Source: an optimization exercise on an open RTL-to-GDS flow (aim: small area, a short achievable clock period and few clock cycles per item). Production flows keep margins and buffers that such runs may drop.
Where RTL was checked, it was by simulation tests only, not by an equivalence proof against the original.
Not every run is shown, and edits may drop behaviour that the tests do not exercise.
Only the layout flow was run in runs 2 to 5 and 7 to 9; the RTL was not checked for function there.

==> design.v <==
module iterative_unit(
	input wire aj,
	input wire gj,
	input wire t_i1_j1,
	input wire t_i1_m1,
	input wire b_mi,
	output wire out_t_i1_m1,
	output wire out_b_mi,
	output wire t_i_j
);
assign out_t_i1_m1 = t_i1_m1;
assign out_b_mi = b_mi;
assign t_i_j = (t_i1_m1&gj)^(b_mi&aj)^t_i1_j1;
endmodule  
module single_bit_b_pe(
	input wire b,
	input wire [163 - 1 : 0] a,
	input wire [163 - 1 : 0] g,
	input wire t_i1_m1,
	input wire [163 - 1 : 0] t_i1_j1,
	output wire [163 - 1 : 0] t_i_j
);
generate
	genvar j;
	for(j = 163 - 1; j >= 0; j = j - 1)
	begin: unit
		iterative_unit inst(
			.aj(a[j]),
			.gj(g[j]),
			.t_i1_j1(t_i1_j1[j]),
			.t_i1_m1(t_i1_m1),
			.b_mi(b),
			.out_t_i1_m1(),
			.out_b_mi(),
	 		.t_i_j(t_i_j[j])
			);
	end
endgenerate
endmodule  
module N_serial(
	input wire [8 - 1:0] b,
	input wire [163 - 1 : 0] a,
	input wire [163 - 1 : 0] g,
	input wire [163 - 1 : 0] t_i1_j1,
	output wire [163 - 1 : 0] t_i_j
);
generate
	genvar j;
	for(j = 0; j< 8 + 1; j = j + 1)
	begin : interconnector
		wire [163 - 1 : 0] t_i_j_wire;
	end
endgenerate
assign t_i_j = interconnector[8].t_i_j_wire;
assign interconnector[0].t_i_j_wire = t_i1_j1;
generate
	genvar i;
	for(i = 0; i < 8; i = i + 1)
	begin: array
		single_bit_b_pe inst_pe(
			.b(b[8 - i - 1]),
			.a(a),
			.g(g),
			.t_i1_m1(interconnector[i].t_i_j_wire[163 - 1]),
			.t_i1_j1({interconnector[i].t_i_j_wire[163 - 2:0], 1'b0}),
			.t_i_j(interconnector[i + 1].t_i_j_wire)
			);
	end
endgenerate
endmodule  
module N_bit_wrapper(
	input wire clk,
	input wire rst_n,
	input wire start,
	input wire [163 - 1 : 0] a,
	input wire [163 - 1 : 0] g,
	input wire [8 - 1 : 0] b,
	output reg [163 - 1 : 0] t_i_j,
	output reg done
);
parameter ITERATION_NUMBER = 163 / 8;
parameter IDLE = 1'b0;
parameter CAL  = 1'b1;
reg state;
reg [12:0] counter;
wire [163 - 1 : 0] wire_t_i_j;
N_serial N_serial_wrapper(
	.b(b),
	.a(a),
	.g(g),
	.t_i1_j1(t_i_j),		 
	.t_i_j(wire_t_i_j)
);
always @(posedge clk or negedge rst_n) begin
	if(!rst_n) begin
		counter <= 0;
	end else begin
		case (state)
			IDLE: begin  
				counter <= 6'd0;
			end
			CAL: begin 
				if( counter < ITERATION_NUMBER) 
					counter <= counter + 1;
				else 
					counter <= 6'd0;
			end		
			default : ;
		endcase
	end
end
always @(posedge clk or negedge rst_n) begin
	if(!rst_n) begin
		t_i_j <= 0;
	end else begin
		case (state)
			IDLE : t_i_j <= 0;
			CAL : t_i_j <= wire_t_i_j;			 
			default : t_i_j <= 0;
		endcase
	end
end
always @(posedge clk or negedge rst_n) begin
	if(!rst_n) begin
		done <= 0;
	end else begin
		case (state)
			IDLE : done <= 0;
			CAL : begin 
				if( counter < ITERATION_NUMBER) 
					done <= 0;
				else 
					done <= 1'b1;
			end	
			default : done <= 0;
		endcase
	end
end
always @(posedge clk or negedge rst_n) begin
	if(!rst_n) begin
		state <= IDLE;
	end else begin
		case (state)
			IDLE: begin
				if (start)
					state <= CAL;
				else
					state <= state;
			end
			CAL: begin
				if ( counter < ITERATION_NUMBER)
					state <= CAL;
				else
					state <= IDLE;
			end
			default : state <= IDLE;
		endcase
	end
end
endmodule  
module systolic_multiplier(
	input wire clk,
	input wire rst_n,
	input wire start,
	input wire [163 - 1 : 0] a,
	input wire [163 - 1 : 0] g,
	input wire [BWIDTH - 1:0] b,
	output reg [163 - 1 : 0] t_i_j,
	output reg done
);
parameter ITERATION_NUMBER = 163 / 8;
parameter BWIDTH = (ITERATION_NUMBER + 1)*8;
parameter IDLE = 2'b00;
parameter CAL  = 2'b01;
parameter DONE = 2'b10;
reg state;
reg [12:0] counter;
reg [163 - 1 : 0] reg_a;
reg [163 - 1 : 0] reg_g;
reg [BWIDTH - 1:0] reg_b;
wire [8 - 1:0] N_bit_b_in;
wire [163 - 1 : 0] out_t_i_j;
wire wire_done;
N_bit_wrapper inst(
	.clk(clk),
	.rst_n(rst_n),
	.start(start),
	.a(reg_a),
	.g(reg_g),
	.b(N_bit_b_in),
	.t_i_j(out_t_i_j),
	.done(wire_done)
);
always @(posedge clk or negedge rst_n) begin
	if(!rst_n) begin
		done <= 0;
	end else begin
		case (wire_done)
			1'b0: done <= 1'b0;
			1'b1: done <= 1'b1;	
			default : done <= done;
		endcase
	end
end
always @(posedge clk or negedge rst_n) begin
	if(!rst_n) begin
		t_i_j <= 0;
	end else begin
		case (wire_done)
			1'b0: t_i_j <= t_i_j;
			1'b1: t_i_j <= out_t_i_j;
			default : t_i_j <= t_i_j;
		endcase
	end
end
always @(posedge clk or negedge rst_n) begin
	if(!rst_n) begin
		counter <= 0;
	end else begin
		case (state)
			IDLE: begin 
				counter <= 12'd0;
			end
			CAL: begin 
				if(counter < ITERATION_NUMBER)
					counter <= counter + 1;
				else
					counter <= 12'd0;
			end
			default : counter <= 12'd0;
		endcase
	end
end
assign N_bit_b_in = reg_b[(ITERATION_NUMBER + 1 - counter)*8 - 1  -: 8];
always @(posedge clk or negedge rst_n) begin
	if(!rst_n) begin
		reg_a <= 0;
	end else begin
		case (state)
			IDLE: begin 
				if(start)
					reg_a <= a;
				else
					reg_a <= 0;
			end		
			default : reg_a <= reg_a;
		endcase
	end
end
always @(posedge clk or negedge rst_n) begin
	if(!rst_n) begin
		reg_b <= 0;
	end else begin
		case (state)
			IDLE: begin 
				if(start)
					reg_b <= b;
				else
					reg_b <= 0;
			end		
			default : reg_b <= reg_b;
		endcase
	end
end
always @(posedge clk or negedge rst_n) begin
	if(!rst_n) begin
		reg_g <= 0;
	end else begin
		case (state)
			IDLE: begin 
				if(start)
					reg_g <= g;
				else
					reg_g <= 0;
			end	 
		 	default : reg_g <= reg_g;
		 endcase 
	end
end
always @(posedge clk or negedge rst_n) begin
	if(!rst_n) begin
		state <= IDLE;
	end else begin
		 case (state)
		 	IDLE: begin 
		 		if(start) begin
		 			state <= CAL;
		 		end
		 		else begin 
		 			state <= state;
		 		end
		 	end
		 	CAL: begin 
		 		if (counter < ITERATION_NUMBER)
		 			state <= CAL;
		 		else 
		 			state <= DONE;
		 	end
		 	DONE: begin
		 		state <= DONE;
		 	end 
		 	default : state <= IDLE;
		 endcase
	end
end
endmodule  
==> run.sh <==
#!/bin/bash
# synth_recipe.tcl (not shown) runs the flow's synth.tcl, then flattens the netlist and writes it again
# the make line also repeats each setting of config.mk as NAME=value (left out here)
make -C /OpenROAD-flow-scripts/flow DESIGN_CONFIG=/design/flow/config.mk WORK_HOME=/design/flow/orfs CLKGATE_MAP_FILE= SYNTH_SCRIPT=/design/flow/synth_recipe.tcl finish
==> config.mk <==
export PLATFORM = sky130hd
export DESIGN_NAME = systolic_multiplier
export DESIGN_NICKNAME = systolic_multiplier
export VERILOG_FILES = /design/flow/design.v
export SDC_FILE = /design/flow/constraint.sdc
export NUM_CORES = 4
export LEC_CHECK = 0
export CAP_MARGIN = 20
export CORE_MARGIN = 2
export CORE_UTILIZATION = 40
export SLEW_MARGIN = 20
==> constraint.sdc <==
create_clock -name core_clock -period 7.0 [get_ports {clk}]
set_input_delay 1.4000 -clock core_clock [delete_from_list [all_inputs] [get_ports {clk}]]
set_output_delay 1.4000 -clock core_clock [all_outputs]
set_load 0.01 [all_outputs]
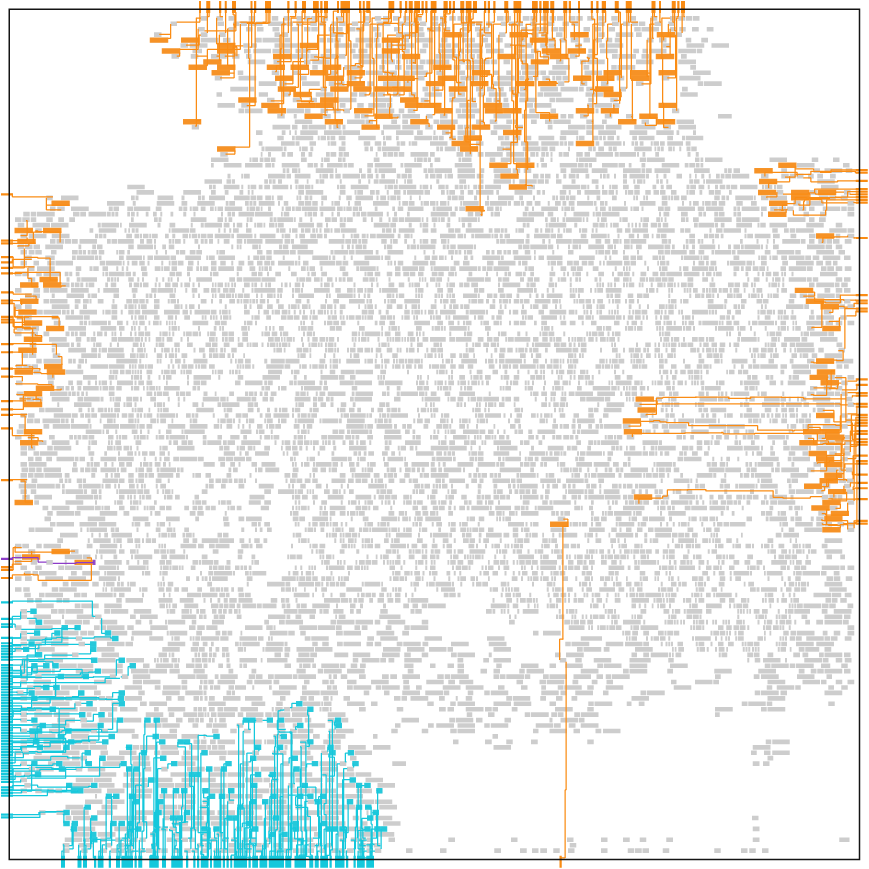
*I/O nets highlighted, run 1*
Drawn at 2 px/um.
port	color	bits	direction	edge	end cells	wire
`t_i_j`	orange	163	output	97 top, 40 right, 25 left, 1 bottom	163	7740 um
`start`	purple	1	input	left	1	41.7 um
`b`	cyan	168	input	106 bottom, 62 left	168	6290 um
count of buffers from port buffering: 660
number of top-level pins: 661

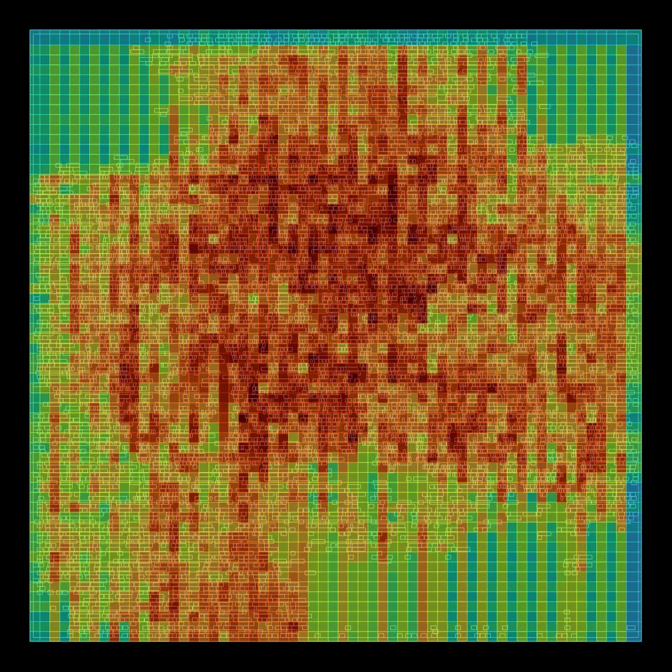
*Routing congestion map, run 1*
met1 capacity usage during global routing: 34.9%
most congested layer reported by global routing: met2
average wire per cell in the routed design: 27.2 um
global-route met2 utilization: 53.7%

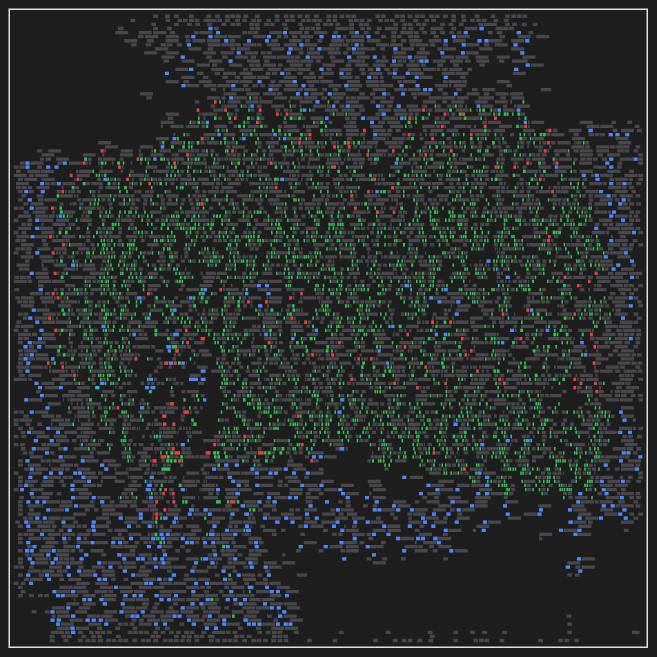
*Gate families picked out, run 1*
Drawn at 1.5 px/um.
family	color	cells	most used
non-inverting ao/oa cells	blue	581	a22o_1
and/or cells	red	157	and3_1
nand cells	green	2310	nand2_1
inv cells	cyan	23	inv_1

==> out/summary.txt, run 1 <==
Final min period -> 6.71 ns
Drt total wl -> 286 mm
Final count of pins violating max slew -> 0
Required time reported for the critical path endpoint -> 7.62 ns
Flip-flop and latch count after synthesis -> 850
Root buffer cell -> clkbuf_16
Top-area cell type share of the netlist area -> 30.1%
Sequential standard cell area -> 21300 um^2
Combinational family with the most area after synthesis -> XOR/XNOR gates
GR met3 Demand/Resource -> 4.92%
Number of cells in the design after placement -> 10300
Clock transition at the registers of the reported paths -> 0.06 ns
Summed instance area of the synthesized netlist -> 70700 um^2
Met1 wire length -> 102 mm
Final worst path period share -> 95.9%
Run status -> timing/DRC/antenna clean
Core Footprint -> 176000 um^2
Arrival time of data at the critical path endpoint -> 7.33 ns
First-pass DRT Iterations -> 6
Post-synth ARST share -> 100%
Synthesis-to-layout area growth -> 16.0%
Count of multi-input gates -> 6284
Synthesized instance count -> 8022
Library cell occupying the most area in the post-synthesis netlist -> dfrtp_1
Headroom to the max-slew limit -> 24.1%
Die Area -> 180000 um^2
Most area-consuming cells after synthesis -> dfrtp_1 (30%), xnor2_1 (19%), nand2_1 (10%)
Post-layout util -> 46.6%
Capture point of the worst reg-to-reg path -> inst.t_i_j[76]
Total inserted antenna cells -> 11
Synthesized-area fraction occupied by xor and xnor cells -> 32.3%
Commonest non-fill, non-tap cells in the layout -> nand2_1 (1925), xnor2_1 (1523), dfrtp_1 (846)
Fraction of area in registers -> 26.0%
# DRC -> 0
Initial Utilization -> 40.2%
Startpoint of the lowest-slack register-to-register path -> counter[2]
Total grt overflow -> 0
Nets@finish -> 8580
Setup Crit Path Kind -> register to register
Nonclk inv count -> 23
# resized after CTS -> 0
Violation count after the first detailed-route iteration -> 5828
FF+latch count -> 850
Unrepaired setup endpoints after global routing -> false
Number of setup violations in the final report -> 0
Kind of launch point of the worst setup path -> register
CTS H-tree lvls -> 3
Testbench counts for the RTL of run 1, summed over its fixed seeds: cycles 36,808, items 1,600.
-- run 1: worst max-delay path, cell delays in order (launching register included) --
cell,delay (ns)
dfrtp_1,0.46
ha_2,0.57
buf_12,0.26
nand2_1,0.31
o311ai_4,0.30
buf_4,0.22
nand3_4,0.12
or3_2,0.52
buf_4,0.29
a31o_2,0.34
a211oi_1,0.29
o211ai_1,0.17
a211oi_1,0.57
o22a_4,0.46
o21ai_2,0.14
xnor2_2,0.19
xnor2_4,0.38
buf_12,0.40
and3_1,0.27
nor3_1,0.06
-- run 1: state kept, by name (all words and copies together), names as in the netlist --
name,cells
counter,13
done,1
inst.counter,13
inst.done,1
inst.state,1
inst.t_i_j,163
reg_a,163
reg_b,168
reg_g,163
state,1
t_i_j,163
==> run 2: changes to the inputs <==
==> design.v (replaced) <==
module systolic_multiplier(
	input wire clk,
	input wire rst_n,
	input wire start,
	input wire [163 - 1 : 0] a,
	input wire [163 - 1 : 0] g,
	input wire [BWIDTH - 1:0] b,
	output wire [163 - 1 : 0] t_i_j,
	output reg done
);
localparam W = 163;
localparam D = 12;
localparam BWIDTH = 168;
localparam R0 = 0;
localparam K = (BWIDTH - R0 + D - 1) / D;           
localparam BW = K * D;                              
localparam CW = $clog2(K);
reg  [W - 1 : 0] reg_a;
reg  [W - 1 : 0] reg_g;
reg  [BW - 1 : 0] reg_b;
reg  [W - 1 : 0] t;
reg  busy;
reg  [CW - 1 : 0] counter;
wire ld = ~busy;    
assign t_i_j = t;
always @(posedge clk or negedge rst_n) begin
	if (!rst_n) begin
		busy <= 1'b0;
		counter <= 0;
		done <= 1'b0;
	end else begin
		done <= busy && (counter == K - 1);
		if (busy) begin
			if (counter == K - 1) begin
				busy <= 1'b0;
				counter <= 0;
			end else
				counter <= counter + 1'b1;
		end else if (start) begin
			busy <= 1'b1;
			counter <= 0;
		end
	end
end
wire [D - 1 : 0] dig = reg_b[BW - 1 -: D];
reg [D - 1 : 0] c;       
reg [D - 1 : 0] hq;      
reg [D - 1 : 0] q;       
reg [W - 1 : 0] nt;      
integer i, j, k;
reg [D - 1 : 0] fac [0 : 3];
reg [D - 1 : 0] pr01, pr23;
always @* begin
	for (k = 0; k < 4; k = k + 1) begin
		fac[k] = 0;
		fac[k][0] = 1'b1;
		for (j = 1; j < D; j = j + 1)
			if ((j << k) < D)
				fac[k][j << k] = reg_g[W - j];
	end
	pr01 = 0; pr23 = 0; c = 0;
	for (i = 0; i < D; i = i + 1)
		for (j = 0; j <= i; j = j + 1) begin
			pr01[i] = pr01[i] ^ (fac[0][j] & fac[1][i - j]);
			pr23[i] = pr23[i] ^ (fac[2][j] & fac[3][i - j]);
		end
	for (i = 0; i < D; i = i + 1)
		for (j = 0; j <= i; j = j + 1)
			c[i] = c[i] ^ (pr01[j] & pr23[i - j]);
end
always @* begin
	for (i = 0; i < D; i = i + 1) begin
		hq[i] = t[W + i - D];
		for (j = 0; j < D; j = j + 1)
			if (W + i - j <= W - 1)
				hq[i] = hq[i] ^ (dig[j] & reg_a[W + i - j]);
	end
	for (i = 0; i < D; i = i + 1) begin
		q[i] = 1'b0;
		for (k = 0; k < D - i; k = k + 1)
			q[i] = q[i] ^ (c[k] & hq[i + k]);
	end
	for (i = 0; i < W; i = i + 1) begin
		nt[i] = (i >= D) ? t[i - D] : 1'b0;
		for (j = 0; j < D; j = j + 1)
			if (i >= j)
				nt[i] = nt[i] ^ (dig[j] & reg_a[i - j]) ^ (q[j] & reg_g[i - j]);
	end
end
wire [W - 1 : 0] t_init;
generate
	if (R0 == 1) begin : first_bit
		assign t_init = b[BWIDTH - 1] ? a : {W{1'b0}};
	end else begin : no_first
		assign t_init = {W{1'b0}};
	end
endgenerate
always @(posedge clk) begin
	if (ld) begin
		reg_a <= a;
		reg_g <= g;
		reg_b <= {{(BW - BWIDTH + R0){1'b0}}, b[BWIDTH - R0 - 1 : 0]};
		t <= t_init;
	end else begin
		reg_b <= reg_b << D;
		t <= nt;
	end
end
endmodule  
==> run 2 against run 1 <==
Effect of this change: die area increased by 6.1%; maximum frequency increased by 19%; still clean on timing, DRC and antenna; clock skew increased by 0.029 ns; routed wire length decreased by 8.9%; setup slack improved by 1.1 ns; utilization decreased by 0.93 points; sequential share of layout area decreased by 6.5 points; largest cell class unchanged; register-to-register slack improved by 1.1 ns; critical path depth decreased by 3; final area increased by 4.3%.
==> out/summary.txt, run 2 <==
Nonclk inv count -> 6 (was 23)
Number of top-level pins -> 661 (unchanged)
Run status -> timing/DRC/antenna clean (unchanged)
Count of multi-input gates -> 7720 (was 6284)
Number of setup violations in the final report -> 0 (unchanged)
Unrepaired setup endpoints after global routing -> false (unchanged)
Fraction of area in registers -> 19.4% (was 26.0%)
Number of tap cells inserted -> 2495 (was 2340)
Core Footprint -> 187000 um^2 (was 176000 um^2)
Kind of launch point of the worst setup path -> register (unchanged)
CTS H-tree lvls -> 3 (unchanged)
Arrival time of data at the critical path endpoint -> 6.23 ns (was 7.33 ns)
Root buffer cell -> clkbuf_16 (unchanged)
Capture point of the worst reg-to-reg path -> t[122] (was inst.t_i_j[76])
Critical Path Max Stage Delay -> 0.88 ns (was 0.57 ns)
FF+latch count -> 663 (was 850)
Cell-by-cell listing of the critical path -> clkinv_1 > ha_1 > xor2_1 > ha_1 > xnor2_1 > xnor2_1 > xnor2_1 > nand2_1 > xnor2_1 > xnor3_1 > xnor3_4 > buf_4 > nand2_1 > xnor3_1 > xnor3_1 > and2_1 (was ha_2 > buf_12 > nand2_1 > o311ai_4 > buf_4 > nand3_4 > or3_2 > buf_4 > a31o_2 > a211oi_1 > o211ai_1 > a211oi_1 > o22a_4 > o21ai_2 > xnor2_2 > xnor2_4 > buf_12 > and3_1 > nor3_1)
Headroom to the max-slew limit -> 23.7% (was 24.1%)
Synthesized instance count -> 9175 (was 8022)
Violation count after the first detailed-route iteration -> 5577 (was 5828)
Flip-flop and latch count after synthesis -> 663 (was 850)
Clock transition at the registers of the reported paths -> 0.07 ns (was 0.06 ns)
Drt total wl -> 261 mm (was 286 mm)
CP bufs+invs -> 2 (was 4)
Critical Path Slowest Stage Cell -> xnor3_4 (was ha_2)
Achievable frequency -> 0.177 GHz (was 0.149 GHz)
Critical Path Stages -> 16 (was 19)
Kind of cell adding the most delay to the critical path -> XOR/XNOR gates (was compound AO/OA/AOI/OAI gates)
Nets@finish -> 9715 (was 8580)
Most flops, register -> reg_b (unchanged)
Top-area cell type share of the netlist area -> 26.6% (was 30.1%)
Crit path max fanout -> 40 (was 137)
Sequential standard cell area -> 16600 um^2 (was 21300 um^2)
Required time reported for the critical path endpoint -> 7.59 ns (was 7.62 ns)
Total inserted antenna cells -> 11 (unchanged)
Number of flip-flops in the largest register -> 168 (unchanged)
Final worst path period share -> 80.6% (was 95.9%)
Final cell area excluding filler cells -> 85500 um^2 (was 82000 um^2)
Setup Crit Path Kind -> register to register (unchanged)
# DRC -> 0 (unchanged)
Post-synth ARST share -> 0.905% (was 100%)
Total grt overflow -> 0 (unchanged)
Detailed placer's ending HPWL -> 171 mm (was 200 mm)
Synthesis-to-layout area growth -> 13.9% (was 16.0%)
Post-layout util -> 45.7% (was 46.6%)
Startpoint of the lowest-slack register-to-register path -> reg_g[162] (was counter[2])
Final count of pins violating max slew -> 0 (unchanged)
Count of buffers from port buffering -> 660 (unchanged)
First-pass DRT Iterations -> 6 (unchanged)
Cell repeated most along the worst path -> xnor2_1
Most area-consuming cells after synthesis -> xnor2_1 (27%), nand2_1 (19%), xnor3_1 (15%) (was dfrtp_1 (30%), xnor2_1 (19%), nand2_1 (10%))
Leading cell type by number of instances after synthesis -> nand2_1 (unchanged)
## run 2: changes by cell type after synthesis, sizes merged, moves of 176 or more
cell	before	now
xor2	324	644
xnor3	278	501
dfxtp	0	331
nor2b	2	178
nand4	193	0
o21ai	244	3
dfrtp	850	6
nor2	221	29
edfxtp	0	326
nand2	1926	3727
xnor2	1526	2279
a22o	497	0
## run 2: logic make-up (layout without fill, tap and decap cells)
logic type,after synthesis,count (layout),synth area share [%]
DFF,663,663,22.1
AOI/OAI and AO/OA,13,13,0.115
and+or+nand+nor,4112,4112,21.7
buffers and inverters,792,896,4.28
muxes,158,158,2.37
other,0,11,0
adders and majority gates,10,10,0.167
xor gates and xnor gates,3427,3427,49.3
## run 2: metal layers
metal	global-route usage [%]	up-vias
li1	-	28000
met2	44.4	2592
met3	3.35	517
met5	0	-
met1	33.9	29700
met4	12.8	2
## run 2: through the flow
step | hold slack (ns) | std cells
2_1_floorplan | 0.433 | 9175
3_3_place_gp | 0.435 | 11600
3_5_place_dp | 0.441 | 11600
4_1_cts | 0.441 | 11800
5_1_grt | 0.460 | 11800
6_report | 0.431 | 11800
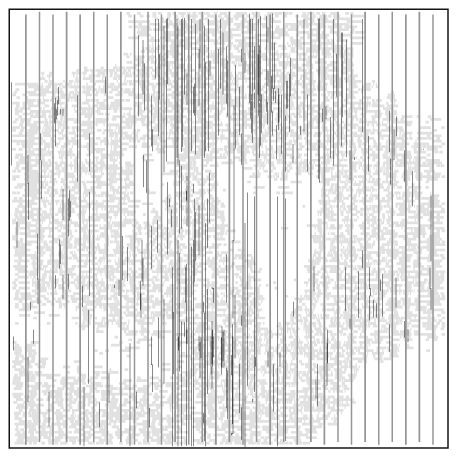
*M4 wires, run 2*
Drawn at 1 px/um. Supply wires on this layer in gray. Cells faint in the background.
longest straight run	250 um
share of all routed wire	5.0%

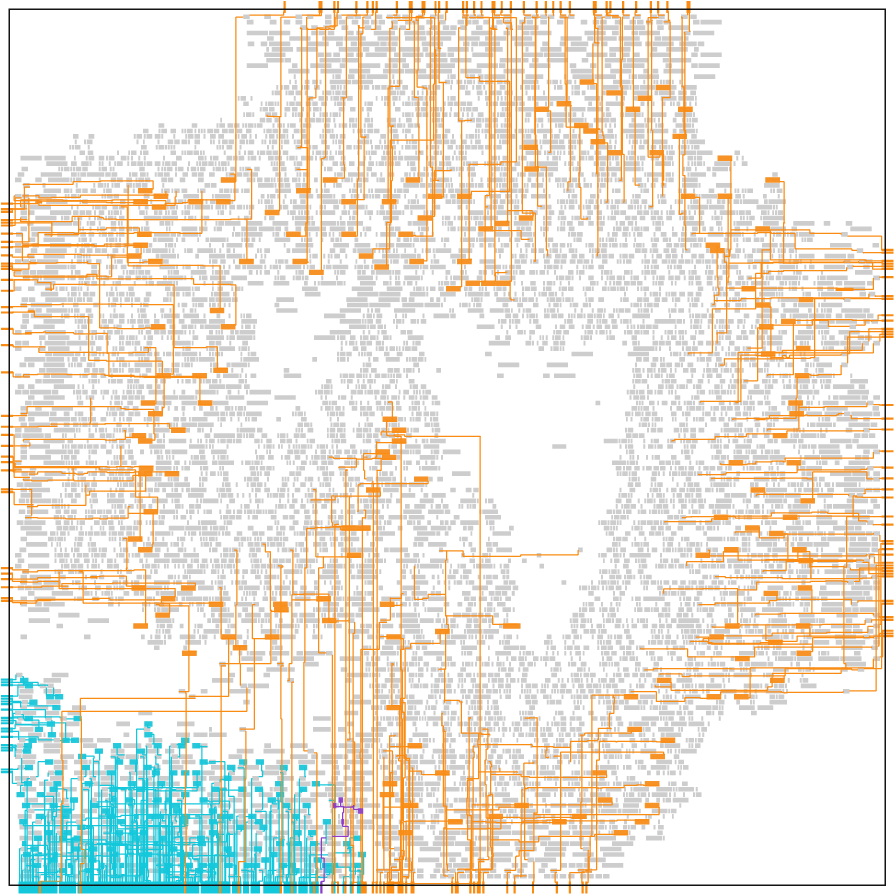
*I/O nets highlighted, run 2*
Drawn at 2 px/um.
port	color	bits	direction	edge	end cells	wire
`start`	purple	1	input	bottom	4	75.4 um
`b`	cyan	168	input	149 bottom, 19 left	168	6780 um
`t_i_j`	orange	163	output	44 bottom, 42 right, 42 top, 35 left	163	21.4 mm

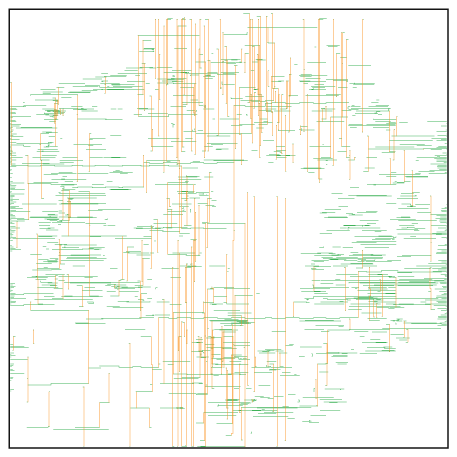
*Routed metal, one color a layer, run 2*
Drawn at 1 px/um. Only two layers are drawn.
layer	color	wire length
M4	orange	13100 um
M3	green	17100 um
average wire per cell in the routed design: 22.1 um
routed via count: 60800
total global-route track usage: 26.6%

==> run 3: changes to the inputs <==
--- a/design.v
+++ b/design.v
@@ -45,2 +45,3 @@
 wire [D - 1 : 0] dig = reg_b[BW - 1 -: D];
+reg [D - 1 : 0] c_in;    
 reg [D - 1 : 0] c;       
@@ -58,5 +59,5 @@
 			if ((j << k) < D)
-				fac[k][j << k] = reg_g[W - j];
+				fac[k][j << k] = g[W - j];
 	end
-	pr01 = 0; pr23 = 0; c = 0;
+	pr01 = 0; pr23 = 0; c_in = 0;
 	for (i = 0; i < D; i = i + 1)
@@ -68,3 +69,3 @@
 		for (j = 0; j <= i; j = j + 1)
-			c[i] = c[i] ^ (pr01[j] & pr23[i - j]);
+			c_in[i] = c_in[i] ^ (pr01[j] & pr23[i - j]);
 end
@@ -101,2 +102,3 @@
 		reg_g <= g;
+		c <= c_in;
 		reg_b <= {{(BW - BWIDTH + R0){1'b0}}, b[BWIDTH - R0 - 1 : 0]};
==> run 3 against run 2 <==
Effect of this change: final area shrank 3.6%; global-route usage shrank 0.56 points; register-to-register slack gained 0.75 ns; highest routed layer is now met4; routed wire length shrank 5.3%; largest cell class unchanged; die area shrank 3.5%; utilization is essentially flat; critical path depth shrank 1; area after synthesis shrank 3.5%; via count grew 1.4%.
==> out/summary.txt, run 3 <==
Run status -> timing/DRC/antenna clean (unchanged)
Most area-consuming cells after synthesis -> xnor2_1 (37%), nand2_1 (20%), edfxtp_1 (14%) (was xnor2_1 (27%), nand2_1 (19%), xnor3_1 (15%))
Most flops, register -> reg_b (unchanged)
Crit path max fanout -> 67 (was 40)
Final min period -> 4.89 ns (was 5.64 ns)
Post-layout util -> 45.7% (about the same)
Number of setup violations in the final report -> 0 (unchanged)
Die Area -> 184000 um^2 (was 191000 um^2)
Clock transition at the registers of the reported paths -> 0.06 ns (was 0.07 ns)
Arrival time of data at the critical path endpoint -> 5.45 ns (was 6.23 ns)
Core Footprint -> 180000 um^2 (was 187000 um^2)
Required time reported for the critical path endpoint -> 7.57 ns (was 7.59 ns)
Cell repeated most along the worst path -> xnor2_1 (unchanged)
Multiplexer fraction of the synthesized cell area -> 2.47% (was 2.37%)
Final worst path period share -> 69.8% (was 80.6%)
Final count of pins violating max slew -> 0 (unchanged)
Detailed placer's ending HPWL -> 162 mm (was 171 mm)
First-pass DRT Iterations -> 5 (was 6)
Setup Crit Path Kind -> register to register (unchanged)
Min Hold Slack -> 0.452 ns (was 0.431 ns)
Initial Utilization -> 40.2% (was 40.1%)
Critical Path Slowest Stage Cell -> buf_4 (was xnor3_4)
Top flop regs -> reg_b (168), reg_a (163), t (163)
Leading cell type by number of instances after synthesis -> nand2_1 (unchanged)
Number of top-level pins -> 661 (unchanged)
Cell Count, Final, Fillers Out -> 12100 (was 11800)
Capture point of the worst reg-to-reg path -> t[89] (was t[122])
Critical Path Stages -> 15 (was 16)
Count of buffers from port buffering -> 660 (unchanged)
Headroom to the max-slew limit -> 21.4% (was 23.7%)
Total grt overflow -> 0 (unchanged)
Synthesized instance count -> 9659 (was 9175)
Kind of launch point of the worst setup path -> register (unchanged)
TritonCTS clock tree -> done (unchanged)
Synthesis-to-layout area growth -> 13.8% (was 13.9%)
Number of flip-flops in the largest register -> 168 (unchanged)
Simple-Gate Fraction of Synth Area -> 21.3% (was 21.7%)
# resized after CTS -> 0 (unchanged)
CP bufs+invs -> 3 (was 2)
Commonest non-fill, non-tap cells in the layout -> nand2_1 (3917), xnor2_1 (3064), xor2_1 (795) (was nand2_1 (3727), xnor2_1 (2275), clkdlybuf4s50_1 (660))
Final setup skew -> 0.0704 ns (was 0.0864 ns)
Top-area cell type share of the netlist area -> 37.1% (was 26.6%)
Critical Path Max Stage Delay -> 0.66 ns (was 0.88 ns)
Startpoint of the lowest-slack register-to-register path -> reg_b[166] (was reg_g[162])
Flip-flop and latch count after synthesis -> 673 (was 663)
Compound-cell area share of the yosys netlist -> 0.155% (was 0.115%)
Number of cells in the design after placement -> 12000 (was 11600)
Violation count after the first detailed-route iteration -> 5865 (was 5577)
Synth warn -> 2 (unchanged)
Final cell area excluding filler cells -> 82400 um^2 (was 85500 um^2)
Adder-Cell Fraction of Synth Area -> 0.173% (was 0.167%)
Post-synth ARST share -> 0.892% (was 0.905%)
Kind of cell adding the most delay to the critical path -> XOR/XNOR gates (unchanged)
Synthesized-area fraction occupied by xor and xnor cells -> 47.9% (was 49.3%)
Achievable frequency -> 0.205 GHz (was 0.177 GHz)
## run 3: cell count changes after synthesis, moves of 102 or more
cell	previous run	this run
nor2_1	29	163
and2_1	156	3
clkbuf_1	500	327
nand2_1	3727	3917
xor2_1	644	795
nor2b_1	178	13
xnor2_1	2276	3066
xnor3_1	500	26
buf_1	155	257
## run 3: cell type report
| type | instances | area [um^2] |
|---|---|---|
| tap | 2370 | 2970 |
| clock inverter | 50 | 648 |
| clock buffer | 108 | 2330 |
| timing repair buffer | 719 | 7240 |
| antenna | 22 | 55.1 |
| sequential | 673 | 16900 |
| fill | 17600 | 97900 |
| inverter | 10 | 45.0 |
| multi-input combinational | 8193 | 52200 |
## run 3: per-layer routing
| layer | GRT usage [%] | vias to the layer above | part of all wire, % |
|---|---|---|---|
| li1 | - | 29000 | - |
| met1 | 31.8 | 29500 | 40 |
| met2 | 43.8 | 2604 | 48 |
| met3 | 3.52 | 599 | 6.6 |
| met4 | 14.9 | 0 | 5.5 |
| met5 | 0 | - | 0 |
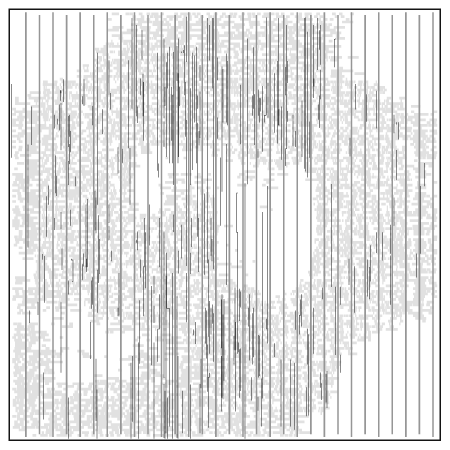
*M4 wires, run 3*
Drawn at 1 px/um. Supply wires on this layer in gray. Cells faint in the background.
share of all routed wire	5.5%
longest straight run	255 um
nets with wire on the layer	211
drt total wl: 247 mm
routed via count: 61600

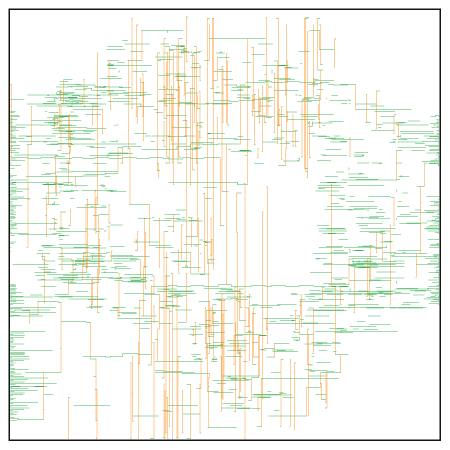
*Routed metal, one color a layer, run 3*
Drawn at 1 px/um. Only two layers are drawn.
layer	color	wire length
M4	orange	13600 um
M3	green	16200 um
total global-route track usage: 26.0%
average wire per cell in the routed design: 20.3 um

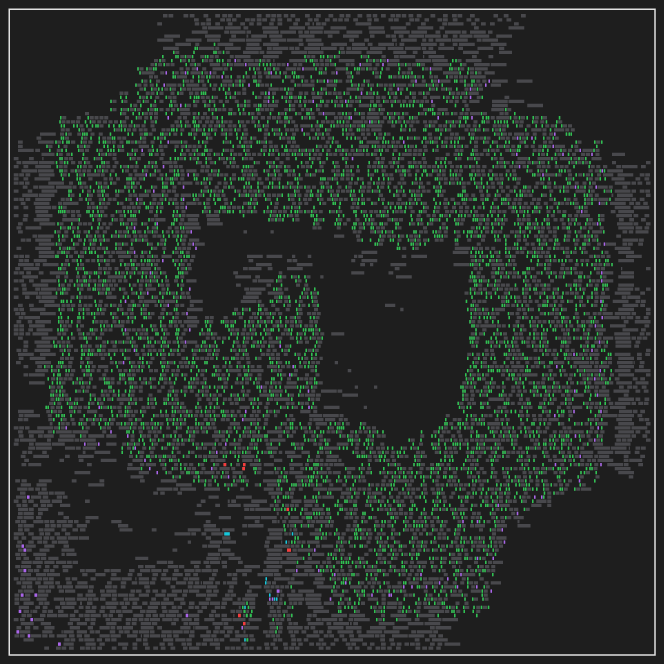
*Gate families picked out, run 3*
Drawn at 1.5 px/um.
family	color	cells	most used
nor cells	purple	176	nor2_1
and/or cells	red	7	and2_1
inv cells	cyan	10	inv_1
nand cells	green	3921	nand2_1

==> run 4: changes to the inputs <==
==> design.v (replaced) <==
module systolic_multiplier(
	input wire clk,
	input wire rst_n,
	input wire start,
	input wire [163 - 1 : 0] a,
	input wire [163 - 1 : 0] g,
	input wire [BWIDTH - 1:0] b,
	output wire [163 - 1 : 0] t_i_j,
	output reg done
);
localparam W = 163;
localparam D = 12;
localparam BWIDTH = 168;
localparam K = (BWIDTH + D - 1) / D;                
localparam BW = K * D;                              
localparam CW = $clog2(K);
reg  [W - 1 : 0] reg_a;
reg  [W - 1 : 0] reg_g;
reg  [BW - 1 : 0] reg_b;
reg  [W - 1 : 0] tr;        
reg  [D - 1 : 0] q;         
reg  [D - 1 : 0] qn;        
reg  [D - 1 : 0] hb;        
reg  busy;                  
reg  fix;                   
reg  [CW - 1 : 0] counter;
wire ld = ~(busy | fix);    
assign t_i_j = tr;
always @(posedge clk or negedge rst_n) begin
	if (!rst_n) begin
		busy <= 1'b0;
		fix <= 1'b0;
		counter <= 0;
		done <= 1'b0;
	end else begin
		done <= fix;
		fix <= busy && (counter == K - 1);
		if (busy) begin
			if (counter == K - 1) begin
				busy <= 1'b0;
				counter <= 0;
			end else
				counter <= counter + 1'b1;
		end else if (start && !fix) begin
			busy <= 1'b1;
			counter <= 0;
		end
	end
end
wire [D - 1 : 0] dig = reg_b[BW - 1 -: D];
wire [D - 1 : 0] dig_nx = reg_b[BW - D - 1 -: D];
reg [D - 1 : 0] fac [0 : 3];
reg [D - 1 : 0] pr01, pr23, c;
integer i, j, k;
always @* begin
	for (k = 0; k < 4; k = k + 1) begin
		fac[k] = 0;
		fac[k][0] = 1'b1;
		for (j = 1; j < D; j = j + 1)
			if ((j << k) < D)
				fac[k][j << k] = reg_g[W - j];
	end
	pr01 = 0; pr23 = 0; c = 0;
	for (i = 0; i < D; i = i + 1)
		for (j = 0; j <= i; j = j + 1) begin
			pr01[i] = pr01[i] ^ (fac[0][j] & fac[1][i - j]);
			pr23[i] = pr23[i] ^ (fac[2][j] & fac[3][i - j]);
		end
	for (i = 0; i < D; i = i + 1)
		for (j = 0; j <= i; j = j + 1)
			c[i] = c[i] ^ (pr01[j] & pr23[i - j]);
end
reg [W - 1 : 0] ta;           
reg [W - 1 : 0] ba;           
reg [D - 1 : 0] hq;           
reg [D - 1 : 0] q_new;        
reg [D - 1 : 0] hb_in, hb_nx;  
always @* begin
	for (i = 0; i < W; i = i + 1) begin
		ta[i] = tr[i];
		ba[i] = 1'b0;
		for (j = 0; j < D; j = j + 1)
			if (i >= j) begin
				ta[i] = ta[i] ^ (q[j] & reg_g[i - j]);
				ba[i] = ba[i] ^ (dig[j] & reg_a[i - j]);
			end
	end
	for (i = 0; i < D; i = i + 1) begin
		hq[i] = tr[W + i - D] ^ hb[i];
		for (j = 0; j < D; j = j + 1)
			if (W + i - D >= j)
				hq[i] = hq[i] ^ (~qn[j] & reg_g[W + i - D - j]);
		hb_in[i] = 1'b0;
		hb_nx[i] = 1'b0;
		for (j = 0; j < D; j = j + 1)
			if (W + i - j <= W - 1) begin
				hb_in[i] = hb_in[i] ^ (b[BW - 1 - (D - 1) + j] & a[W + i - j]);
				hb_nx[i] = hb_nx[i] ^ (dig_nx[j] & reg_a[W + i - j]);
			end
	end
	for (i = 0; i < D; i = i + 1) begin
		q_new[i] = 1'b0;
		for (k = 0; k < D - i; k = k + 1)
			q_new[i] = q_new[i] ^ (c[k] & hq[i + k]);
	end
end
always @(posedge clk) begin
	if (ld) begin
		reg_a <= a;
		reg_g <= g;
		reg_b <= {{(BW - BWIDTH){1'b0}}, b};
		tr <= {W{1'b0}};
		q <= {D{1'b0}};
		qn <= {D{1'b1}};
		hb <= hb_in;
	end else begin
		reg_b <= reg_b << D;
		tr <= fix ? ta : ({ta[W - D - 1 : 0], {D{1'b0}}} ^ ba);
		q <= q_new;
		qn <= ~q_new;
		hb <= hb_nx;
	end
end
endmodule  
==> run 4 against run 3 <==
Effect of this change: non-clock buffer count fell by 6; utilization is 0.13 points lower; cell count rose by 9.1%.
==> out/summary.txt, run 4 <==
Nonclk inv count -> 12 (was 10)
Cell-by-cell listing of the critical path -> inv_1 > ha_1 > nor2_1 > xnor2_1 > xnor3_1 > xnor2_1 > nand2_1 > xor2_1 > xnor2_1 > xnor3_1 > and2_1 (was buf_4 > nand2_1 > xnor2_1 > xnor2_1 > xnor2_2 > nand2_1 > xor2_1 > xnor3_1 > xnor2_4 > buf_4 > buf_4 > nand2_1 > xnor2_1 > xnor2_1 > nor2_1)
Required time reported for the critical path endpoint -> 7.66 ns (was 7.57 ns)
# resized after CTS -> 0 (unchanged)
Synthesized instance count -> 10700 (was 9659)
Cell repeated most along the worst path -> xnor2_1 (unchanged)
Number of top-level pins -> 661 (unchanged)
Clock transition at the registers of the reported paths -> 0.06 ns (about the same)
# DRC -> 0 (unchanged)
Most area-consuming cells after synthesis -> xnor2_1 (34%), nand2_1 (22%), edfxtp_1 (13%) (was xnor2_1 (37%), nand2_1 (20%), edfxtp_1 (14%))
Violation count after the first detailed-route iteration -> 7844 (was 5865)
Top cell category -> multi-input combinational cells (unchanged)
Core Footprint -> 192000 um^2 (was 180000 um^2)
Hold Fails Final Rpt -> 0 (unchanged)
Number of tap cells inserted -> 2526 (was 2370)
Total inserted antenna cells -> 20 (was 22)
Post-synth ARST share -> 1.00% (was 0.892%)
Count of non-CTS buffers in the layout -> 713 (was 719)
Multi-input gate area -> 56400 um^2 (was 52200 um^2)
Count of buffers from port buffering -> 660 (unchanged)
Final setup skew -> 0.0603 ns (was 0.0704 ns)
Non-clock buffering overhead in the final layout -> 8.35% (was 8.78%)
FF+latch count -> 699 (was 673)
Crit path max fanout -> 23 (was 67)
Synth warn -> 2 (unchanged)
CP bufs+invs -> 1 (was 3)
Top-area cell type share of the netlist area -> 33.5% (was 37.1%)
Compound-cell area share of the yosys netlist -> 1.66% (was 0.155%)
Achievable frequency -> 0.272 GHz (was 0.205 GHz)
Multi-input combinational area share -> 64.5% (was 63.4%)
Total grt overflow -> 0 (unchanged)
Unrepaired setup endpoints after global routing -> false (unchanged)
Final worst path period share -> 52.6% (was 69.8%)
Combinational family with the most area after synthesis -> XOR/XNOR gates (unchanged)
Summed instance area of the synthesized netlist -> 77100 um^2 (was 72400 um^2)
Simple-Gate Fraction of Synth Area -> 24.1% (was 21.3%)
Number of cells in the design after placement -> 13100 (was 12000)
Die Area -> 196000 um^2 (was 184000 um^2)
Critical Path Stages -> 11 (was 15)
Root buffer cell -> clkbuf_16 (unchanged)
Number of setup violations in the final report -> 0 (unchanged)
Fraction of area in registers -> 19.9% (was 20.5%)
Most flops, register -> reg_b (unchanged)
First-pass DRT Iterations -> 7 (was 5)
Flip-flop and latch count after synthesis -> 699 (was 673)
Critical Path Slowest Stage Cell -> edfxtp_1 (was buf_4)
Nets@finish -> 11100 (was 10200)
Synthesized-area fraction occupied by xor and xnor cells -> 47.2% (was 47.9%)
Final min period -> 3.68 ns (was 4.89 ns)
Detailed placer's ending HPWL -> 195 mm (was 162 mm)
Sequential standard cell area -> 17400 um^2 (was 16900 um^2)
Number of flip-flops in the largest register -> 168 (unchanged)
Multiplexer fraction of the synthesized cell area -> 0.0260% (was 2.47%)
Routed via count -> 69200 (was 61600)
Commonest non-fill, non-tap cells in the layout -> nand2_1 (4599), xnor2_1 (2952), xor2_1 (1117) (was nand2_1 (3917), xnor2_1 (3064), xor2_1 (795))
Count of multi-input gates -> 9115 (was 8193)
Cell Count, Final, Fillers Out -> 13300 (was 12100)
Kind of cell adding the most delay to the critical path -> XOR/XNOR gates (unchanged)
Min Hold Slack -> 0.420 ns (was 0.452 ns)
Run status -> timing/DRC/antenna clean (unchanged)
Clock tree buffer count of the final layout -> 126 (was 108)
Critical Path Max Stage Delay -> 0.86 ns (was 0.66 ns)
Kind of launch point of the worst setup path -> register (unchanged)
TritonCTS clock tree -> done (unchanged)
Headroom to the max-slew limit -> 9.51% (was 21.4%)
Final count of pins violating max slew -> 0 (unchanged)
Clock network area share -> 3.59% (was 3.61%)
Filler instances -> 19000 (was 17600)
Library cell occupying the most area in the post-synthesis netlist -> xnor2_1 (unchanged)
Setup Crit Path Kind -> register to register (unchanged)
Adder-Cell Fraction of Synth Area -> 0.162% (was 0.173%)
==> run 4: cell types whose count changed after synthesis, moves of 138 or more <==
cell      change
nand2_1     +683
xor2_1      +322
mux2_2      -158
clkbuf_1    +367
nor2_1      -148
o31ai_1     +138
==> run 4: path summary, 6_finish.rpt <==
check	start	end	slack, ns
worst max-delay path	reg_g[162]	q[0]	3.32
worst max register to register	reg_g[162]	q[0]	3.32
worst min register to register	reg_b[144]	reg_b[156]	0.42
min in group asynchronous	rst_n	busy	0.92
max in group asynchronous	rst_n	fix	5.79
worst min-delay path	reg_b[144]	reg_b[156]	0.42
==> run 4: per-layer routing <==
layer	share of wire (%)	up-vias	global-route usage (%)
met3	9.5	571	5.53
met1	42	33300	40.2
met2	43	3412	43.2
met5	0.016	-	0
li1	-	31900	-
met4	5.4	8	15.2
==> run 4: stage by stage <==
| stage | instance area, um^2 | util [%] |
|---|---|---|
| floorplan | 77100 | - |
| global placement | 84300 | 43.9 |
| detailed placement | 84300 | 43.9 |
| CTS | 87400 | 45.5 |
| global route | 87500 | 45.6 |
| finish | 87500 | 45.6 |
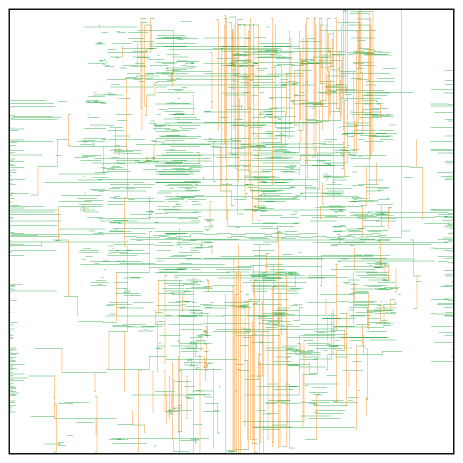
*Routed metal, one color a layer, run 4*
Drawn at 1 px/um. Only two layers are drawn.
layer	color	wire length
M3	green	28.2 mm
M4	orange	16200 um
total global-route track usage: 29.2%
average wire per cell in the routed design: 22.4 um
drt total wl: 297 mm

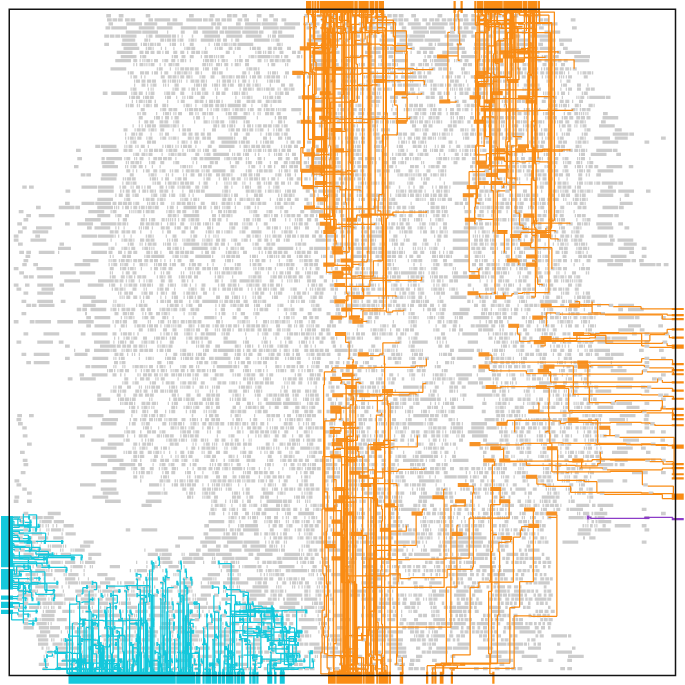
*I/O nets highlighted, run 4*
Drawn at 1.5 px/um.
port	color	bits	direction	edge	end cells	wire
`t_i_j`	orange	163	output	90 top, 47 bottom, 26 right	163	23.2 mm
`start`	purple	1	input	right	1	61.6 um
`b`	cyan	168	input	126 bottom, 42 left	234	6420 um

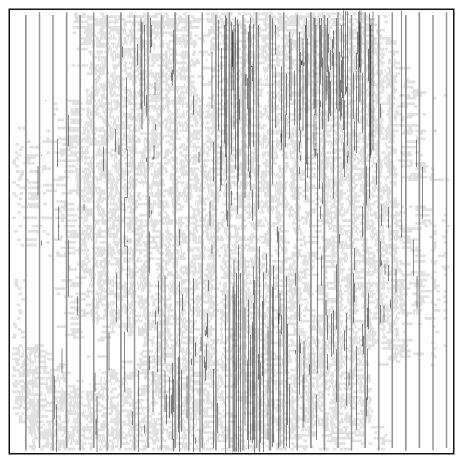
*M4 wires, run 4*
Drawn at 1 px/um. Supply wires on this layer in gray. Cells faint in the background.
share of all routed wire	5.5%
wire length on this layer	16200 um
nets with wire on the layer	206
main direction	vertical

==> run 5: changes to the inputs <==
--- a/config.mk
+++ b/config.mk
@@ -10,2 +10,3 @@
 export CORE_UTILIZATION = 40
+export SETUP_SLACK_MARGIN = 4.2
 export SLEW_MARGIN = 20
==> run 5 against run 4 <==
Effect of this change: clock-buffer cell count decreased by 20; via count increased by 3.9%; largest cell class unchanged; highest routed layer unchanged; flip-flop and latch count unchanged; clock skew decreased by 0.0082 ns; still clean; register-to-register slack improved by 0.67 ns; area after synthesis unchanged.
==> out/summary.txt, run 5 <==
Final cell area excluding filler cells -> 91600 um^2 (was 87500 um^2)
CTS H-tree lvls -> 3 (unchanged)
Top cell category -> multi-input combinational cells (unchanged)
Combinational family with the most area after synthesis -> XOR/XNOR gates (unchanged)
Final min period -> 3.01 ns (was 3.68 ns)
Arrival time of data at the critical path endpoint -> 3.67 ns (was 4.35 ns)
Run status -> timing/DRC/antenna clean (unchanged)
Library cell occupying the most area in the post-synthesis netlist -> xnor2_1 (unchanged)
Total grt overflow -> 0 (unchanged)
Synthesis-to-layout area growth -> 18.8% (was 13.4%)
Clock tree buffer count of the final layout -> 106 (was 126)
Nets@finish -> 11400 (was 11100)
# DRC -> 0 (unchanged)
Detailed placer's ending HPWL -> 198 mm (was 195 mm)
Multi-input combinational area share -> 62.9% (was 64.5%)
Dpl ws -> 3.31 ns (was 3.34 ns)
Kind of launch point of the worst setup path -> register (unchanged)
Endpoint of the worst hold path -> reg_b[156] (unchanged)
Compound-cell area share of the yosys netlist -> 1.66% (unchanged)
First-pass DRT Iterations -> 6 (was 7)
Number of flip-flops in the largest register -> 168 (unchanged)
Initial Utilization -> 40.2% (unchanged)
Met1 wire length -> 127 mm (was 126 mm)
Final count of pins violating max slew -> 0 (unchanged)
Clock transition at the registers of the reported paths -> 0.06 ns (about the same)
Root buffer cell -> clkbuf_16 (unchanged)
Wire length on met2 -> 139 mm (was 127 mm)
Critical Path Stages -> 14 (was 11)
Total inserted antenna cells -> 13 (was 20)
Hold Fails Final Rpt -> 0 (unchanged)
Count of multi-input gates -> 9115 (unchanged)
Number of setup violations in the final report -> 0 (unchanged)
Flip-flop and latch count after synthesis -> 699 (unchanged)
Multi-input gate area -> 57600 um^2 (was 56400 um^2)
Clock network area share -> 3.45% (was 3.59%)
Most flops, register -> reg_b (unchanged)
Detailed-routed wire length on met3 -> 35.1 mm (was 28.2 mm)
Critical Path Slowest Stage Cell -> edfxtp_1 (unchanged)
Crit path max fanout -> 3 (was 23)
GR met3 Demand/Resource -> 6.21% (was 5.53%)
Final worst path period share -> 43.1% (was 52.6%)
Most area-consuming cells after synthesis -> xnor2_1 (34%), nand2_1 (22%), edfxtp_1 (13%) (unchanged)
Startpoint of the lowest-slack register-to-register path -> reg_g[162] (unchanged)
TritonCTS clock tree -> done (unchanged)
Kind of cell adding the most delay to the critical path -> XOR/XNOR gates (unchanged)
Top-area cell type share of the netlist area -> 33.5% (unchanged)
Global-route met2 utilization -> 46.3% (was 43.2%)
Core Footprint -> 192000 um^2 (unchanged)
Cell-by-cell listing of the critical path -> buf_12 > ha_4 > xnor2_2 > xnor2_1 > ha_2 > xnor2_2 > xnor2_2 > xnor2_2 > buf_4 > nand2_4 > xor2_2 > xor2_1 > xnor3_1 > and2_1 (was inv_1 > ha_1 > nor2_1 > xnor2_1 > xnor3_1 > xnor2_1 > nand2_1 > xor2_1 > xnor2_1 > xnor3_1 > and2_1)
Summed instance area of the synthesized netlist -> 77100 um^2 (unchanged)
Unrepaired setup endpoints after global routing -> true (was false)
Slack of the worst reg-to-reg path -> 3.99 ns (was 3.32 ns)
CP bufs+invs -> 2 (was 1)
Synthesized instance count -> 10700 (unchanged)
Met1 capacity usage during global routing -> 41.1% (was 40.2%)
Number of top-level pins -> 661 (unchanged)
FF+latch count -> 699 (unchanged)
Violation count after the first detailed-route iteration -> 9187 (was 7844)
Cell repeated most along the worst path -> xnor2_2 (was xnor2_1)
Achievable frequency -> 0.332 GHz (was 0.272 GHz)
Sequential standard cell area -> 17800 um^2 (was 17400 um^2)
Nonclk inv count -> 14 (was 12)
Synthesized-area fraction occupied by xor and xnor cells -> 47.2% (unchanged)
Leading cell type by number of instances after synthesis -> nand2_1 (unchanged)
Final setup skew -> 0.0521 ns (was 0.0603 ns)
Worst min-delay path category -> register to register (unchanged)
Required time reported for the critical path endpoint -> 7.66 ns (about the same)
Leading cell type in the layout, fill and taps excluded -> nand2_1 (unchanged)
Filler instances -> 18500 (was 19000)
Setup Crit Path Kind -> register to register (unchanged)
Commonest non-fill, non-tap cells in the layout -> nand2_1 (4592), xnor2_1 (2819), xor2_1 (1117) (was nand2_1 (4599), xnor2_1 (2952), xor2_1 (1117))
Post-synth ARST share -> 1.00% (unchanged)
Min-Delay Path Depth -> 2 (unchanged)
Number of tap cells inserted -> 2526 (unchanged)
Critical Path Max Stage Delay -> 0.42 ns (was 0.86 ns)
Headroom to the max-slew limit -> 31.4% (was 9.51%)
Die Area -> 196000 um^2 (unchanged)
Most congested layer reported by global routing -> met2 (unchanged)
Adder-Cell Fraction of Synth Area -> 0.162% (unchanged)
Topmost layer with routed signal wires -> met5 (unchanged)
Synth warn -> 2 (unchanged)
Capture point of the worst reg-to-reg path -> q[1] (was q[0])
Worst Hold Launch -> reg_b[144] (unchanged)
Count of non-CTS buffers in the layout -> 925 (was 713)
Multiplexer fraction of the synthesized cell area -> 0.0260% (unchanged)
Non-clock buffering overhead in the final layout -> 10.6% (was 8.35%)
Setup crit start -> reg_g[162] (unchanged)
==> run 5: worst register-to-register path, cell delays in order, from the launching register on <==
cell,delay [ns]
edfxtp_1,0.42
buf_12,0.16
ha_4,0.17
xnor2_2,0.13
xnor2_1,0.13
ha_2,0.20
xnor2_2,0.22
xnor2_2,0.13
xnor2_2,0.24
buf_4,0.16
nand2_4,0.05
xor2_2,0.17
xor2_1,0.20
xnor3_1,0.36
and2_1,0.17
==> run 5: cell families (layout without fill, tap and decap cells) <==
logic type	count (synthesis)	in the layout
xor+xnor	4103	4103
simple gates	4816	4816
buf+inv	893	1102
fa+ha+maj	10	10
flops	699	699
mux	2	2
compound gates	184	184
other cells	0	13
==> run 5: through the flow <==
step / hold slack (ns) / util (%) / std cells
after floorplan: 0.352 / - / 10700
after global placement: 0.406 / 43.9 / 13100
after detailed placement: 0.402 / 43.9 / 13100
after CTS: 0.409 / 46.9 / 13400
after global routing: 0.424 / 47.7 / 13500
final: 0.413 / 47.7 / 13500
==> run 5: what timing repair did <==
| action | CTS | global route |
|---|---|---|
| setup endpoints to repair | 836 | 440 |
| gates cloned | 10 | 12 |
| resized for setup | 1080 | 134 |
| setup buffers | 157 | 35 |
| pin swaps | 39 | 52 |
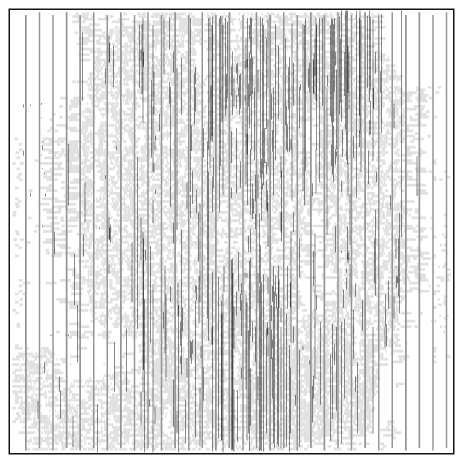
*M4 wires, run 5*
Drawn at 1 px/um. Supply wires on this layer in gray. Cells faint in the background.
wire length on this layer	21.0 mm
share of all routed wire	6.5%
nets with wire on the layer	259
longest straight run	226 um

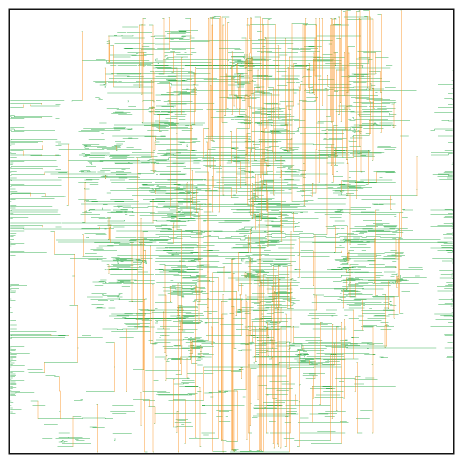
*Routed metal, one color a layer, run 5*
Drawn at 1 px/um. Only two layers are drawn.
layer	color	wire length
M4	orange	21.0 mm
M3	green	35.1 mm
average wire per cell in the routed design: 24.0 um
drt total wl: 323 mm
routed via count: 71900
total global-route track usage: 30.9%

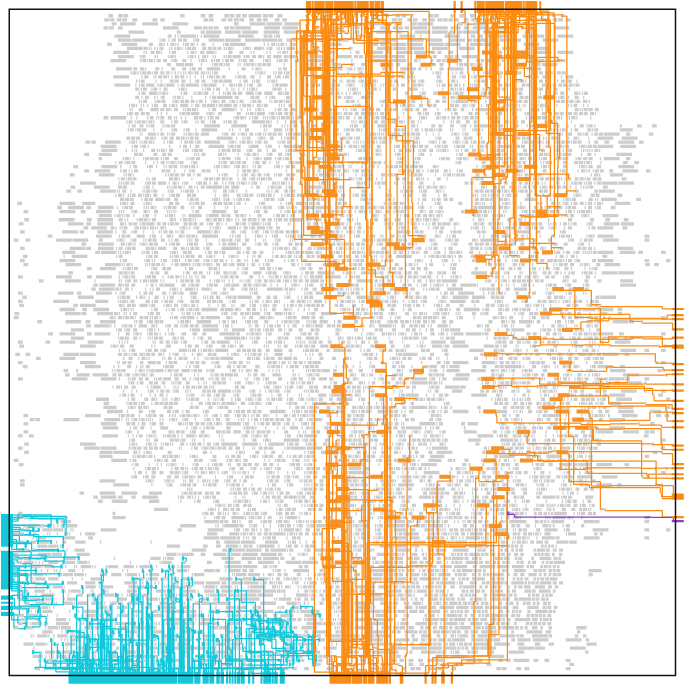
*I/O nets highlighted, run 5*
Drawn at 1.5 px/um.
port	color	bits	direction	edge	end cells	wire
`start`	purple	1	input	right	1	118 um
`b`	cyan	168	input	126 bottom, 42 left	234	7400 um
`t_i_j`	orange	163	output	90 top, 46 bottom, 27 right	163	22.9 mm

==> run 6: changes to the inputs <==
--- a/design.v
+++ b/design.v
@@ -15,3 +15,3 @@
 localparam BW = K * D;                              
-localparam CW = $clog2(K);
+localparam CW = 4;                               
 reg  [W - 1 : 0] reg_a;
==> run 6 against run 5 <==
Effect of this change: routed wire length did not move; via count unchanged; non-clock buffer count did not move; clock-buffer cell count unchanged; final area did not move; register-to-register slack hardly changed; utilization stayed put; die area did not move; synthesized cell count stayed put.
==> out/summary.txt, run 6 <==
Total global-route track usage -> 30.9% (unchanged)
Run status -> timing/DRC/antenna clean (unchanged)
Multi-input gate area -> 57600 um^2 (unchanged)
Root buffer cell -> clkbuf_16 (unchanged)
# DRC -> 0 (unchanged)
Top-area cell type share of the netlist area -> 33.5% (unchanged)
Crit path max fanout -> 3 (unchanged)
Compound-cell area share of the yosys netlist -> 1.66% (unchanged)
Simple-Gate Fraction of Synth Area -> 24.1% (unchanged)
Setup Crit Path Kind -> register to register (unchanged)
Nets@finish -> 11400 (unchanged)
Worst setup path endpoint -> q[1] (unchanged)
Hold Fails Final Rpt -> 0 (unchanged)
Sequential standard cell area -> 17800 um^2 (unchanged)
Drt total wl -> 323 mm (unchanged)
Count of non-CTS buffers in the layout -> 925 (unchanged)
Routed via count -> 71900 (unchanged)
Endpoint of the worst hold path -> reg_b[156] (unchanged)
Core Footprint -> 192000 um^2 (unchanged)
Filler instances -> 18500 (unchanged)
Capture point of the worst reg-to-reg path -> q[1] (unchanged)
Required time reported for the critical path endpoint -> 7.66 ns (about the same)
Unrepaired setup endpoints after global routing -> true (unchanged)
FF+latch count -> 699 (unchanged)
Worst Hold Launch -> reg_b[144] (unchanged)
Fraction of area in registers -> 19.5% (unchanged)
Clock tree buffer count of the final layout -> 106 (unchanged)
Total grt overflow -> 0 (unchanged)
First-pass DRT Iterations -> 6 (unchanged)
Final min period -> 3.01 ns (unchanged)
Leading cell type by number of instances after synthesis -> nand2_1 (unchanged)
Final count of pins violating max slew -> 0 (unchanged)
Count of buffers from port buffering -> 660 (unchanged)
Startpoint of the lowest-slack register-to-register path -> reg_g[162] (unchanged)
Post-synth ARST share -> 1.00% (unchanged)
TritonCTS clock tree -> done (unchanged)
Flip-flop and latch count after synthesis -> 699 (unchanged)
Min-Delay Path Depth -> 2 (unchanged)
Dpl ws -> 3.31 ns (unchanged)
Violation count after the first detailed-route iteration -> 9187 (unchanged)
Top cell category -> multi-input combinational cells (unchanged)
Leading cell type in the layout, fill and taps excluded -> nand2_1 (unchanged)
Number of tap cells inserted -> 2526 (unchanged)
Total inserted antenna cells -> 13 (unchanged)
Detailed placer's ending HPWL -> 198 mm (unchanged)
Synth warn -> 2 (unchanged)
Non-clock buffering overhead in the final layout -> 10.6% (unchanged)
Average wire per cell in the routed design -> 24.0 um (unchanged)
Achievable frequency -> 0.332 GHz (unchanged)
Arrival time of data at the critical path endpoint -> 3.67 ns (about the same)
Synthesized instance count -> 10700 (unchanged)
Count of distinct cell types in the synthesized netlist -> 35 (unchanged)
Number of flip-flops in the largest register -> 168 (unchanged)
Headroom to the max-slew limit -> 31.4% (unchanged)
Summed instance area of the synthesized netlist -> 77100 um^2 (unchanged)
Library cell occupying the most area in the post-synthesis netlist -> xnor2_1 (unchanged)
Number of setup violations in the final report -> 0 (unchanged)
Setup crit start -> reg_g[162] (unchanged)
Kind of launch point of the worst setup path -> register (unchanged)
Synthesis-to-layout area growth -> 18.8% (unchanged)
Commonest non-fill, non-tap cells in the layout -> nand2_1 (4592), xnor2_1 (2819), xor2_1 (1117) (unchanged)
Number of top-level pins -> 661 (unchanged)
Clock transition at the registers of the reported paths -> 0.06 ns (about the same)
Multiplexer fraction of the synthesized cell area -> 0.0260% (unchanged)
Worst min-delay path category -> register to register (unchanged)
Most flops, register -> reg_b (unchanged)
Slack of the worst reg-to-reg path -> 3.99 ns (about the same)
Adder-Cell Fraction of Synth Area -> 0.162% (unchanged)
Min Hold Slack -> 0.413 ns (unchanged)
CTS H-tree lvls -> 3 (unchanged)
Cell Count, Final, Fillers Out -> 13500 (unchanged)
Combinational family with the most area after synthesis -> XOR/XNOR gates (unchanged)
Testbench counts for the RTL of run 6, summed over its fixed seeds: cycles 25,608, items 1,600.
-- run 6: cell counts after synthesis --
No cell type changed its count.
-- run 6: through the flow --
stage / instance area [um^2]
6_report: 91600
5_1_grt: 91600
4_1_cts: 90100
3_5_place_dp: 84300
3_3_place_gp: 84300
2_1_floorplan: 77100
-- run 6: routing by layer --
metal	share of wire [%]	up-vias	GRT usage, %
li1	-	32400	-
met1	39	34500	41.1
met2	43	4209	46.3
met3	11	788	6.21
met4	6.5	34	17.6
met5	0.068	-	0
-- run 6: worst max-delay path, stage by stage (launching register included) --
cell,delay (ns)
edfxtp_1,0.42
buf_12,0.16
ha_4,0.17
xnor2_2,0.13
xnor2_1,0.13
ha_2,0.20
xnor2_2,0.22
xnor2_2,0.13
xnor2_2,0.24
buf_4,0.16
nand2_4,0.05
xor2_2,0.17
xor2_1,0.20
xnor3_1,0.36
and2_1,0.17
-- run 6: what timing repair did --
| action | CTS | global route |
|---|---|---|
| setup endpoints to repair | 836 | 440 |
| resized for setup | 1080 | 134 |
| hold buffers | 0 | 0 |
| gates cloned | 10 | 12 |
| pin swaps | 39 | 52 |
| buffers inserted | 157 | 35 |
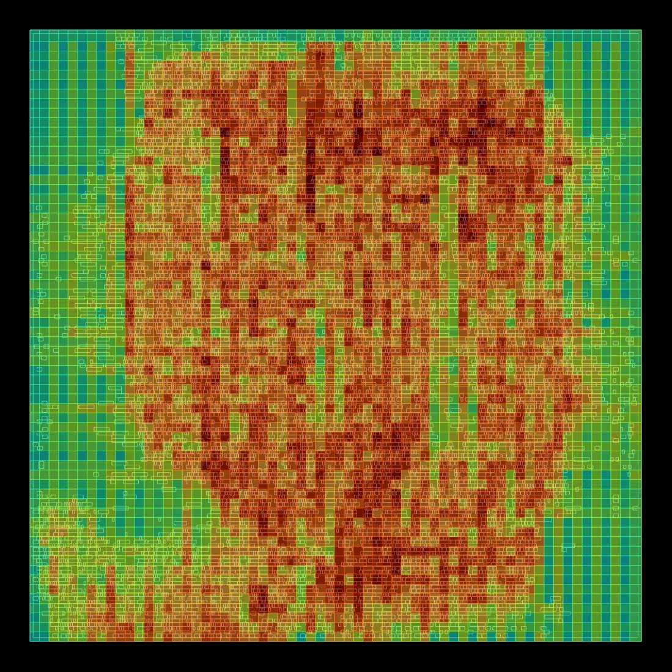
*Routing congestion map, run 6*
global-route met2 utilization: 46.3%
post-layout util: 47.7%
met1 capacity usage during global routing: 41.1%

==> run 7: changes to the inputs <==
--- a/design.v
+++ b/design.v
@@ -15,3 +15,3 @@
 localparam BW = K * D;                              
-localparam CW = 4;                               
+localparam CW = $clog2(K);
 reg  [W - 1 : 0] reg_a;
@@ -52,3 +52,5 @@
 reg [D - 1 : 0] fac [0 : 3];
-reg [D - 1 : 0] pr01, pr23, c;
+reg [D - 1 : 0] pr01, pr23, c_in;
+reg [D - 1 : 1] c_r;        
+wire [D - 1 : 0] c = {c_r, 1'b1};
 integer i, j, k;
@@ -60,5 +62,5 @@
 			if ((j << k) < D)
-				fac[k][j << k] = reg_g[W - j];
+				fac[k][j << k] = g[W - j];
 	end
-	pr01 = 0; pr23 = 0; c = 0;
+	pr01 = 0; pr23 = 0; c_in = 0;
 	for (i = 0; i < D; i = i + 1)
@@ -70,3 +72,3 @@
 		for (j = 0; j <= i; j = j + 1)
-			c[i] = c[i] ^ (pr01[j] & pr23[i - j]);
+			c_in[i] = c_in[i] ^ (pr01[j] & pr23[i - j]);
 end
@@ -110,2 +112,3 @@
 		reg_g <= g;
+		c_r <= c_in[D - 1 : 1];
 		reg_b <= {{(BW - BWIDTH){1'b0}}, b};
--- a/config.mk
+++ b/config.mk
@@ -9,4 +9,5 @@
 export CORE_MARGIN = 2
-export CORE_UTILIZATION = 40
-export SETUP_SLACK_MARGIN = 4.2
+export CORE_UTILIZATION = 55
+export PLACE_DENSITY = 0.68
+export SETUP_SLACK_MARGIN = 4.5
 export SLEW_MARGIN = 20
==> run 7 against run 6 <==
Effect of this change: non-clock buffer count rose by 305; utilization is 21 points higher; sequential share of layout area shrank 0.64 points; critical path depth down 4; maximum frequency up 2.4%; final area up 5.4%; global-route usage grew 11 points; die area down 27%.
==> out/summary.txt, run 7 <==
Routed via count -> 78200 (was 71900)
Most area-consuming cells after synthesis -> xnor2_1 (33%), nand2_1 (22%), edfxtp_1 (13%) (was xnor2_1 (34%), nand2_1 (22%), edfxtp_1 (13%))
Final min period -> 2.94 ns (was 3.01 ns)
Number of setup violations in the final report -> 0 (unchanged)
Min Hold Slack -> 0.419 ns (was 0.413 ns)
CP bufs+invs -> 1 (was 2)
Detailed-routed wire length on met3 -> 59.3 mm (was 35.1 mm)
Setup Crit Path Kind -> register to register (unchanged)
Clock transition at the registers of the reported paths -> 0.06 ns (about the same)
Slack of the worst reg-to-reg path -> 4.06 ns (was 3.99 ns)
Clock network area share -> 3.05% (was 3.45%)
Clock tree buffer count of the final layout -> 104 (was 106)
Sequential standard cell area -> 18200 um^2 (was 17800 um^2)
Total inserted antenna cells -> 21 (was 13)
Top-area cell type share of the netlist area -> 33.4% (was 33.5%)
Initial Utilization -> 55.5% (was 40.2%)
Run status -> timing/DRC/antenna clean (unchanged)
Headroom to the max-slew limit -> 31.9% (was 31.4%)
Summed instance area of the synthesized netlist -> 77400 um^2 (was 77100 um^2)
Synthesis-to-layout area growth -> 24.7% (was 18.8%)
Number of flip-flops in the largest register -> 168 (unchanged)
Compound-cell area share of the yosys netlist -> 1.67% (was 1.66%)
Multi-input gate area -> 58200 um^2 (was 57600 um^2)
Core Footprint -> 140000 um^2 (was 192000 um^2)
Multiplexer fraction of the synthesized cell area -> 0.0275% (was 0.0260%)
Flip-flop and latch count after synthesis -> 709 (was 699)
Synth warn -> 2 (unchanged)
Combinational family with the most area after synthesis -> XOR/XNOR gates (unchanged)
Number of hold-repair buffers added at the cts stage -> 0 (unchanged)
Drt total wl -> 343 mm (was 323 mm)
Cell Count, Final, Fillers Out -> 13100 (was 13500)
Kind of cell adding the most delay to the critical path -> XOR/XNOR gates (unchanged)
Endpoint of the worst hold path -> reg_b[156] (unchanged)
Number of top-level pins -> 661 (unchanged)
Setup Buffers After CTS -> 215 (was 157)
Commonest non-fill, non-tap cells in the layout -> nand2_1 (4597), xnor2_1 (2752), xor2_1 (1116) (was nand2_1 (4592), xnor2_1 (2819), xor2_1 (1117))
Final cell area excluding filler cells -> 96500 um^2 (was 91600 um^2)
Critical Path Max Stage Delay -> 0.50 ns (was 0.42 ns)
CTS H-tree lvls -> 3 (unchanged)
Post-synth ARST share -> 0.987% (was 1.00%)
First-pass DRT Iterations -> 14 (was 6)
-- run 7: changes by cell type in the layout (fill, tap and decap cells not counted), sizes merged, moves of 6 or more --
cell           delta
clkdlybuf4s50    -10
clkinv            +8
xor2              +6
diode             +8
clkinvlp          -7
and2b             +8
clkbuf           +43
edfxtp           +10
nand2            +20
buf             +306
clkdlybuf4s15    -38
nor2b            -19
-- run 7: how the worst max path moves through the flow --
stage	startpoint	end	slack (ns)	depth (start not counted)
after floorplan	g[160]	c_r[11]	4.34	8
after global placement	g[162]	c_r[11]	2.99	9
after detailed placement	g[162]	c_r[11]	2.99	9
after CTS	reg_g[155]	qn[3]	4.12	10
after global routing	reg_g[154]	qn[3]	3.98	10
final	reg_g[149]	q[0]	4.06	10
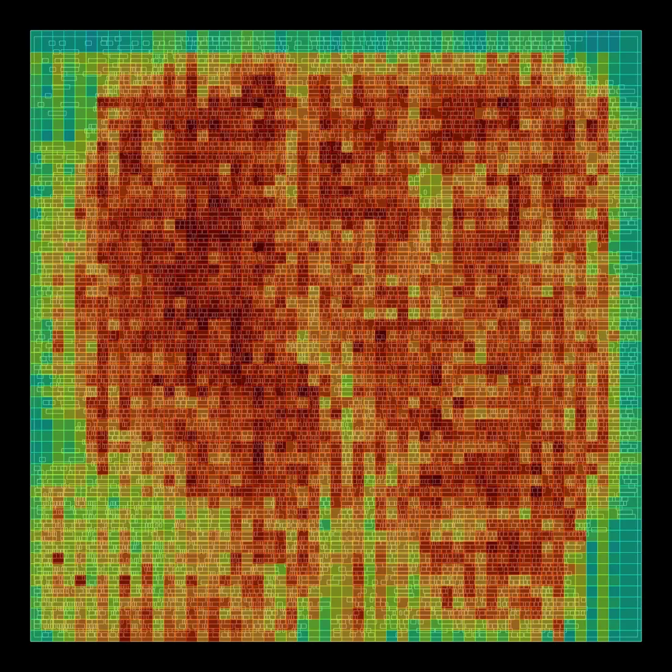
*Routing congestion map, run 7*
GR met3 Demand/Resource: 14.9%
average wire per cell in the routed design: 26.1 um
post-layout util: 69.2%
met1 capacity usage during global routing: 53.7%
global-route met2 utilization: 59.7%

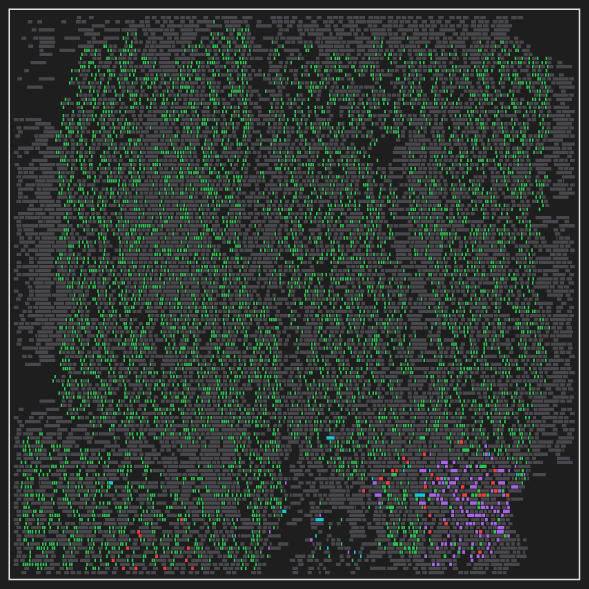
*Gate families picked out, run 7*
Drawn at 1.5 px/um.
family	color	cells	most used
and/or cells	red	38	and2_1
nor cells	purple	118	nor2b_1
inv cells	cyan	15	inv_1
nand cells	green	4660	nand2_1

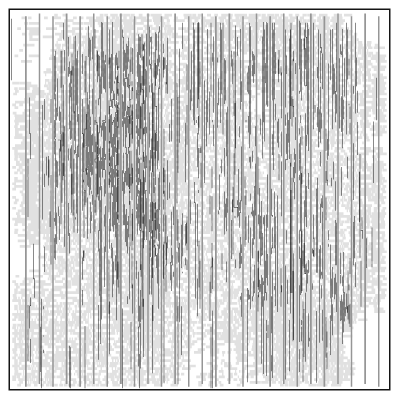
*M4 wires, run 7*
Drawn at 1 px/um. Supply wires on this layer in gray. Cells faint in the background.
wire length on this layer	29.2 mm
main direction	vertical
nets with wire on the layer	474
longest straight run	152 um
share of all routed wire	8.5%

==> run 8: changes to the inputs <==
--- a/config.mk
+++ b/config.mk
@@ -9,4 +9,3 @@
 export CORE_MARGIN = 2
-export CORE_UTILIZATION = 55
-export PLACE_DENSITY = 0.68
+export CORE_UTILIZATION = 40
 export SETUP_SLACK_MARGIN = 4.5
==> run 8 against run 7 <==
Effect of this change: clock-buffer cell count up 7; via count is 4.4% lower; flip-flop and latch count did not move; non-clock buffer count down 18; critical path depth unchanged; setup slack better by 0.034 ns; highest routed layer unchanged; still clean on timing, DRC and antenna.
==> out/summary.txt, run 8 <==
Run status -> timing/DRC/antenna clean (unchanged)
Nets@finish -> 11700 (about the same)
Met1 wire length -> 127 mm (was 119 mm)
Startpoint of the lowest-slack register-to-register path -> reg_g[156] (was reg_g[149])
Detailed-routed wire length on met3 -> 43.3 mm (was 59.3 mm)
Synthesis-to-layout area growth -> 26.0% (was 24.7%)
Most flops, register -> reg_b (unchanged)
Sum Neg Setup Slack -> 0 ns (unchanged)
Slack of the worst reg-to-reg path -> 4.09 ns (was 4.06 ns)
Die Area -> 197000 um^2 (was 144000 um^2)
Count of distinct cell types in the synthesized netlist -> 37 (unchanged)
Worst min-delay path category -> register to register (unchanged)
Crit path max fanout -> 4 (was 5)
Violation count after the first detailed-route iteration -> 10500 (was 13300)
Floorplan die width -> 444 um (was 379 um)
Core Footprint -> 192000 um^2 (was 140000 um^2)
Library cell occupying the most area in the post-synthesis netlist -> xnor2_1 (unchanged)
Summed instance area of the synthesized netlist -> 77400 um^2 (unchanged)
Top flop regs -> reg_b (168), reg_a (163), tr (163) (unchanged)
Final worst path period share -> 41.6% (was 42.1%)
Most congested layer reported by global routing -> met2 (unchanged)
Headroom to the max-slew limit -> 40.3% (was 31.9%)
CP bufs+invs -> 1 (unchanged)
Required time reported for the critical path endpoint -> 7.65 ns (about the same)
Number of setup violations in the final report -> 0 (unchanged)
Drt total wl -> 342 mm (was 343 mm)
Endpoint of the worst hold path -> reg_b[150] (was reg_b[156])
Post-DP Area -> 84700 um^2 (was 83800 um^2)
Critical Path Max Stage Delay -> 0.53 ns (was 0.50 ns)
# DRC -> 0 (unchanged)
Worst Hold Launch -> reg_b[138] (was reg_b[144])
Min-Delay Path Depth -> 2 (unchanged)
Count of buffers from port buffering -> 660 (unchanged)
Topmost layer with routed signal wires -> met5 (unchanged)
Leading cell type in the layout, fill and taps excluded -> nand2_1 (unchanged)
Hold Fails Final Rpt -> 0 (unchanged)
Top-area cell type share of the netlist area -> 33.4% (unchanged)
Number of cells in the design after placement -> 13100 (was 12400)
Setup crit start -> reg_g[156] (was reg_g[149])
Total global-route track usage -> 31.5% (was 41.8%)
Cell Count, Final, Fillers Out -> 13800 (was 13100)
Clock transition at the registers of the reported paths -> 0.06 ns (about the same)
Critical Path Slowest Stage Cell -> edfxtp_1 (unchanged)
Achievable frequency -> 0.344 GHz (was 0.340 GHz)
Critical Path Stages -> 10 (unchanged)
Root buffer cell -> clkbuf_16 (unchanged)
First-pass DRT Iterations -> 12 (was 14)
Final cell area excluding filler cells -> 97500 um^2 (was 96500 um^2)
Setup Crit Path Kind -> register to register (unchanged)
TritonCTS clock tree -> done (unchanged)
GR met3 Demand/Resource -> 7.34% (was 14.9%)
# resized after CTS -> 1424 (was 1383)
Number of flip-flops in the largest register -> 168 (unchanged)
Initial Utilization -> 40.2% (was 55.5%)
Arrival time of data at the critical path endpoint -> 3.56 ns (was 3.59 ns)
Met1 capacity usage during global routing -> 41.1% (was 53.7%)
Worst setup path endpoint -> qn[3] (was q[0])
Kind of launch point of the worst setup path -> register (unchanged)
Synth warn -> 2 (unchanged)
Final count of pins violating max slew -> 0 (unchanged)
Capture point of the worst reg-to-reg path -> qn[3] (was q[0])
Wire length on met2 -> 144 mm (was 136 mm)
Cell-by-cell listing of the critical path -> buf_6 > nor2b_2 > xnor2_1 > xnor2_1 > xnor3_2 > nand2_2 > xor2_2 > xnor2_2 > xnor3_1 > or2_1 (was buf_6 > nor2b_4 > xnor2_1 > xnor3_1 > xnor3_2 > nand2_2 > xor2_1 > xnor2_1 > xnor3_1 > and2_1)
Total grt overflow -> 0 (unchanged)
Number of top-level pins -> 661 (unchanged)
Number of hold-repair buffers added at the cts stage -> 0 (unchanged)
Dpl ws -> 2.96 ns (was 2.99 ns)
TritonCTS Sinks -> 709 (unchanged)
Commonest non-fill, non-tap cells in the layout -> nand2_1 (4595), xnor2_1 (2723), xor2_1 (1116) (was nand2_1 (4597), xnor2_1 (2752), xor2_1 (1116))
Min Hold Slack -> 0.390 ns (was 0.419 ns)
Flip-flop and latch count after synthesis -> 709 (unchanged)
Final setup skew -> 0.0775 ns (was 0.0966 ns)
Detailed placer's ending HPWL -> 195 mm (was 180 mm)
Synthesized instance count -> 10700 (unchanged)
Cell repeated most along the worst path -> xnor2_1
Routed via count -> 74800 (was 78200)
Leading cell type by number of instances after synthesis -> nand2_1 (unchanged)
Post-synth ARST share -> 0.987% (unchanged)
Final min period -> 2.91 ns (was 2.94 ns)
CTS H-tree lvls -> 3 (unchanged)
Unrepaired setup endpoints after global routing -> true (unchanged)
Setup Buffers After CTS -> 245 (was 215)
Most area-consuming cells after synthesis -> xnor2_1 (33%), nand2_1 (22%), edfxtp_1 (13%) (unchanged)
Kind of cell adding the most delay to the critical path -> XOR/XNOR gates (unchanged)
-- run 8: cell type report --
class,instances,area [um^2]
Inverter,13,82.6
Clock buffer,111,2520
Sequential cell,709,18200
Fill cell,17800,94900
Timing Repair Buffer,1212,14200
Clock inverter,64,926
Multi-Input combinational cell,9119,58400
Tap cell,2526,3160
Antenna cell,22,55.1
-- run 8: kinds of logic after synthesis --
| group | count (synthesis) | synth area share (%) |
|---|---|---|
| AOI/OAI and AO/OA | 186 | 1.67 |
| xor gates and xnor gates | 4105 | 47.0 |
| adders and majority gates | 10 | 0.162 |
| buffers and inverters | 889 | 4.43 |
| DFF | 709 | 22.7 |
| muxes | 2 | 0.0275 |
| and+or+nand+nor | 4816 | 24.0 |
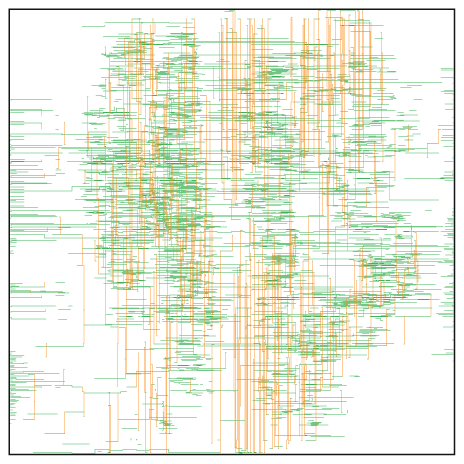
*Routed metal, one color a layer, run 8*
Drawn at 1 px/um. Only two layers are drawn.
layer	color	wire length
M3	green	43.3 mm
M4	orange	27.3 mm

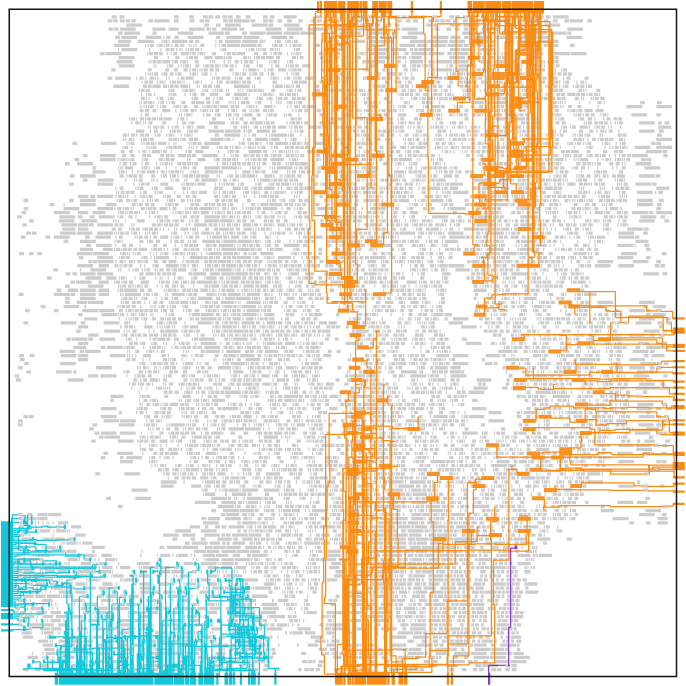
*I/O nets highlighted, run 8*
Drawn at 1.5 px/um.
port	color	bits	direction	edge	end cells	wire
`t_i_j`	orange	163	output	92 top, 41 bottom, 30 right	163	21.7 mm
`b`	cyan	168	input	120 bottom, 48 left	234	6780 um
`start`	purple	1	input	bottom	1	103 um

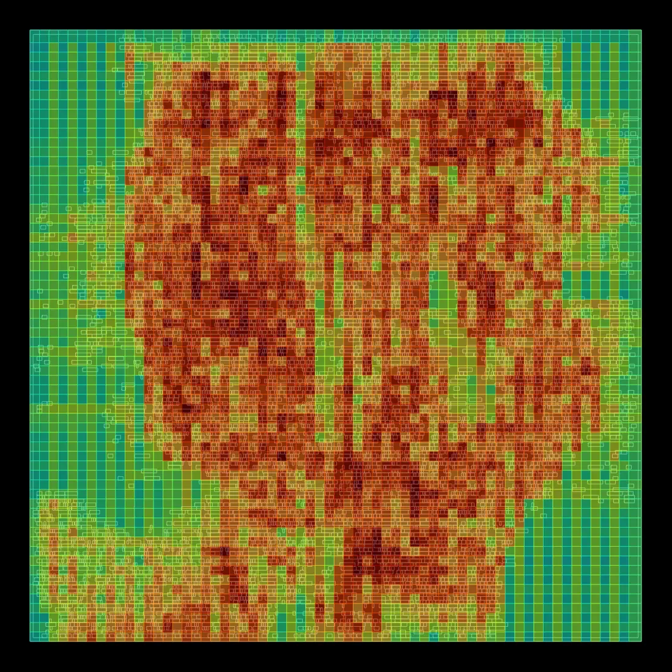
*Routing congestion map, run 8*
post-layout util: 50.7%
global-route met2 utilization: 47.0%
average wire per cell in the routed design: 24.8 um

==> run 9: changes to the inputs <==
--- a/config.mk
+++ b/config.mk
@@ -10,3 +10,3 @@
 export CORE_UTILIZATION = 40
-export SETUP_SLACK_MARGIN = 4.5
+export SETUP_SLACK_MARGIN = 4.1
 export SLEW_MARGIN = 20
==> run 9 against run 8 <==
Effect of this change: via count decreased by 5.1%; clock skew is 0.015 ns lower; largest cell class unchanged; area after synthesis stayed put; critical endpoint is now q[2]; die area is the same; utilization fell by 3.7 points; routed wire length fell by 8.6%.
==> out/summary.txt, run 9 <==
Final min period -> 3.02 ns (was 2.91 ns)
Global-route wire length before repair -> 448 mm (was 469 mm)
Floorplan die width -> 444 um (unchanged)
Most congested layer reported by global routing -> met2 (unchanged)
Count of buffers from port buffering -> 660 (unchanged)
Cell Count, Final, Fillers Out -> 13400 (was 13800)
Number of setup violations in the final report -> 0 (unchanged)
Min-Delay Path Depth -> 2 (unchanged)
TritonCTS Sinks -> 709 (unchanged)
Wire length on met2 -> 135 mm (was 144 mm)
Final worst path period share -> 43.2% (was 41.6%)
Kind of cell adding the most delay to the critical path -> XOR/XNOR gates (unchanged)
TritonCTS clock tree -> done (unchanged)
Violation count after the first detailed-route iteration -> 9006 (was 10500)
Detailed-routed wire length on met3 -> 33.7 mm (was 43.3 mm)
Cell-by-cell listing of the critical path -> xor2_1 > xnor2_1 > xnor2_1 > xnor3_2 > buf_4 > nand2_1 > xnor2_2 > xnor3_1 > xnor2_2 > and2_1 (was buf_6 > nor2b_2 > xnor2_1 > xnor2_1 > xnor3_2 > nand2_2 > xor2_2 > xnor2_2 > xnor3_1 > or2_1)
Final cell area excluding filler cells -> 90400 um^2 (was 97500 um^2)
Critical Path Slowest Stage Cell -> xnor3_2 (was edfxtp_1)
Least-Margin Pin Slew -> 1.07 ns (was 0.896 ns)
Setup Crit Path Kind -> register to register (unchanged)
Average wire per cell in the routed design -> 23.4 um (was 24.8 um)
Critical Path Stages -> 10 (unchanged)
Dpl ws -> 3.24 ns (was 2.96 ns)
Endpoint of the worst hold path -> reg_b[85] (was reg_b[150])
Top flop regs -> reg_b (168), reg_a (163), tr (163) (unchanged)
Drt total wl -> 312 mm (was 342 mm)
Number of top-level pins -> 661 (unchanged)
Clock transition at the registers of the reported paths -> 0.07 ns (was 0.06 ns)
Achievable frequency -> 0.331 GHz (was 0.344 GHz)
Nets@finish -> 11300 (was 11700)
Synthesized instance count -> 10700 (unchanged)
Unrepaired setup endpoints after global routing -> true (unchanged)
Number of flip-flops in the largest register -> 168 (unchanged)
Most flops, register -> reg_b (unchanged)
Multi-input gate area -> 57200 um^2 (was 58400 um^2)
Root buffer cell -> clkbuf_16 (unchanged)
Arrival time of data at the critical path endpoint -> 3.69 ns (was 3.56 ns)
Required time reported for the critical path endpoint -> 7.67 ns (was 7.65 ns)
Filler instances -> 18600 (was 17800)
Routed via count -> 71000 (was 74800)
Mean number of vias per cell -> 5.31 (was 5.43)
Post-synth ARST share -> 0.987% (unchanged)
Number of cells traversed by the worst register-to-register path -> 10 (unchanged)
Worst setup path endpoint -> q[2] (was qn[3])
Initial Utilization -> 40.2% (unchanged)
Top-area cell type share of the netlist area -> 33.4% (unchanged)
Synth warn -> 2 (unchanged)
Run status -> timing/DRC/antenna clean (unchanged)
Total global-route track usage -> 29.9% (was 31.5%)
Headroom to the max-slew limit -> 28.8% (was 40.3%)
GR met3 Demand/Resource -> 6.68% (was 7.34%)
Setup crit start -> tr[159] (was reg_g[156])
Synthesis-to-layout area growth -> 16.8% (was 26.0%)
Kind of launch point of the worst setup path -> register (unchanged)
First-pass DRT Iterations -> 8 (was 12)
Post-DP Area -> 84500 um^2 (was 84700 um^2)
Met1 capacity usage during global routing -> 39.7% (was 41.1%)
Worst min-delay path category -> register to register (unchanged)
Detailed placer's ending HPWL -> 198 mm (was 195 mm)
# DRC -> 0 (unchanged)
Number of cell rows -> 161 (unchanged)
Critical Path Max Stage Delay -> 0.54 ns (was 0.53 ns)
Leading cell type by number of instances after synthesis -> nand2_1 (unchanged)
CP bufs+invs -> 1 (unchanged)
Total grt overflow -> 0 (unchanged)
Flip-flop and latch count after synthesis -> 709 (unchanged)
Topmost layer with routed signal wires -> met5 (unchanged)
Sequential standard cell area -> 17900 um^2 (was 18200 um^2)
Global-route met2 utilization -> 44.9% (was 47.0%)
CTS H-tree lvls -> 3 (unchanged)
Startpoint of the lowest-slack register-to-register path -> tr[159] (was reg_g[156])
Capture point of the worst reg-to-reg path -> q[2] (was qn[3])
Leading cell type in the layout, fill and taps excluded -> nand2_1 (unchanged)
Final count of pins violating max slew -> 0 (unchanged)
Core Footprint -> 192000 um^2 (unchanged)
Met1 wire length -> 124 mm (was 127 mm)
Crit path max fanout -> 5 (was 4)
Number of cells in the design after placement -> 13100 (about the same)
Count of distinct cell types in the synthesized netlist -> 37 (unchanged)
Final setup skew -> 0.0622 ns (was 0.0775 ns)
Sum Neg Setup Slack -> 0 ns (unchanged)
Most area-consuming cells after synthesis -> xnor2_1 (33%), nand2_1 (22%), edfxtp_1 (13%) (unchanged)
Slack of the worst reg-to-reg path -> 3.98 ns (was 4.09 ns)
Proportion of layout cells with a drive suffix above 1 -> 6.01% (was 12.3%)
Hold Fails Final Rpt -> 0 (unchanged)
Die Area -> 197000 um^2 (unchanged)
Library cell occupying the most area in the post-synthesis netlist -> xnor2_1 (unchanged)
Commonest non-fill, non-tap cells in the layout -> nand2_1 (4610), xnor2_1 (2853), xor2_1 (1122) (was nand2_1 (4595), xnor2_1 (2723), xor2_1 (1116))
Worst Hold Launch -> reg_b[73] (was reg_b[138])
Summed instance area of the synthesized netlist -> 77400 um^2 (unchanged)
## run 9: through the flow
stage	util (%)	hold slack, ns
CTS	46.3	0.420
floorplan	-	0.352
detailed placement	43.9	0.405
global route	47.0	0.429
global placement	43.9	0.406
finish	47.0	0.420
## run 9: what timing repair did
| item | 4_1_cts | 5_1_grt |
|---|---|---|
| hold buffers | 0 | 0 |
| setup buffers | 64 | 43 |
| pin swaps | 1 | 25 |
| resized for setup | 616 | 104 |
| cloned | 3 | 8 |
| endpoints found under the setup margin | 761 | 414 |
## run 9: layout make-up
class	instances	area share, %
multi-input cells	9121	63.3
flip-flops and latches	709	19.9
repair buffers	822	9.64
well taps	2526	3.50
clock buffers	114	2.74
clock inverters	58	0.857
inverters	13	0.0886
diodes	14	0.0388
## run 9: kinds of logic after synthesis
group	after synthesis	synth area share, %
AO/OA/AOI/OAI	186	1.67
XOR/XNOR	4105	47.0
adder cells (fa/ha/maj)	10	0.162
buffers and inverters	889	4.43
flip-flops	709	22.7
multiplexers	2	0.0275
AND/OR/NAND/NOR	4816	24.0
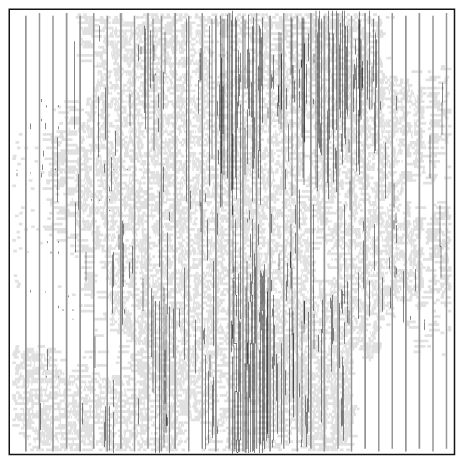
*M4 wires, run 9*
Drawn at 1 px/um. Supply wires on this layer in gray. Cells faint in the background.
nets with wire on the layer	238
wire length on this layer	19300 um

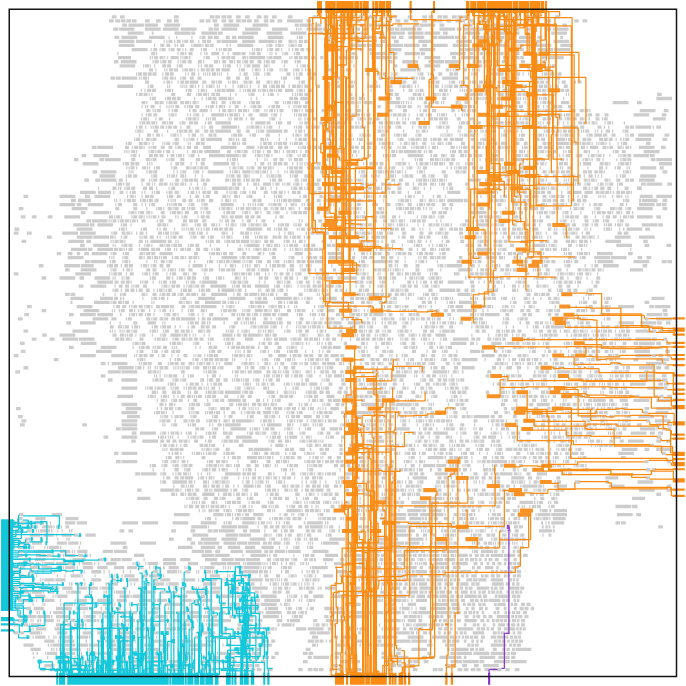
*I/O nets highlighted, run 9*
Drawn at 1.5 px/um.
port	color	bits	direction	edge	end cells	wire
`b`	cyan	168	input	119 bottom, 49 left	234	6460 um
`start`	purple	1	input	bottom	1	109 um
`t_i_j`	orange	163	output	92 top, 41 bottom, 30 right	163	23.5 mm

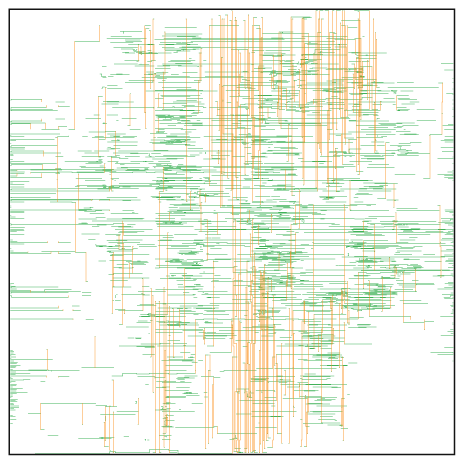
*Routed metal, one color a layer, run 9*
Drawn at 1 px/um. Only two layers are drawn.
layer	color	wire length
M3	green	33.7 mm
M4	orange	19300 um

==> run 10: changes to the inputs <==
--- a/design.v
+++ b/design.v
@@ -15,3 +15,3 @@
 localparam BW = K * D;                              
-localparam CW = $clog2(K);
+localparam CW = 4;                               
 reg  [W - 1 : 0] reg_a;
==> flow/run.sh (new file) <==
#!/bin/bash
# The standard layout, with the port buffers inserted as buf_1 cells
# (ORFS's buffer_ports otherwise picks clkdlybuf4s50_1). Timing repair
# still resizes the ones on critical paths.
set -euo pipefail
export BUFFER_PORTS_ARGS="-buffer_cell sky130_fd_sc_hd__buf_1"
bash standard.sh > standard_flow.log 2>&1
==> standard.sh (new file) <==
#!/bin/bash
# synth_recipe.tcl (not shown) runs the flow's synth.tcl, then flattens the netlist and writes it again
# the make line also repeats each setting of config.mk as NAME=value (left out here)
make -C /OpenROAD-flow-scripts/flow DESIGN_CONFIG=/design/flow/config.mk WORK_HOME=/design/flow/orfs CLKGATE_MAP_FILE= SYNTH_SCRIPT=/design/flow/synth_recipe.tcl "${@:-finish}"
--- a/config.mk
+++ b/config.mk
@@ -10,3 +10,3 @@
 export CORE_UTILIZATION = 40
-export SETUP_SLACK_MARGIN = 4.1
+export SETUP_SLACK_MARGIN = 3.7
 export SLEW_MARGIN = 20
removed: run.sh
==> run 10 against run 9 <==
Effect of this change: highest routed layer unchanged; clock-buffer cell count increased by 4; setup slack worse by 0.25 ns; still clean; critical endpoint is now tr[125]; utilization decreased by 3.2 points; register-to-register slack got worse by 0.25 ns.
==> out/summary.txt, run 10 <==
Run status -> timing/DRC/antenna clean (unchanged)
Headroom to the max-slew limit -> 26.1% (was 28.8%)
Required time reported for the critical path endpoint -> 7.67 ns (about the same)
Violation count after the first detailed-route iteration -> 7945 (was 9006)
Synth warn -> 2 (unchanged)
# resized after CTS -> 6 (was 616)
First-pass DRT Iterations -> 7 (was 8)
Clock tree buffer count of the final layout -> 118 (was 114)
TritonCTS clock tree -> done (unchanged)
Core Footprint -> 192000 um^2 (unchanged)
Worst Hold Launch -> reg_b[116] (was reg_b[73])
Count of distinct cell types in the synthesized netlist -> 37 (unchanged)
Summed instance area of the synthesized netlist -> 77400 um^2 (unchanged)
Fraction of area in registers -> 21.0% (was 19.9%)
Endpoint of the worst hold path -> reg_b[128] (was reg_b[85])
Achievable frequency -> 0.306 GHz (was 0.331 GHz)
Total inserted antenna cells -> 11 (was 14)
Floorplan die width -> 444 um (unchanged)
Setup Crit Path Kind -> register to register (unchanged)
Sum Neg Setup Slack -> 0 ns (unchanged)
Cell-by-cell listing of the critical path -> buf_4 > nand2_1 > xor2_1 > xnor2_1 > xnor2_1 > xnor2_1 > xnor2_1 > o31ai_1 (was xor2_1 > xnor2_1 > xnor2_1 > xnor3_2 > buf_4 > nand2_1 > xnor2_2 > xnor3_1 > xnor2_2 > and2_1)
Multi-input gate area -> 56500 um^2 (was 57200 um^2)
Final min period -> 3.27 ns (was 3.02 ns)
Number of cells traversed by the worst register-to-register path -> 8 (was 10)
Min-Delay Path Depth -> 2 (unchanged)
Library cell occupying the most area in the post-synthesis netlist -> xnor2_1 (unchanged)
Capture point of the worst reg-to-reg path -> tr[125] (was q[2])
FF+latch count -> 709 (unchanged)
Number of tap cells inserted -> 2526 (unchanged)
Arrival time of data at the critical path endpoint -> 3.94 ns (was 3.69 ns)
Setup Buffers After CTS -> 6 (was 64)
Root buffer cell -> clkbuf_16 (unchanged)
Topmost layer with routed signal wires -> met5 (unchanged)
Most area-consuming cells after synthesis -> xnor2_1 (33%), nand2_1 (22%), edfxtp_1 (13%) (unchanged)
Sequential standard cell area -> 17700 um^2 (was 17900 um^2)
Clock transition at the registers of the reported paths -> 0.06 ns (was 0.07 ns)
Count of multi-input gates -> 9119 (was 9121)
Global-route wire length before repair -> 439 mm (was 448 mm)
Top-area cell type share of the netlist area -> 33.4% (unchanged)
Leading cell type by number of instances after synthesis -> nand2_1 (unchanged)
Mean number of vias per cell -> 5.26 (was 5.31)
Final setup skew -> 0.0865 ns (was 0.0622 ns)
Critical Path Stages -> 8 (was 10)
Top cell category -> multi-input combinational cells (unchanged)
Number of hold-repair buffers added at the cts stage -> 0 (unchanged)
TritonCTS Sinks -> 709 (unchanged)
Slack of the worst reg-to-reg path -> 3.73 ns (was 3.98 ns)
Filler instances -> 19100 (was 18600)
CTS H-tree lvls -> 3 (unchanged)
Met1 wire length -> 124 mm (about the same)
Setup crit start -> reg_b[163] (was tr[159])
Synthesized instance count -> 10700 (unchanged)
Total global-route track usage -> 29.1% (was 29.9%)
Testbench counts for the RTL of run 10, summed over its fixed seeds: cycles 25,608, items 1,600.
## run 10: cell families after synthesis
family | Yosys count | share of synthesized area, %
simple gates | 4816 | 24.0
xor+xnor | 4105 | 47.0
buf+inv | 889 | 4.43
flops | 709 | 22.7
compound gates | 186 | 1.67
fa+ha+maj | 10 | 0.162
mux | 2 | 0.0275
## run 10: through the flow
stage / setup WS [ns] / area, um^2 / hold slack, ns / instances
floorplan: 4.20 / 77400 / 0.352 / 10700
CTS: 3.70 / 83800 / 0.420 / 13300
global route: 3.70 / 84100 / 0.434 / 13300
detailed placement: 3.42 / 80500 / 0.404 / 13100
finish: 3.73 / 84200 / 0.419 / 13300
global placement: 3.48 / 80500 / 0.406 / 13100
## run 10: worst register-to-register path: stages (launching register included)
cell     delay [ns]
dfxtp_4        0.64
buf_4          0.64
nand2_1        0.16
xor2_1         0.20
xnor2_1        0.22
xnor2_1        0.11
xnor2_1        0.62
xnor2_1        0.21
o31ai_1        0.38
## run 10: per-layer routing
| layer | track usage (%) | vias up |
|---|---|---|
| li1 | - | 32000 |
| met4 | 15.8 | 24 |
| met3 | 6.12 | 624 |
| met1 | 39.6 | 33600 |
| met2 | 42.9 | 3615 |
| met5 | 0 | - |
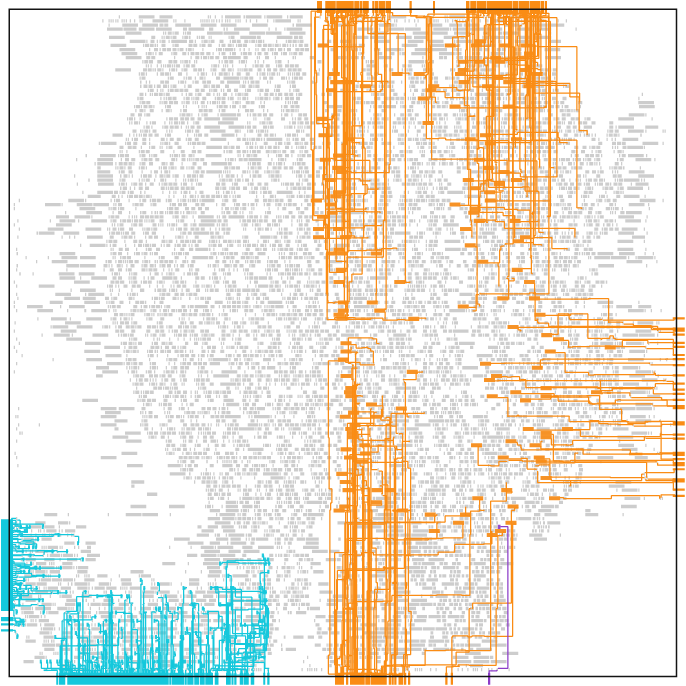
*I/O nets highlighted, run 10*
Drawn at 1.5 px/um.
port	color	bits	direction	edge	end cells	wire
`t_i_j`	orange	163	output	92 top, 41 bottom, 30 right	163	23.8 mm
`start`	purple	1	input	bottom	1	115 um
`b`	cyan	168	input	119 bottom, 49 left	234	5760 um

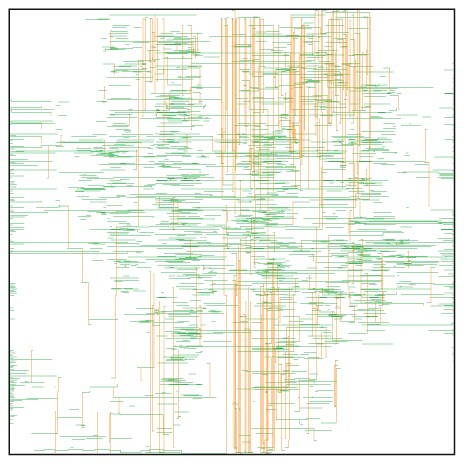
*Routed metal, one color a layer, run 10*
Drawn at 1 px/um. Only two layers are drawn.
layer	color	wire length
M3	green	30.4 mm
M4	orange	17900 um
average wire per cell in the routed design: 22.6 um
drt total wl: 300 mm

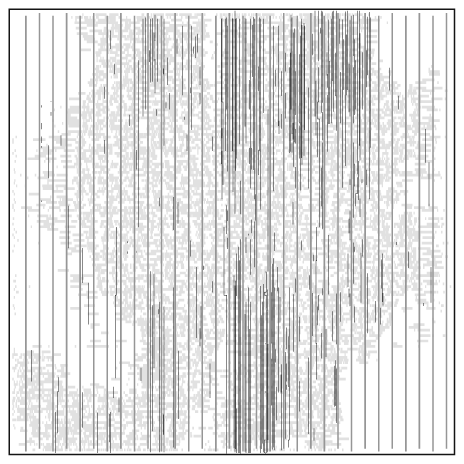
*M4 wires, run 10*
Drawn at 1 px/um. Supply wires on this layer in gray. Cells faint in the background.
longest straight run	214 um
share of all routed wire	6.0%
nets with wire on the layer	220
wire length on this layer	17900 um
main direction	vertical

==> run 11: changes to the inputs <==
--- a/config.mk
+++ b/config.mk
@@ -10,3 +10,4 @@
 export CORE_UTILIZATION = 40
-export SETUP_SLACK_MARGIN = 3.7
+export SETUP_SLACK_MARGIN = 4.1
 export SLEW_MARGIN = 20
+export TNS_END_PERCENT = 10
==> run 11 against run 10 <==
Effect of this change: largest cell class unchanged; clock skew up 0.0058 ns; still clean on timing, DRC and antenna; setup slack gained 0.16 ns; sequential share of layout area decreased by 0.34 points; register-to-register slack gained 0.31 ns.
==> out/summary.txt, run 11 <==
Combinational family with the most area after synthesis -> XOR/XNOR gates (unchanged)
Top cell category -> multi-input combinational cells (unchanged)
Hold Fails Final Rpt -> 0 (unchanged)
Final worst path period share -> 44.4% (was 46.7%)
Startpoint of the lowest-slack register-to-register path -> reg_b[163] (unchanged)
Number of cells in the design after placement -> 13100 (unchanged)
Post-layout util -> 44.5% (was 43.7%)
Sum Neg Setup Slack -> 0 ns (unchanged)
Slack of the worst reg-to-reg path -> 4.04 ns (was 3.73 ns)
Achievable frequency -> 0.322 GHz (was 0.306 GHz)
Setup Crit Path Kind -> register to output pin (was register to register)
Critical Path Stages -> 1 (was 8)
Root buffer cell -> clkbuf_16 (unchanged)
Clock transition at the registers of the reported paths -> 0.06 ns (about the same)
Number of cells traversed by the worst register-to-register path -> 8 (unchanged)
Filler instances -> 19000 (was 19100)
Critical Path Max Stage Delay -> 0.58 ns (was 0.64 ns)
Floorplan die width -> 444 um (unchanged)
Worst Hold Launch -> reg_b[116] (unchanged)
# DRC -> 0 (unchanged)
Final setup skew -> 0.0923 ns (was 0.0865 ns)
Count of distinct cell types in the synthesized netlist -> 37 (unchanged)
FF+latch count -> 709 (unchanged)
Multi-input combinational area share -> 66.2% (was 67.1%)
Number of cell rows -> 161 (unchanged)
Number of top-level pins -> 661 (unchanged)
Initial Utilization -> 40.2% (unchanged)
Adder-Cell Fraction of Synth Area -> 0.162% (unchanged)
Least-Margin Pin Slew -> 1.03 ns (was 1.11 ns)
Core Footprint -> 192000 um^2 (unchanged)
Cell Count, Final, Fillers Out -> 13400 (was 13300)
Final min period -> 3.11 ns (was 3.27 ns)
Most flops, register -> reg_b (unchanged)
Count of non-CTS buffers in the layout -> 823 (was 731)
Library cell occupying the most area in the post-synthesis netlist -> xnor2_1 (unchanged)
Worst min-delay path category -> register to register (unchanged)
Synthesized-area fraction occupied by xor and xnor cells -> 47.0% (unchanged)
Violation count after the first detailed-route iteration -> 8622 (was 7945)
Global-route wire length before repair -> 442 mm (was 439 mm)
Clock network area share -> 3.78% (was 3.85%)
Min Hold Slack -> 0.418 ns (was 0.419 ns)
Capture point of the worst reg-to-reg path -> tr[133] (was tr[125])
Count of multi-input gates -> 9119 (unchanged)
Post-synth ARST share -> 0.987% (unchanged)
Leading cell type by number of instances after synthesis -> nand2_1 (unchanged)
Run status -> timing/DRC/antenna clean (unchanged)
Total global-route track usage -> 29.4% (was 29.1%)
Final count of pins violating max slew -> 0 (unchanged)
CP bufs+invs -> 1 (unchanged)
Number of setup violations in the final report -> 0 (unchanged)
TritonCTS clock tree -> done (unchanged)
Compound-cell area share of the yosys netlist -> 1.67% (unchanged)
Multiplexer fraction of the synthesized cell area -> 0.0275% (unchanged)
Die Area -> 197000 um^2 (unchanged)
Arrival time of data at the critical path endpoint -> 1.71 ns (was 3.94 ns)
Proportion of layout cells with a drive suffix above 1 -> 3.92% (was 2.61%)
Non-clock buffering overhead in the final layout -> 5.50% (was 4.15%)
Top-area cell type share of the netlist area -> 33.4% (unchanged)
Top flop regs -> reg_b (168), reg_a (163), tr (163) (unchanged)
Kind of cell adding the most delay to the critical path -> buffers and inverters (was XOR/XNOR gates)
Kind of launch point of the worst setup path -> register (unchanged)
Headroom to the max-slew limit -> 31.1% (was 26.1%)
Fraction of area in registers -> 20.7% (was 21.0%)
Total inserted antenna cells -> 10 (was 11)
Number of tap cells inserted -> 2526 (unchanged)
Crit path max fanout -> 2 (was 46)
Final worst setup slack -> 3.89 ns (was 3.73 ns)
Final cell area excluding filler cells -> 85600 um^2 (was 84200 um^2)
TritonCTS Sinks -> 709 (unchanged)
Simple-Gate Fraction of Synth Area -> 24.0% (unchanged)
Commonest non-fill, non-tap cells in the layout -> nand2_1 (4615), xnor2_1 (2908), xor2_1 (1119) (was nand2_1 (4617), xnor2_1 (2935), xor2_1 (1122))
Required time reported for the critical path endpoint -> 5.60 ns (was 7.67 ns)
Total grt overflow -> 0 (unchanged)
Detailed placer's ending HPWL -> 199 mm (unchanged)
Synth warn -> 2 (unchanged)
First-pass DRT Iterations -> 8 (was 7)
Critical Path Slowest Stage Cell -> buf_1 (was dfxtp_4)
Most area-consuming cells after synthesis -> xnor2_1 (33%), nand2_1 (22%), edfxtp_1 (13%) (unchanged)
==> run 11: cell counts after synthesis <==
No cell type changed its count.
==> run 11: worst min-delay path: stages (launching register included) <==
cell     delay, ns
dfxtp_1       0.30
nand2_1       0.04
nand2_1       0.05
==> run 11: cell families after synthesis <==
logic type                 after synthesis
AOI/OAI and AO/OA                      186
xor gates and xnor gates              4105
adders and majority gates               10
buffers and inverters                  889
DFF                                    709
muxes                                    2
and+or+nand+nor                       4816
==> run 11: routing by layer <==
metal / GRT usage, % / part of all wire (%)
met3: 6.22 / 11
met4: 16.4 / 6.3
met5: 0 / 0.041
met2: 43.4 / 43
met1: 39.8 / 40
==> run 11: timing repair <==
action                     4_1_cts  5_1_grt
hold endpoints to repair         0        0
hold buffers                     0        0
buffers inserted                24       77
gates resized for setup         23      102
gates cloned                     1        7
setup endpoints to repair      672      606
pin swaps                        0        8
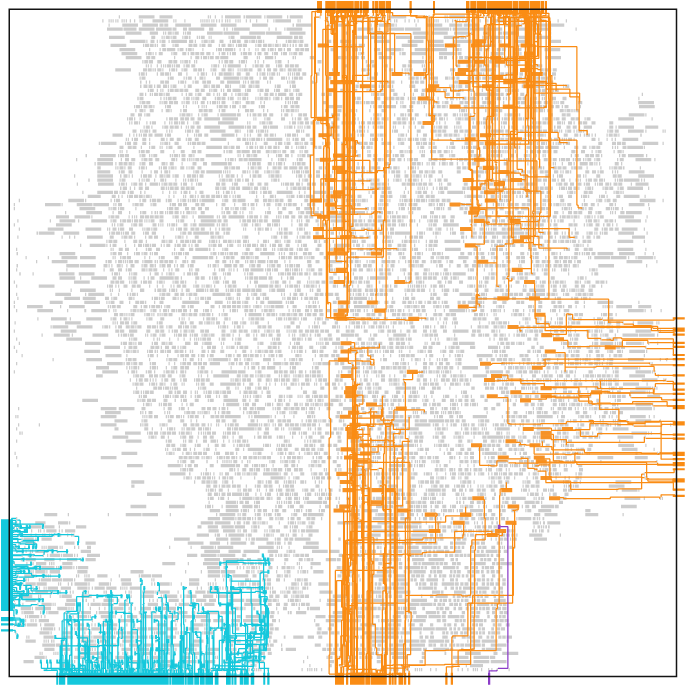
*I/O nets highlighted, run 11*
Drawn at 1.5 px/um.
port	color	bits	direction	edge	end cells	wire
`b`	cyan	168	input	119 bottom, 49 left	234	5760 um
`start`	purple	1	input	bottom	1	115 um
`t_i_j`	orange	163	output	92 top, 41 bottom, 30 right	163	23.7 mm

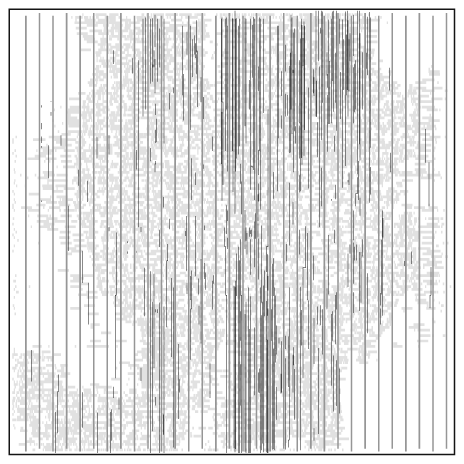
*M4 wires, run 11*
Drawn at 1 px/um. Supply wires on this layer in gray. Cells faint in the background.
wire length on this layer	19600 um
nets with wire on the layer	247
share of all routed wire	6.3%
longest straight run	206 um
main direction	vertical
drt total wl: 310 mm
routed via count: 70900

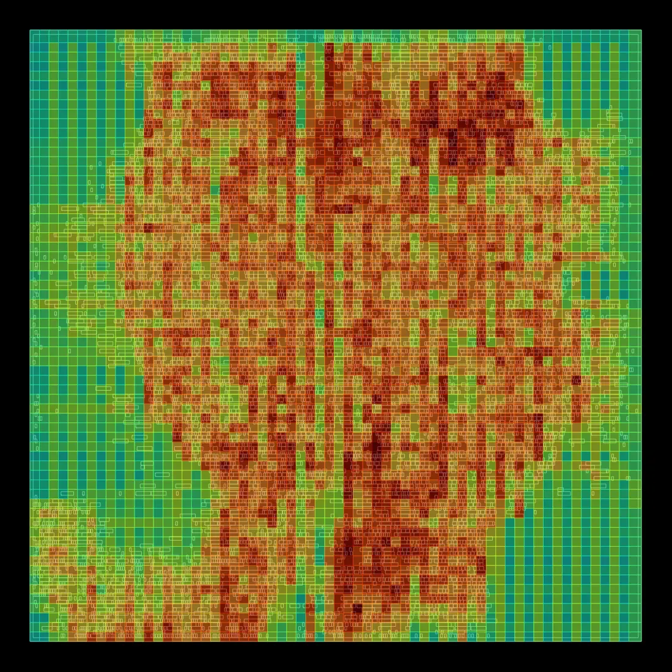
*Routing congestion map, run 11*
average wire per cell in the routed design: 23.2 um
met1 capacity usage during global routing: 39.8%
GR met3 Demand/Resource: 6.22%


==> screenshots <==
Routed metal, one color a layer.
Drawn at 1 px/um. Only two layers are drawn.
picture 1
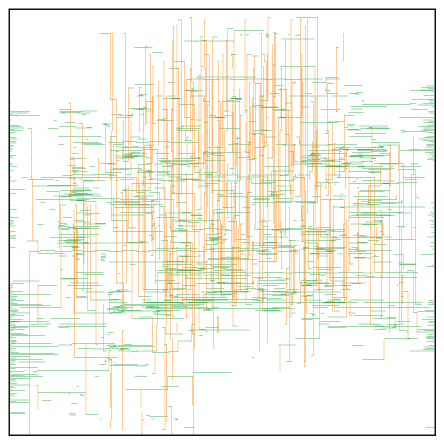
picture 2
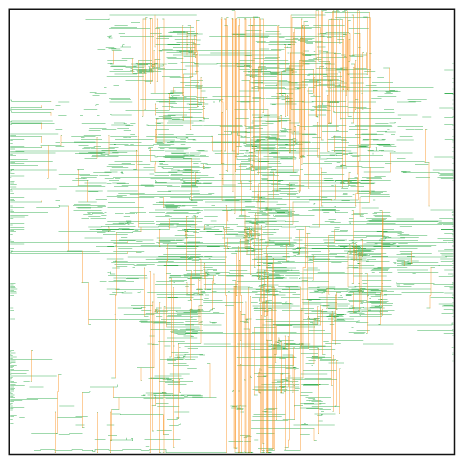
picture 3
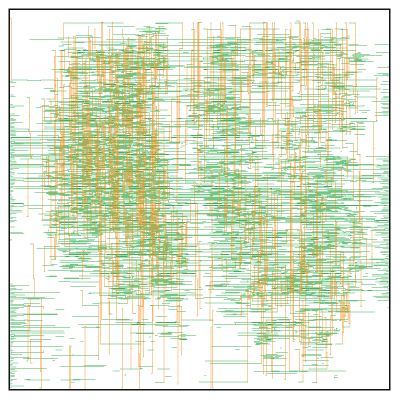
picture 1 -> run 1
picture 2 -> run 11
picture 3 -> run 7
Of these, smallest die: picture 3


==> layout pictures side by side <==
Routing congestion map.
panel A
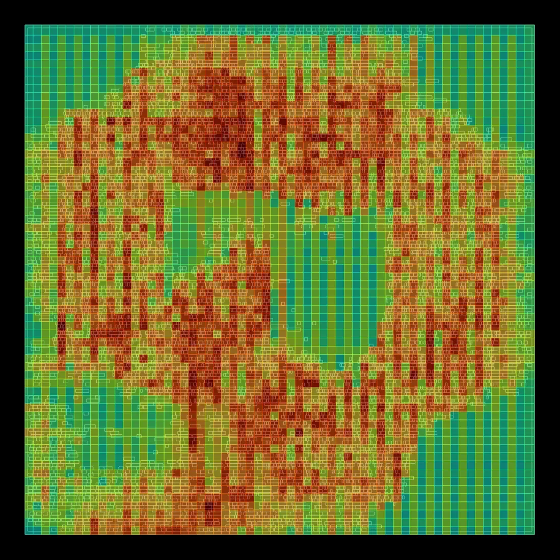
panel B
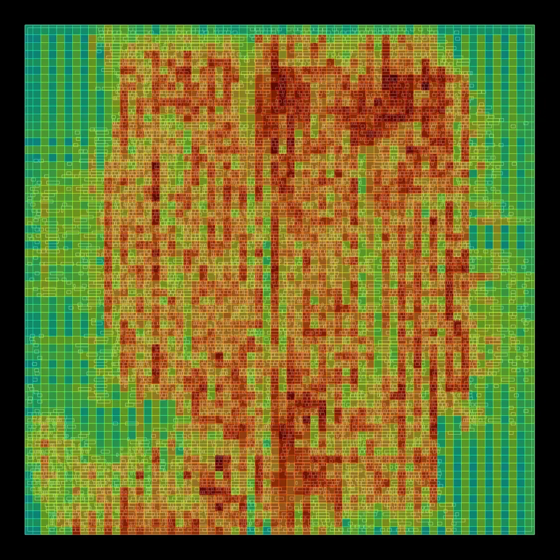
panel A -> run 3
panel B -> run 4

## what the ideal ports hide
How much do the figures lean on ideal ports? The routed layouts below were timed once more, with nothing changed but the port constraints. Step 1 sets driving cells, clkbuf_16 on the clock port and buf_2 on the other inputs (assumed; they add their load-dependent delay and slew). Step 2 moves the port delays by t, midway between the first and last clock arrival at a register: inputs arrive t later, outputs are due t later. That takes back most of the time a late clock gives input paths. a / b / c = no drivers / after step 1 / after step 2; a / b = the first two.
run	t, ns	slack for setup (ns)	hold slack, ns	worst register clock-pin slew, ns	worst slew at a driven data input, ns
run 1	0.874	0.289 / 0.289 / 0.289	0.461 / 0.461 / 0.461	0.08 / 0.08	0.12
run 2	0.817	1.359 / 1.359 / 1.359	0.431 / 0.431 / 0.431	0.08 / 0.08	0.21
run 3	0.812	2.112 / 2.112 / 2.112	0.452 / 0.452 / 0.452	0.08 / 0.08	0.24
run 4	0.857	3.317 / 3.317 / 3.317	0.420 / 0.420 / 0.420	0.07 / 0.07	0.18
run 5	0.847	3.985 / 3.985 / 3.646	0.413 / 0.413 / 0.413	0.08 / 0.08	0.17
run 6	0.847	3.985 / 3.985 / 3.646	0.413 / 0.413 / 0.413	0.08 / 0.08	0.17
run 7	0.840	4.055 / 4.055 / 3.823	0.419 / 0.419 / 0.419	0.10 / 0.10	0.11
run 8	0.867	4.089 / 4.089 / 3.838	0.390 / 0.390 / 0.390	0.07 / 0.07	0.18
run 9	0.853	3.978 / 3.978 / 3.453	0.420 / 0.420 / 0.420	0.07 / 0.07	0.16
run 10	0.853	3.729 / 3.729 / 3.524	0.419 / 0.419 / 0.419	0.07 / 0.07	0.18
run 11	0.854	3.890 / 3.799 / 3.495	0.418 / 0.418 / 0.418	0.07 / 0.07	0.18
After both steps setup and hold are still met in every run listed. The setup slack of run 9, which loses most, moves by 0.000 ns with the drivers and by -0.525 ns with both steps.
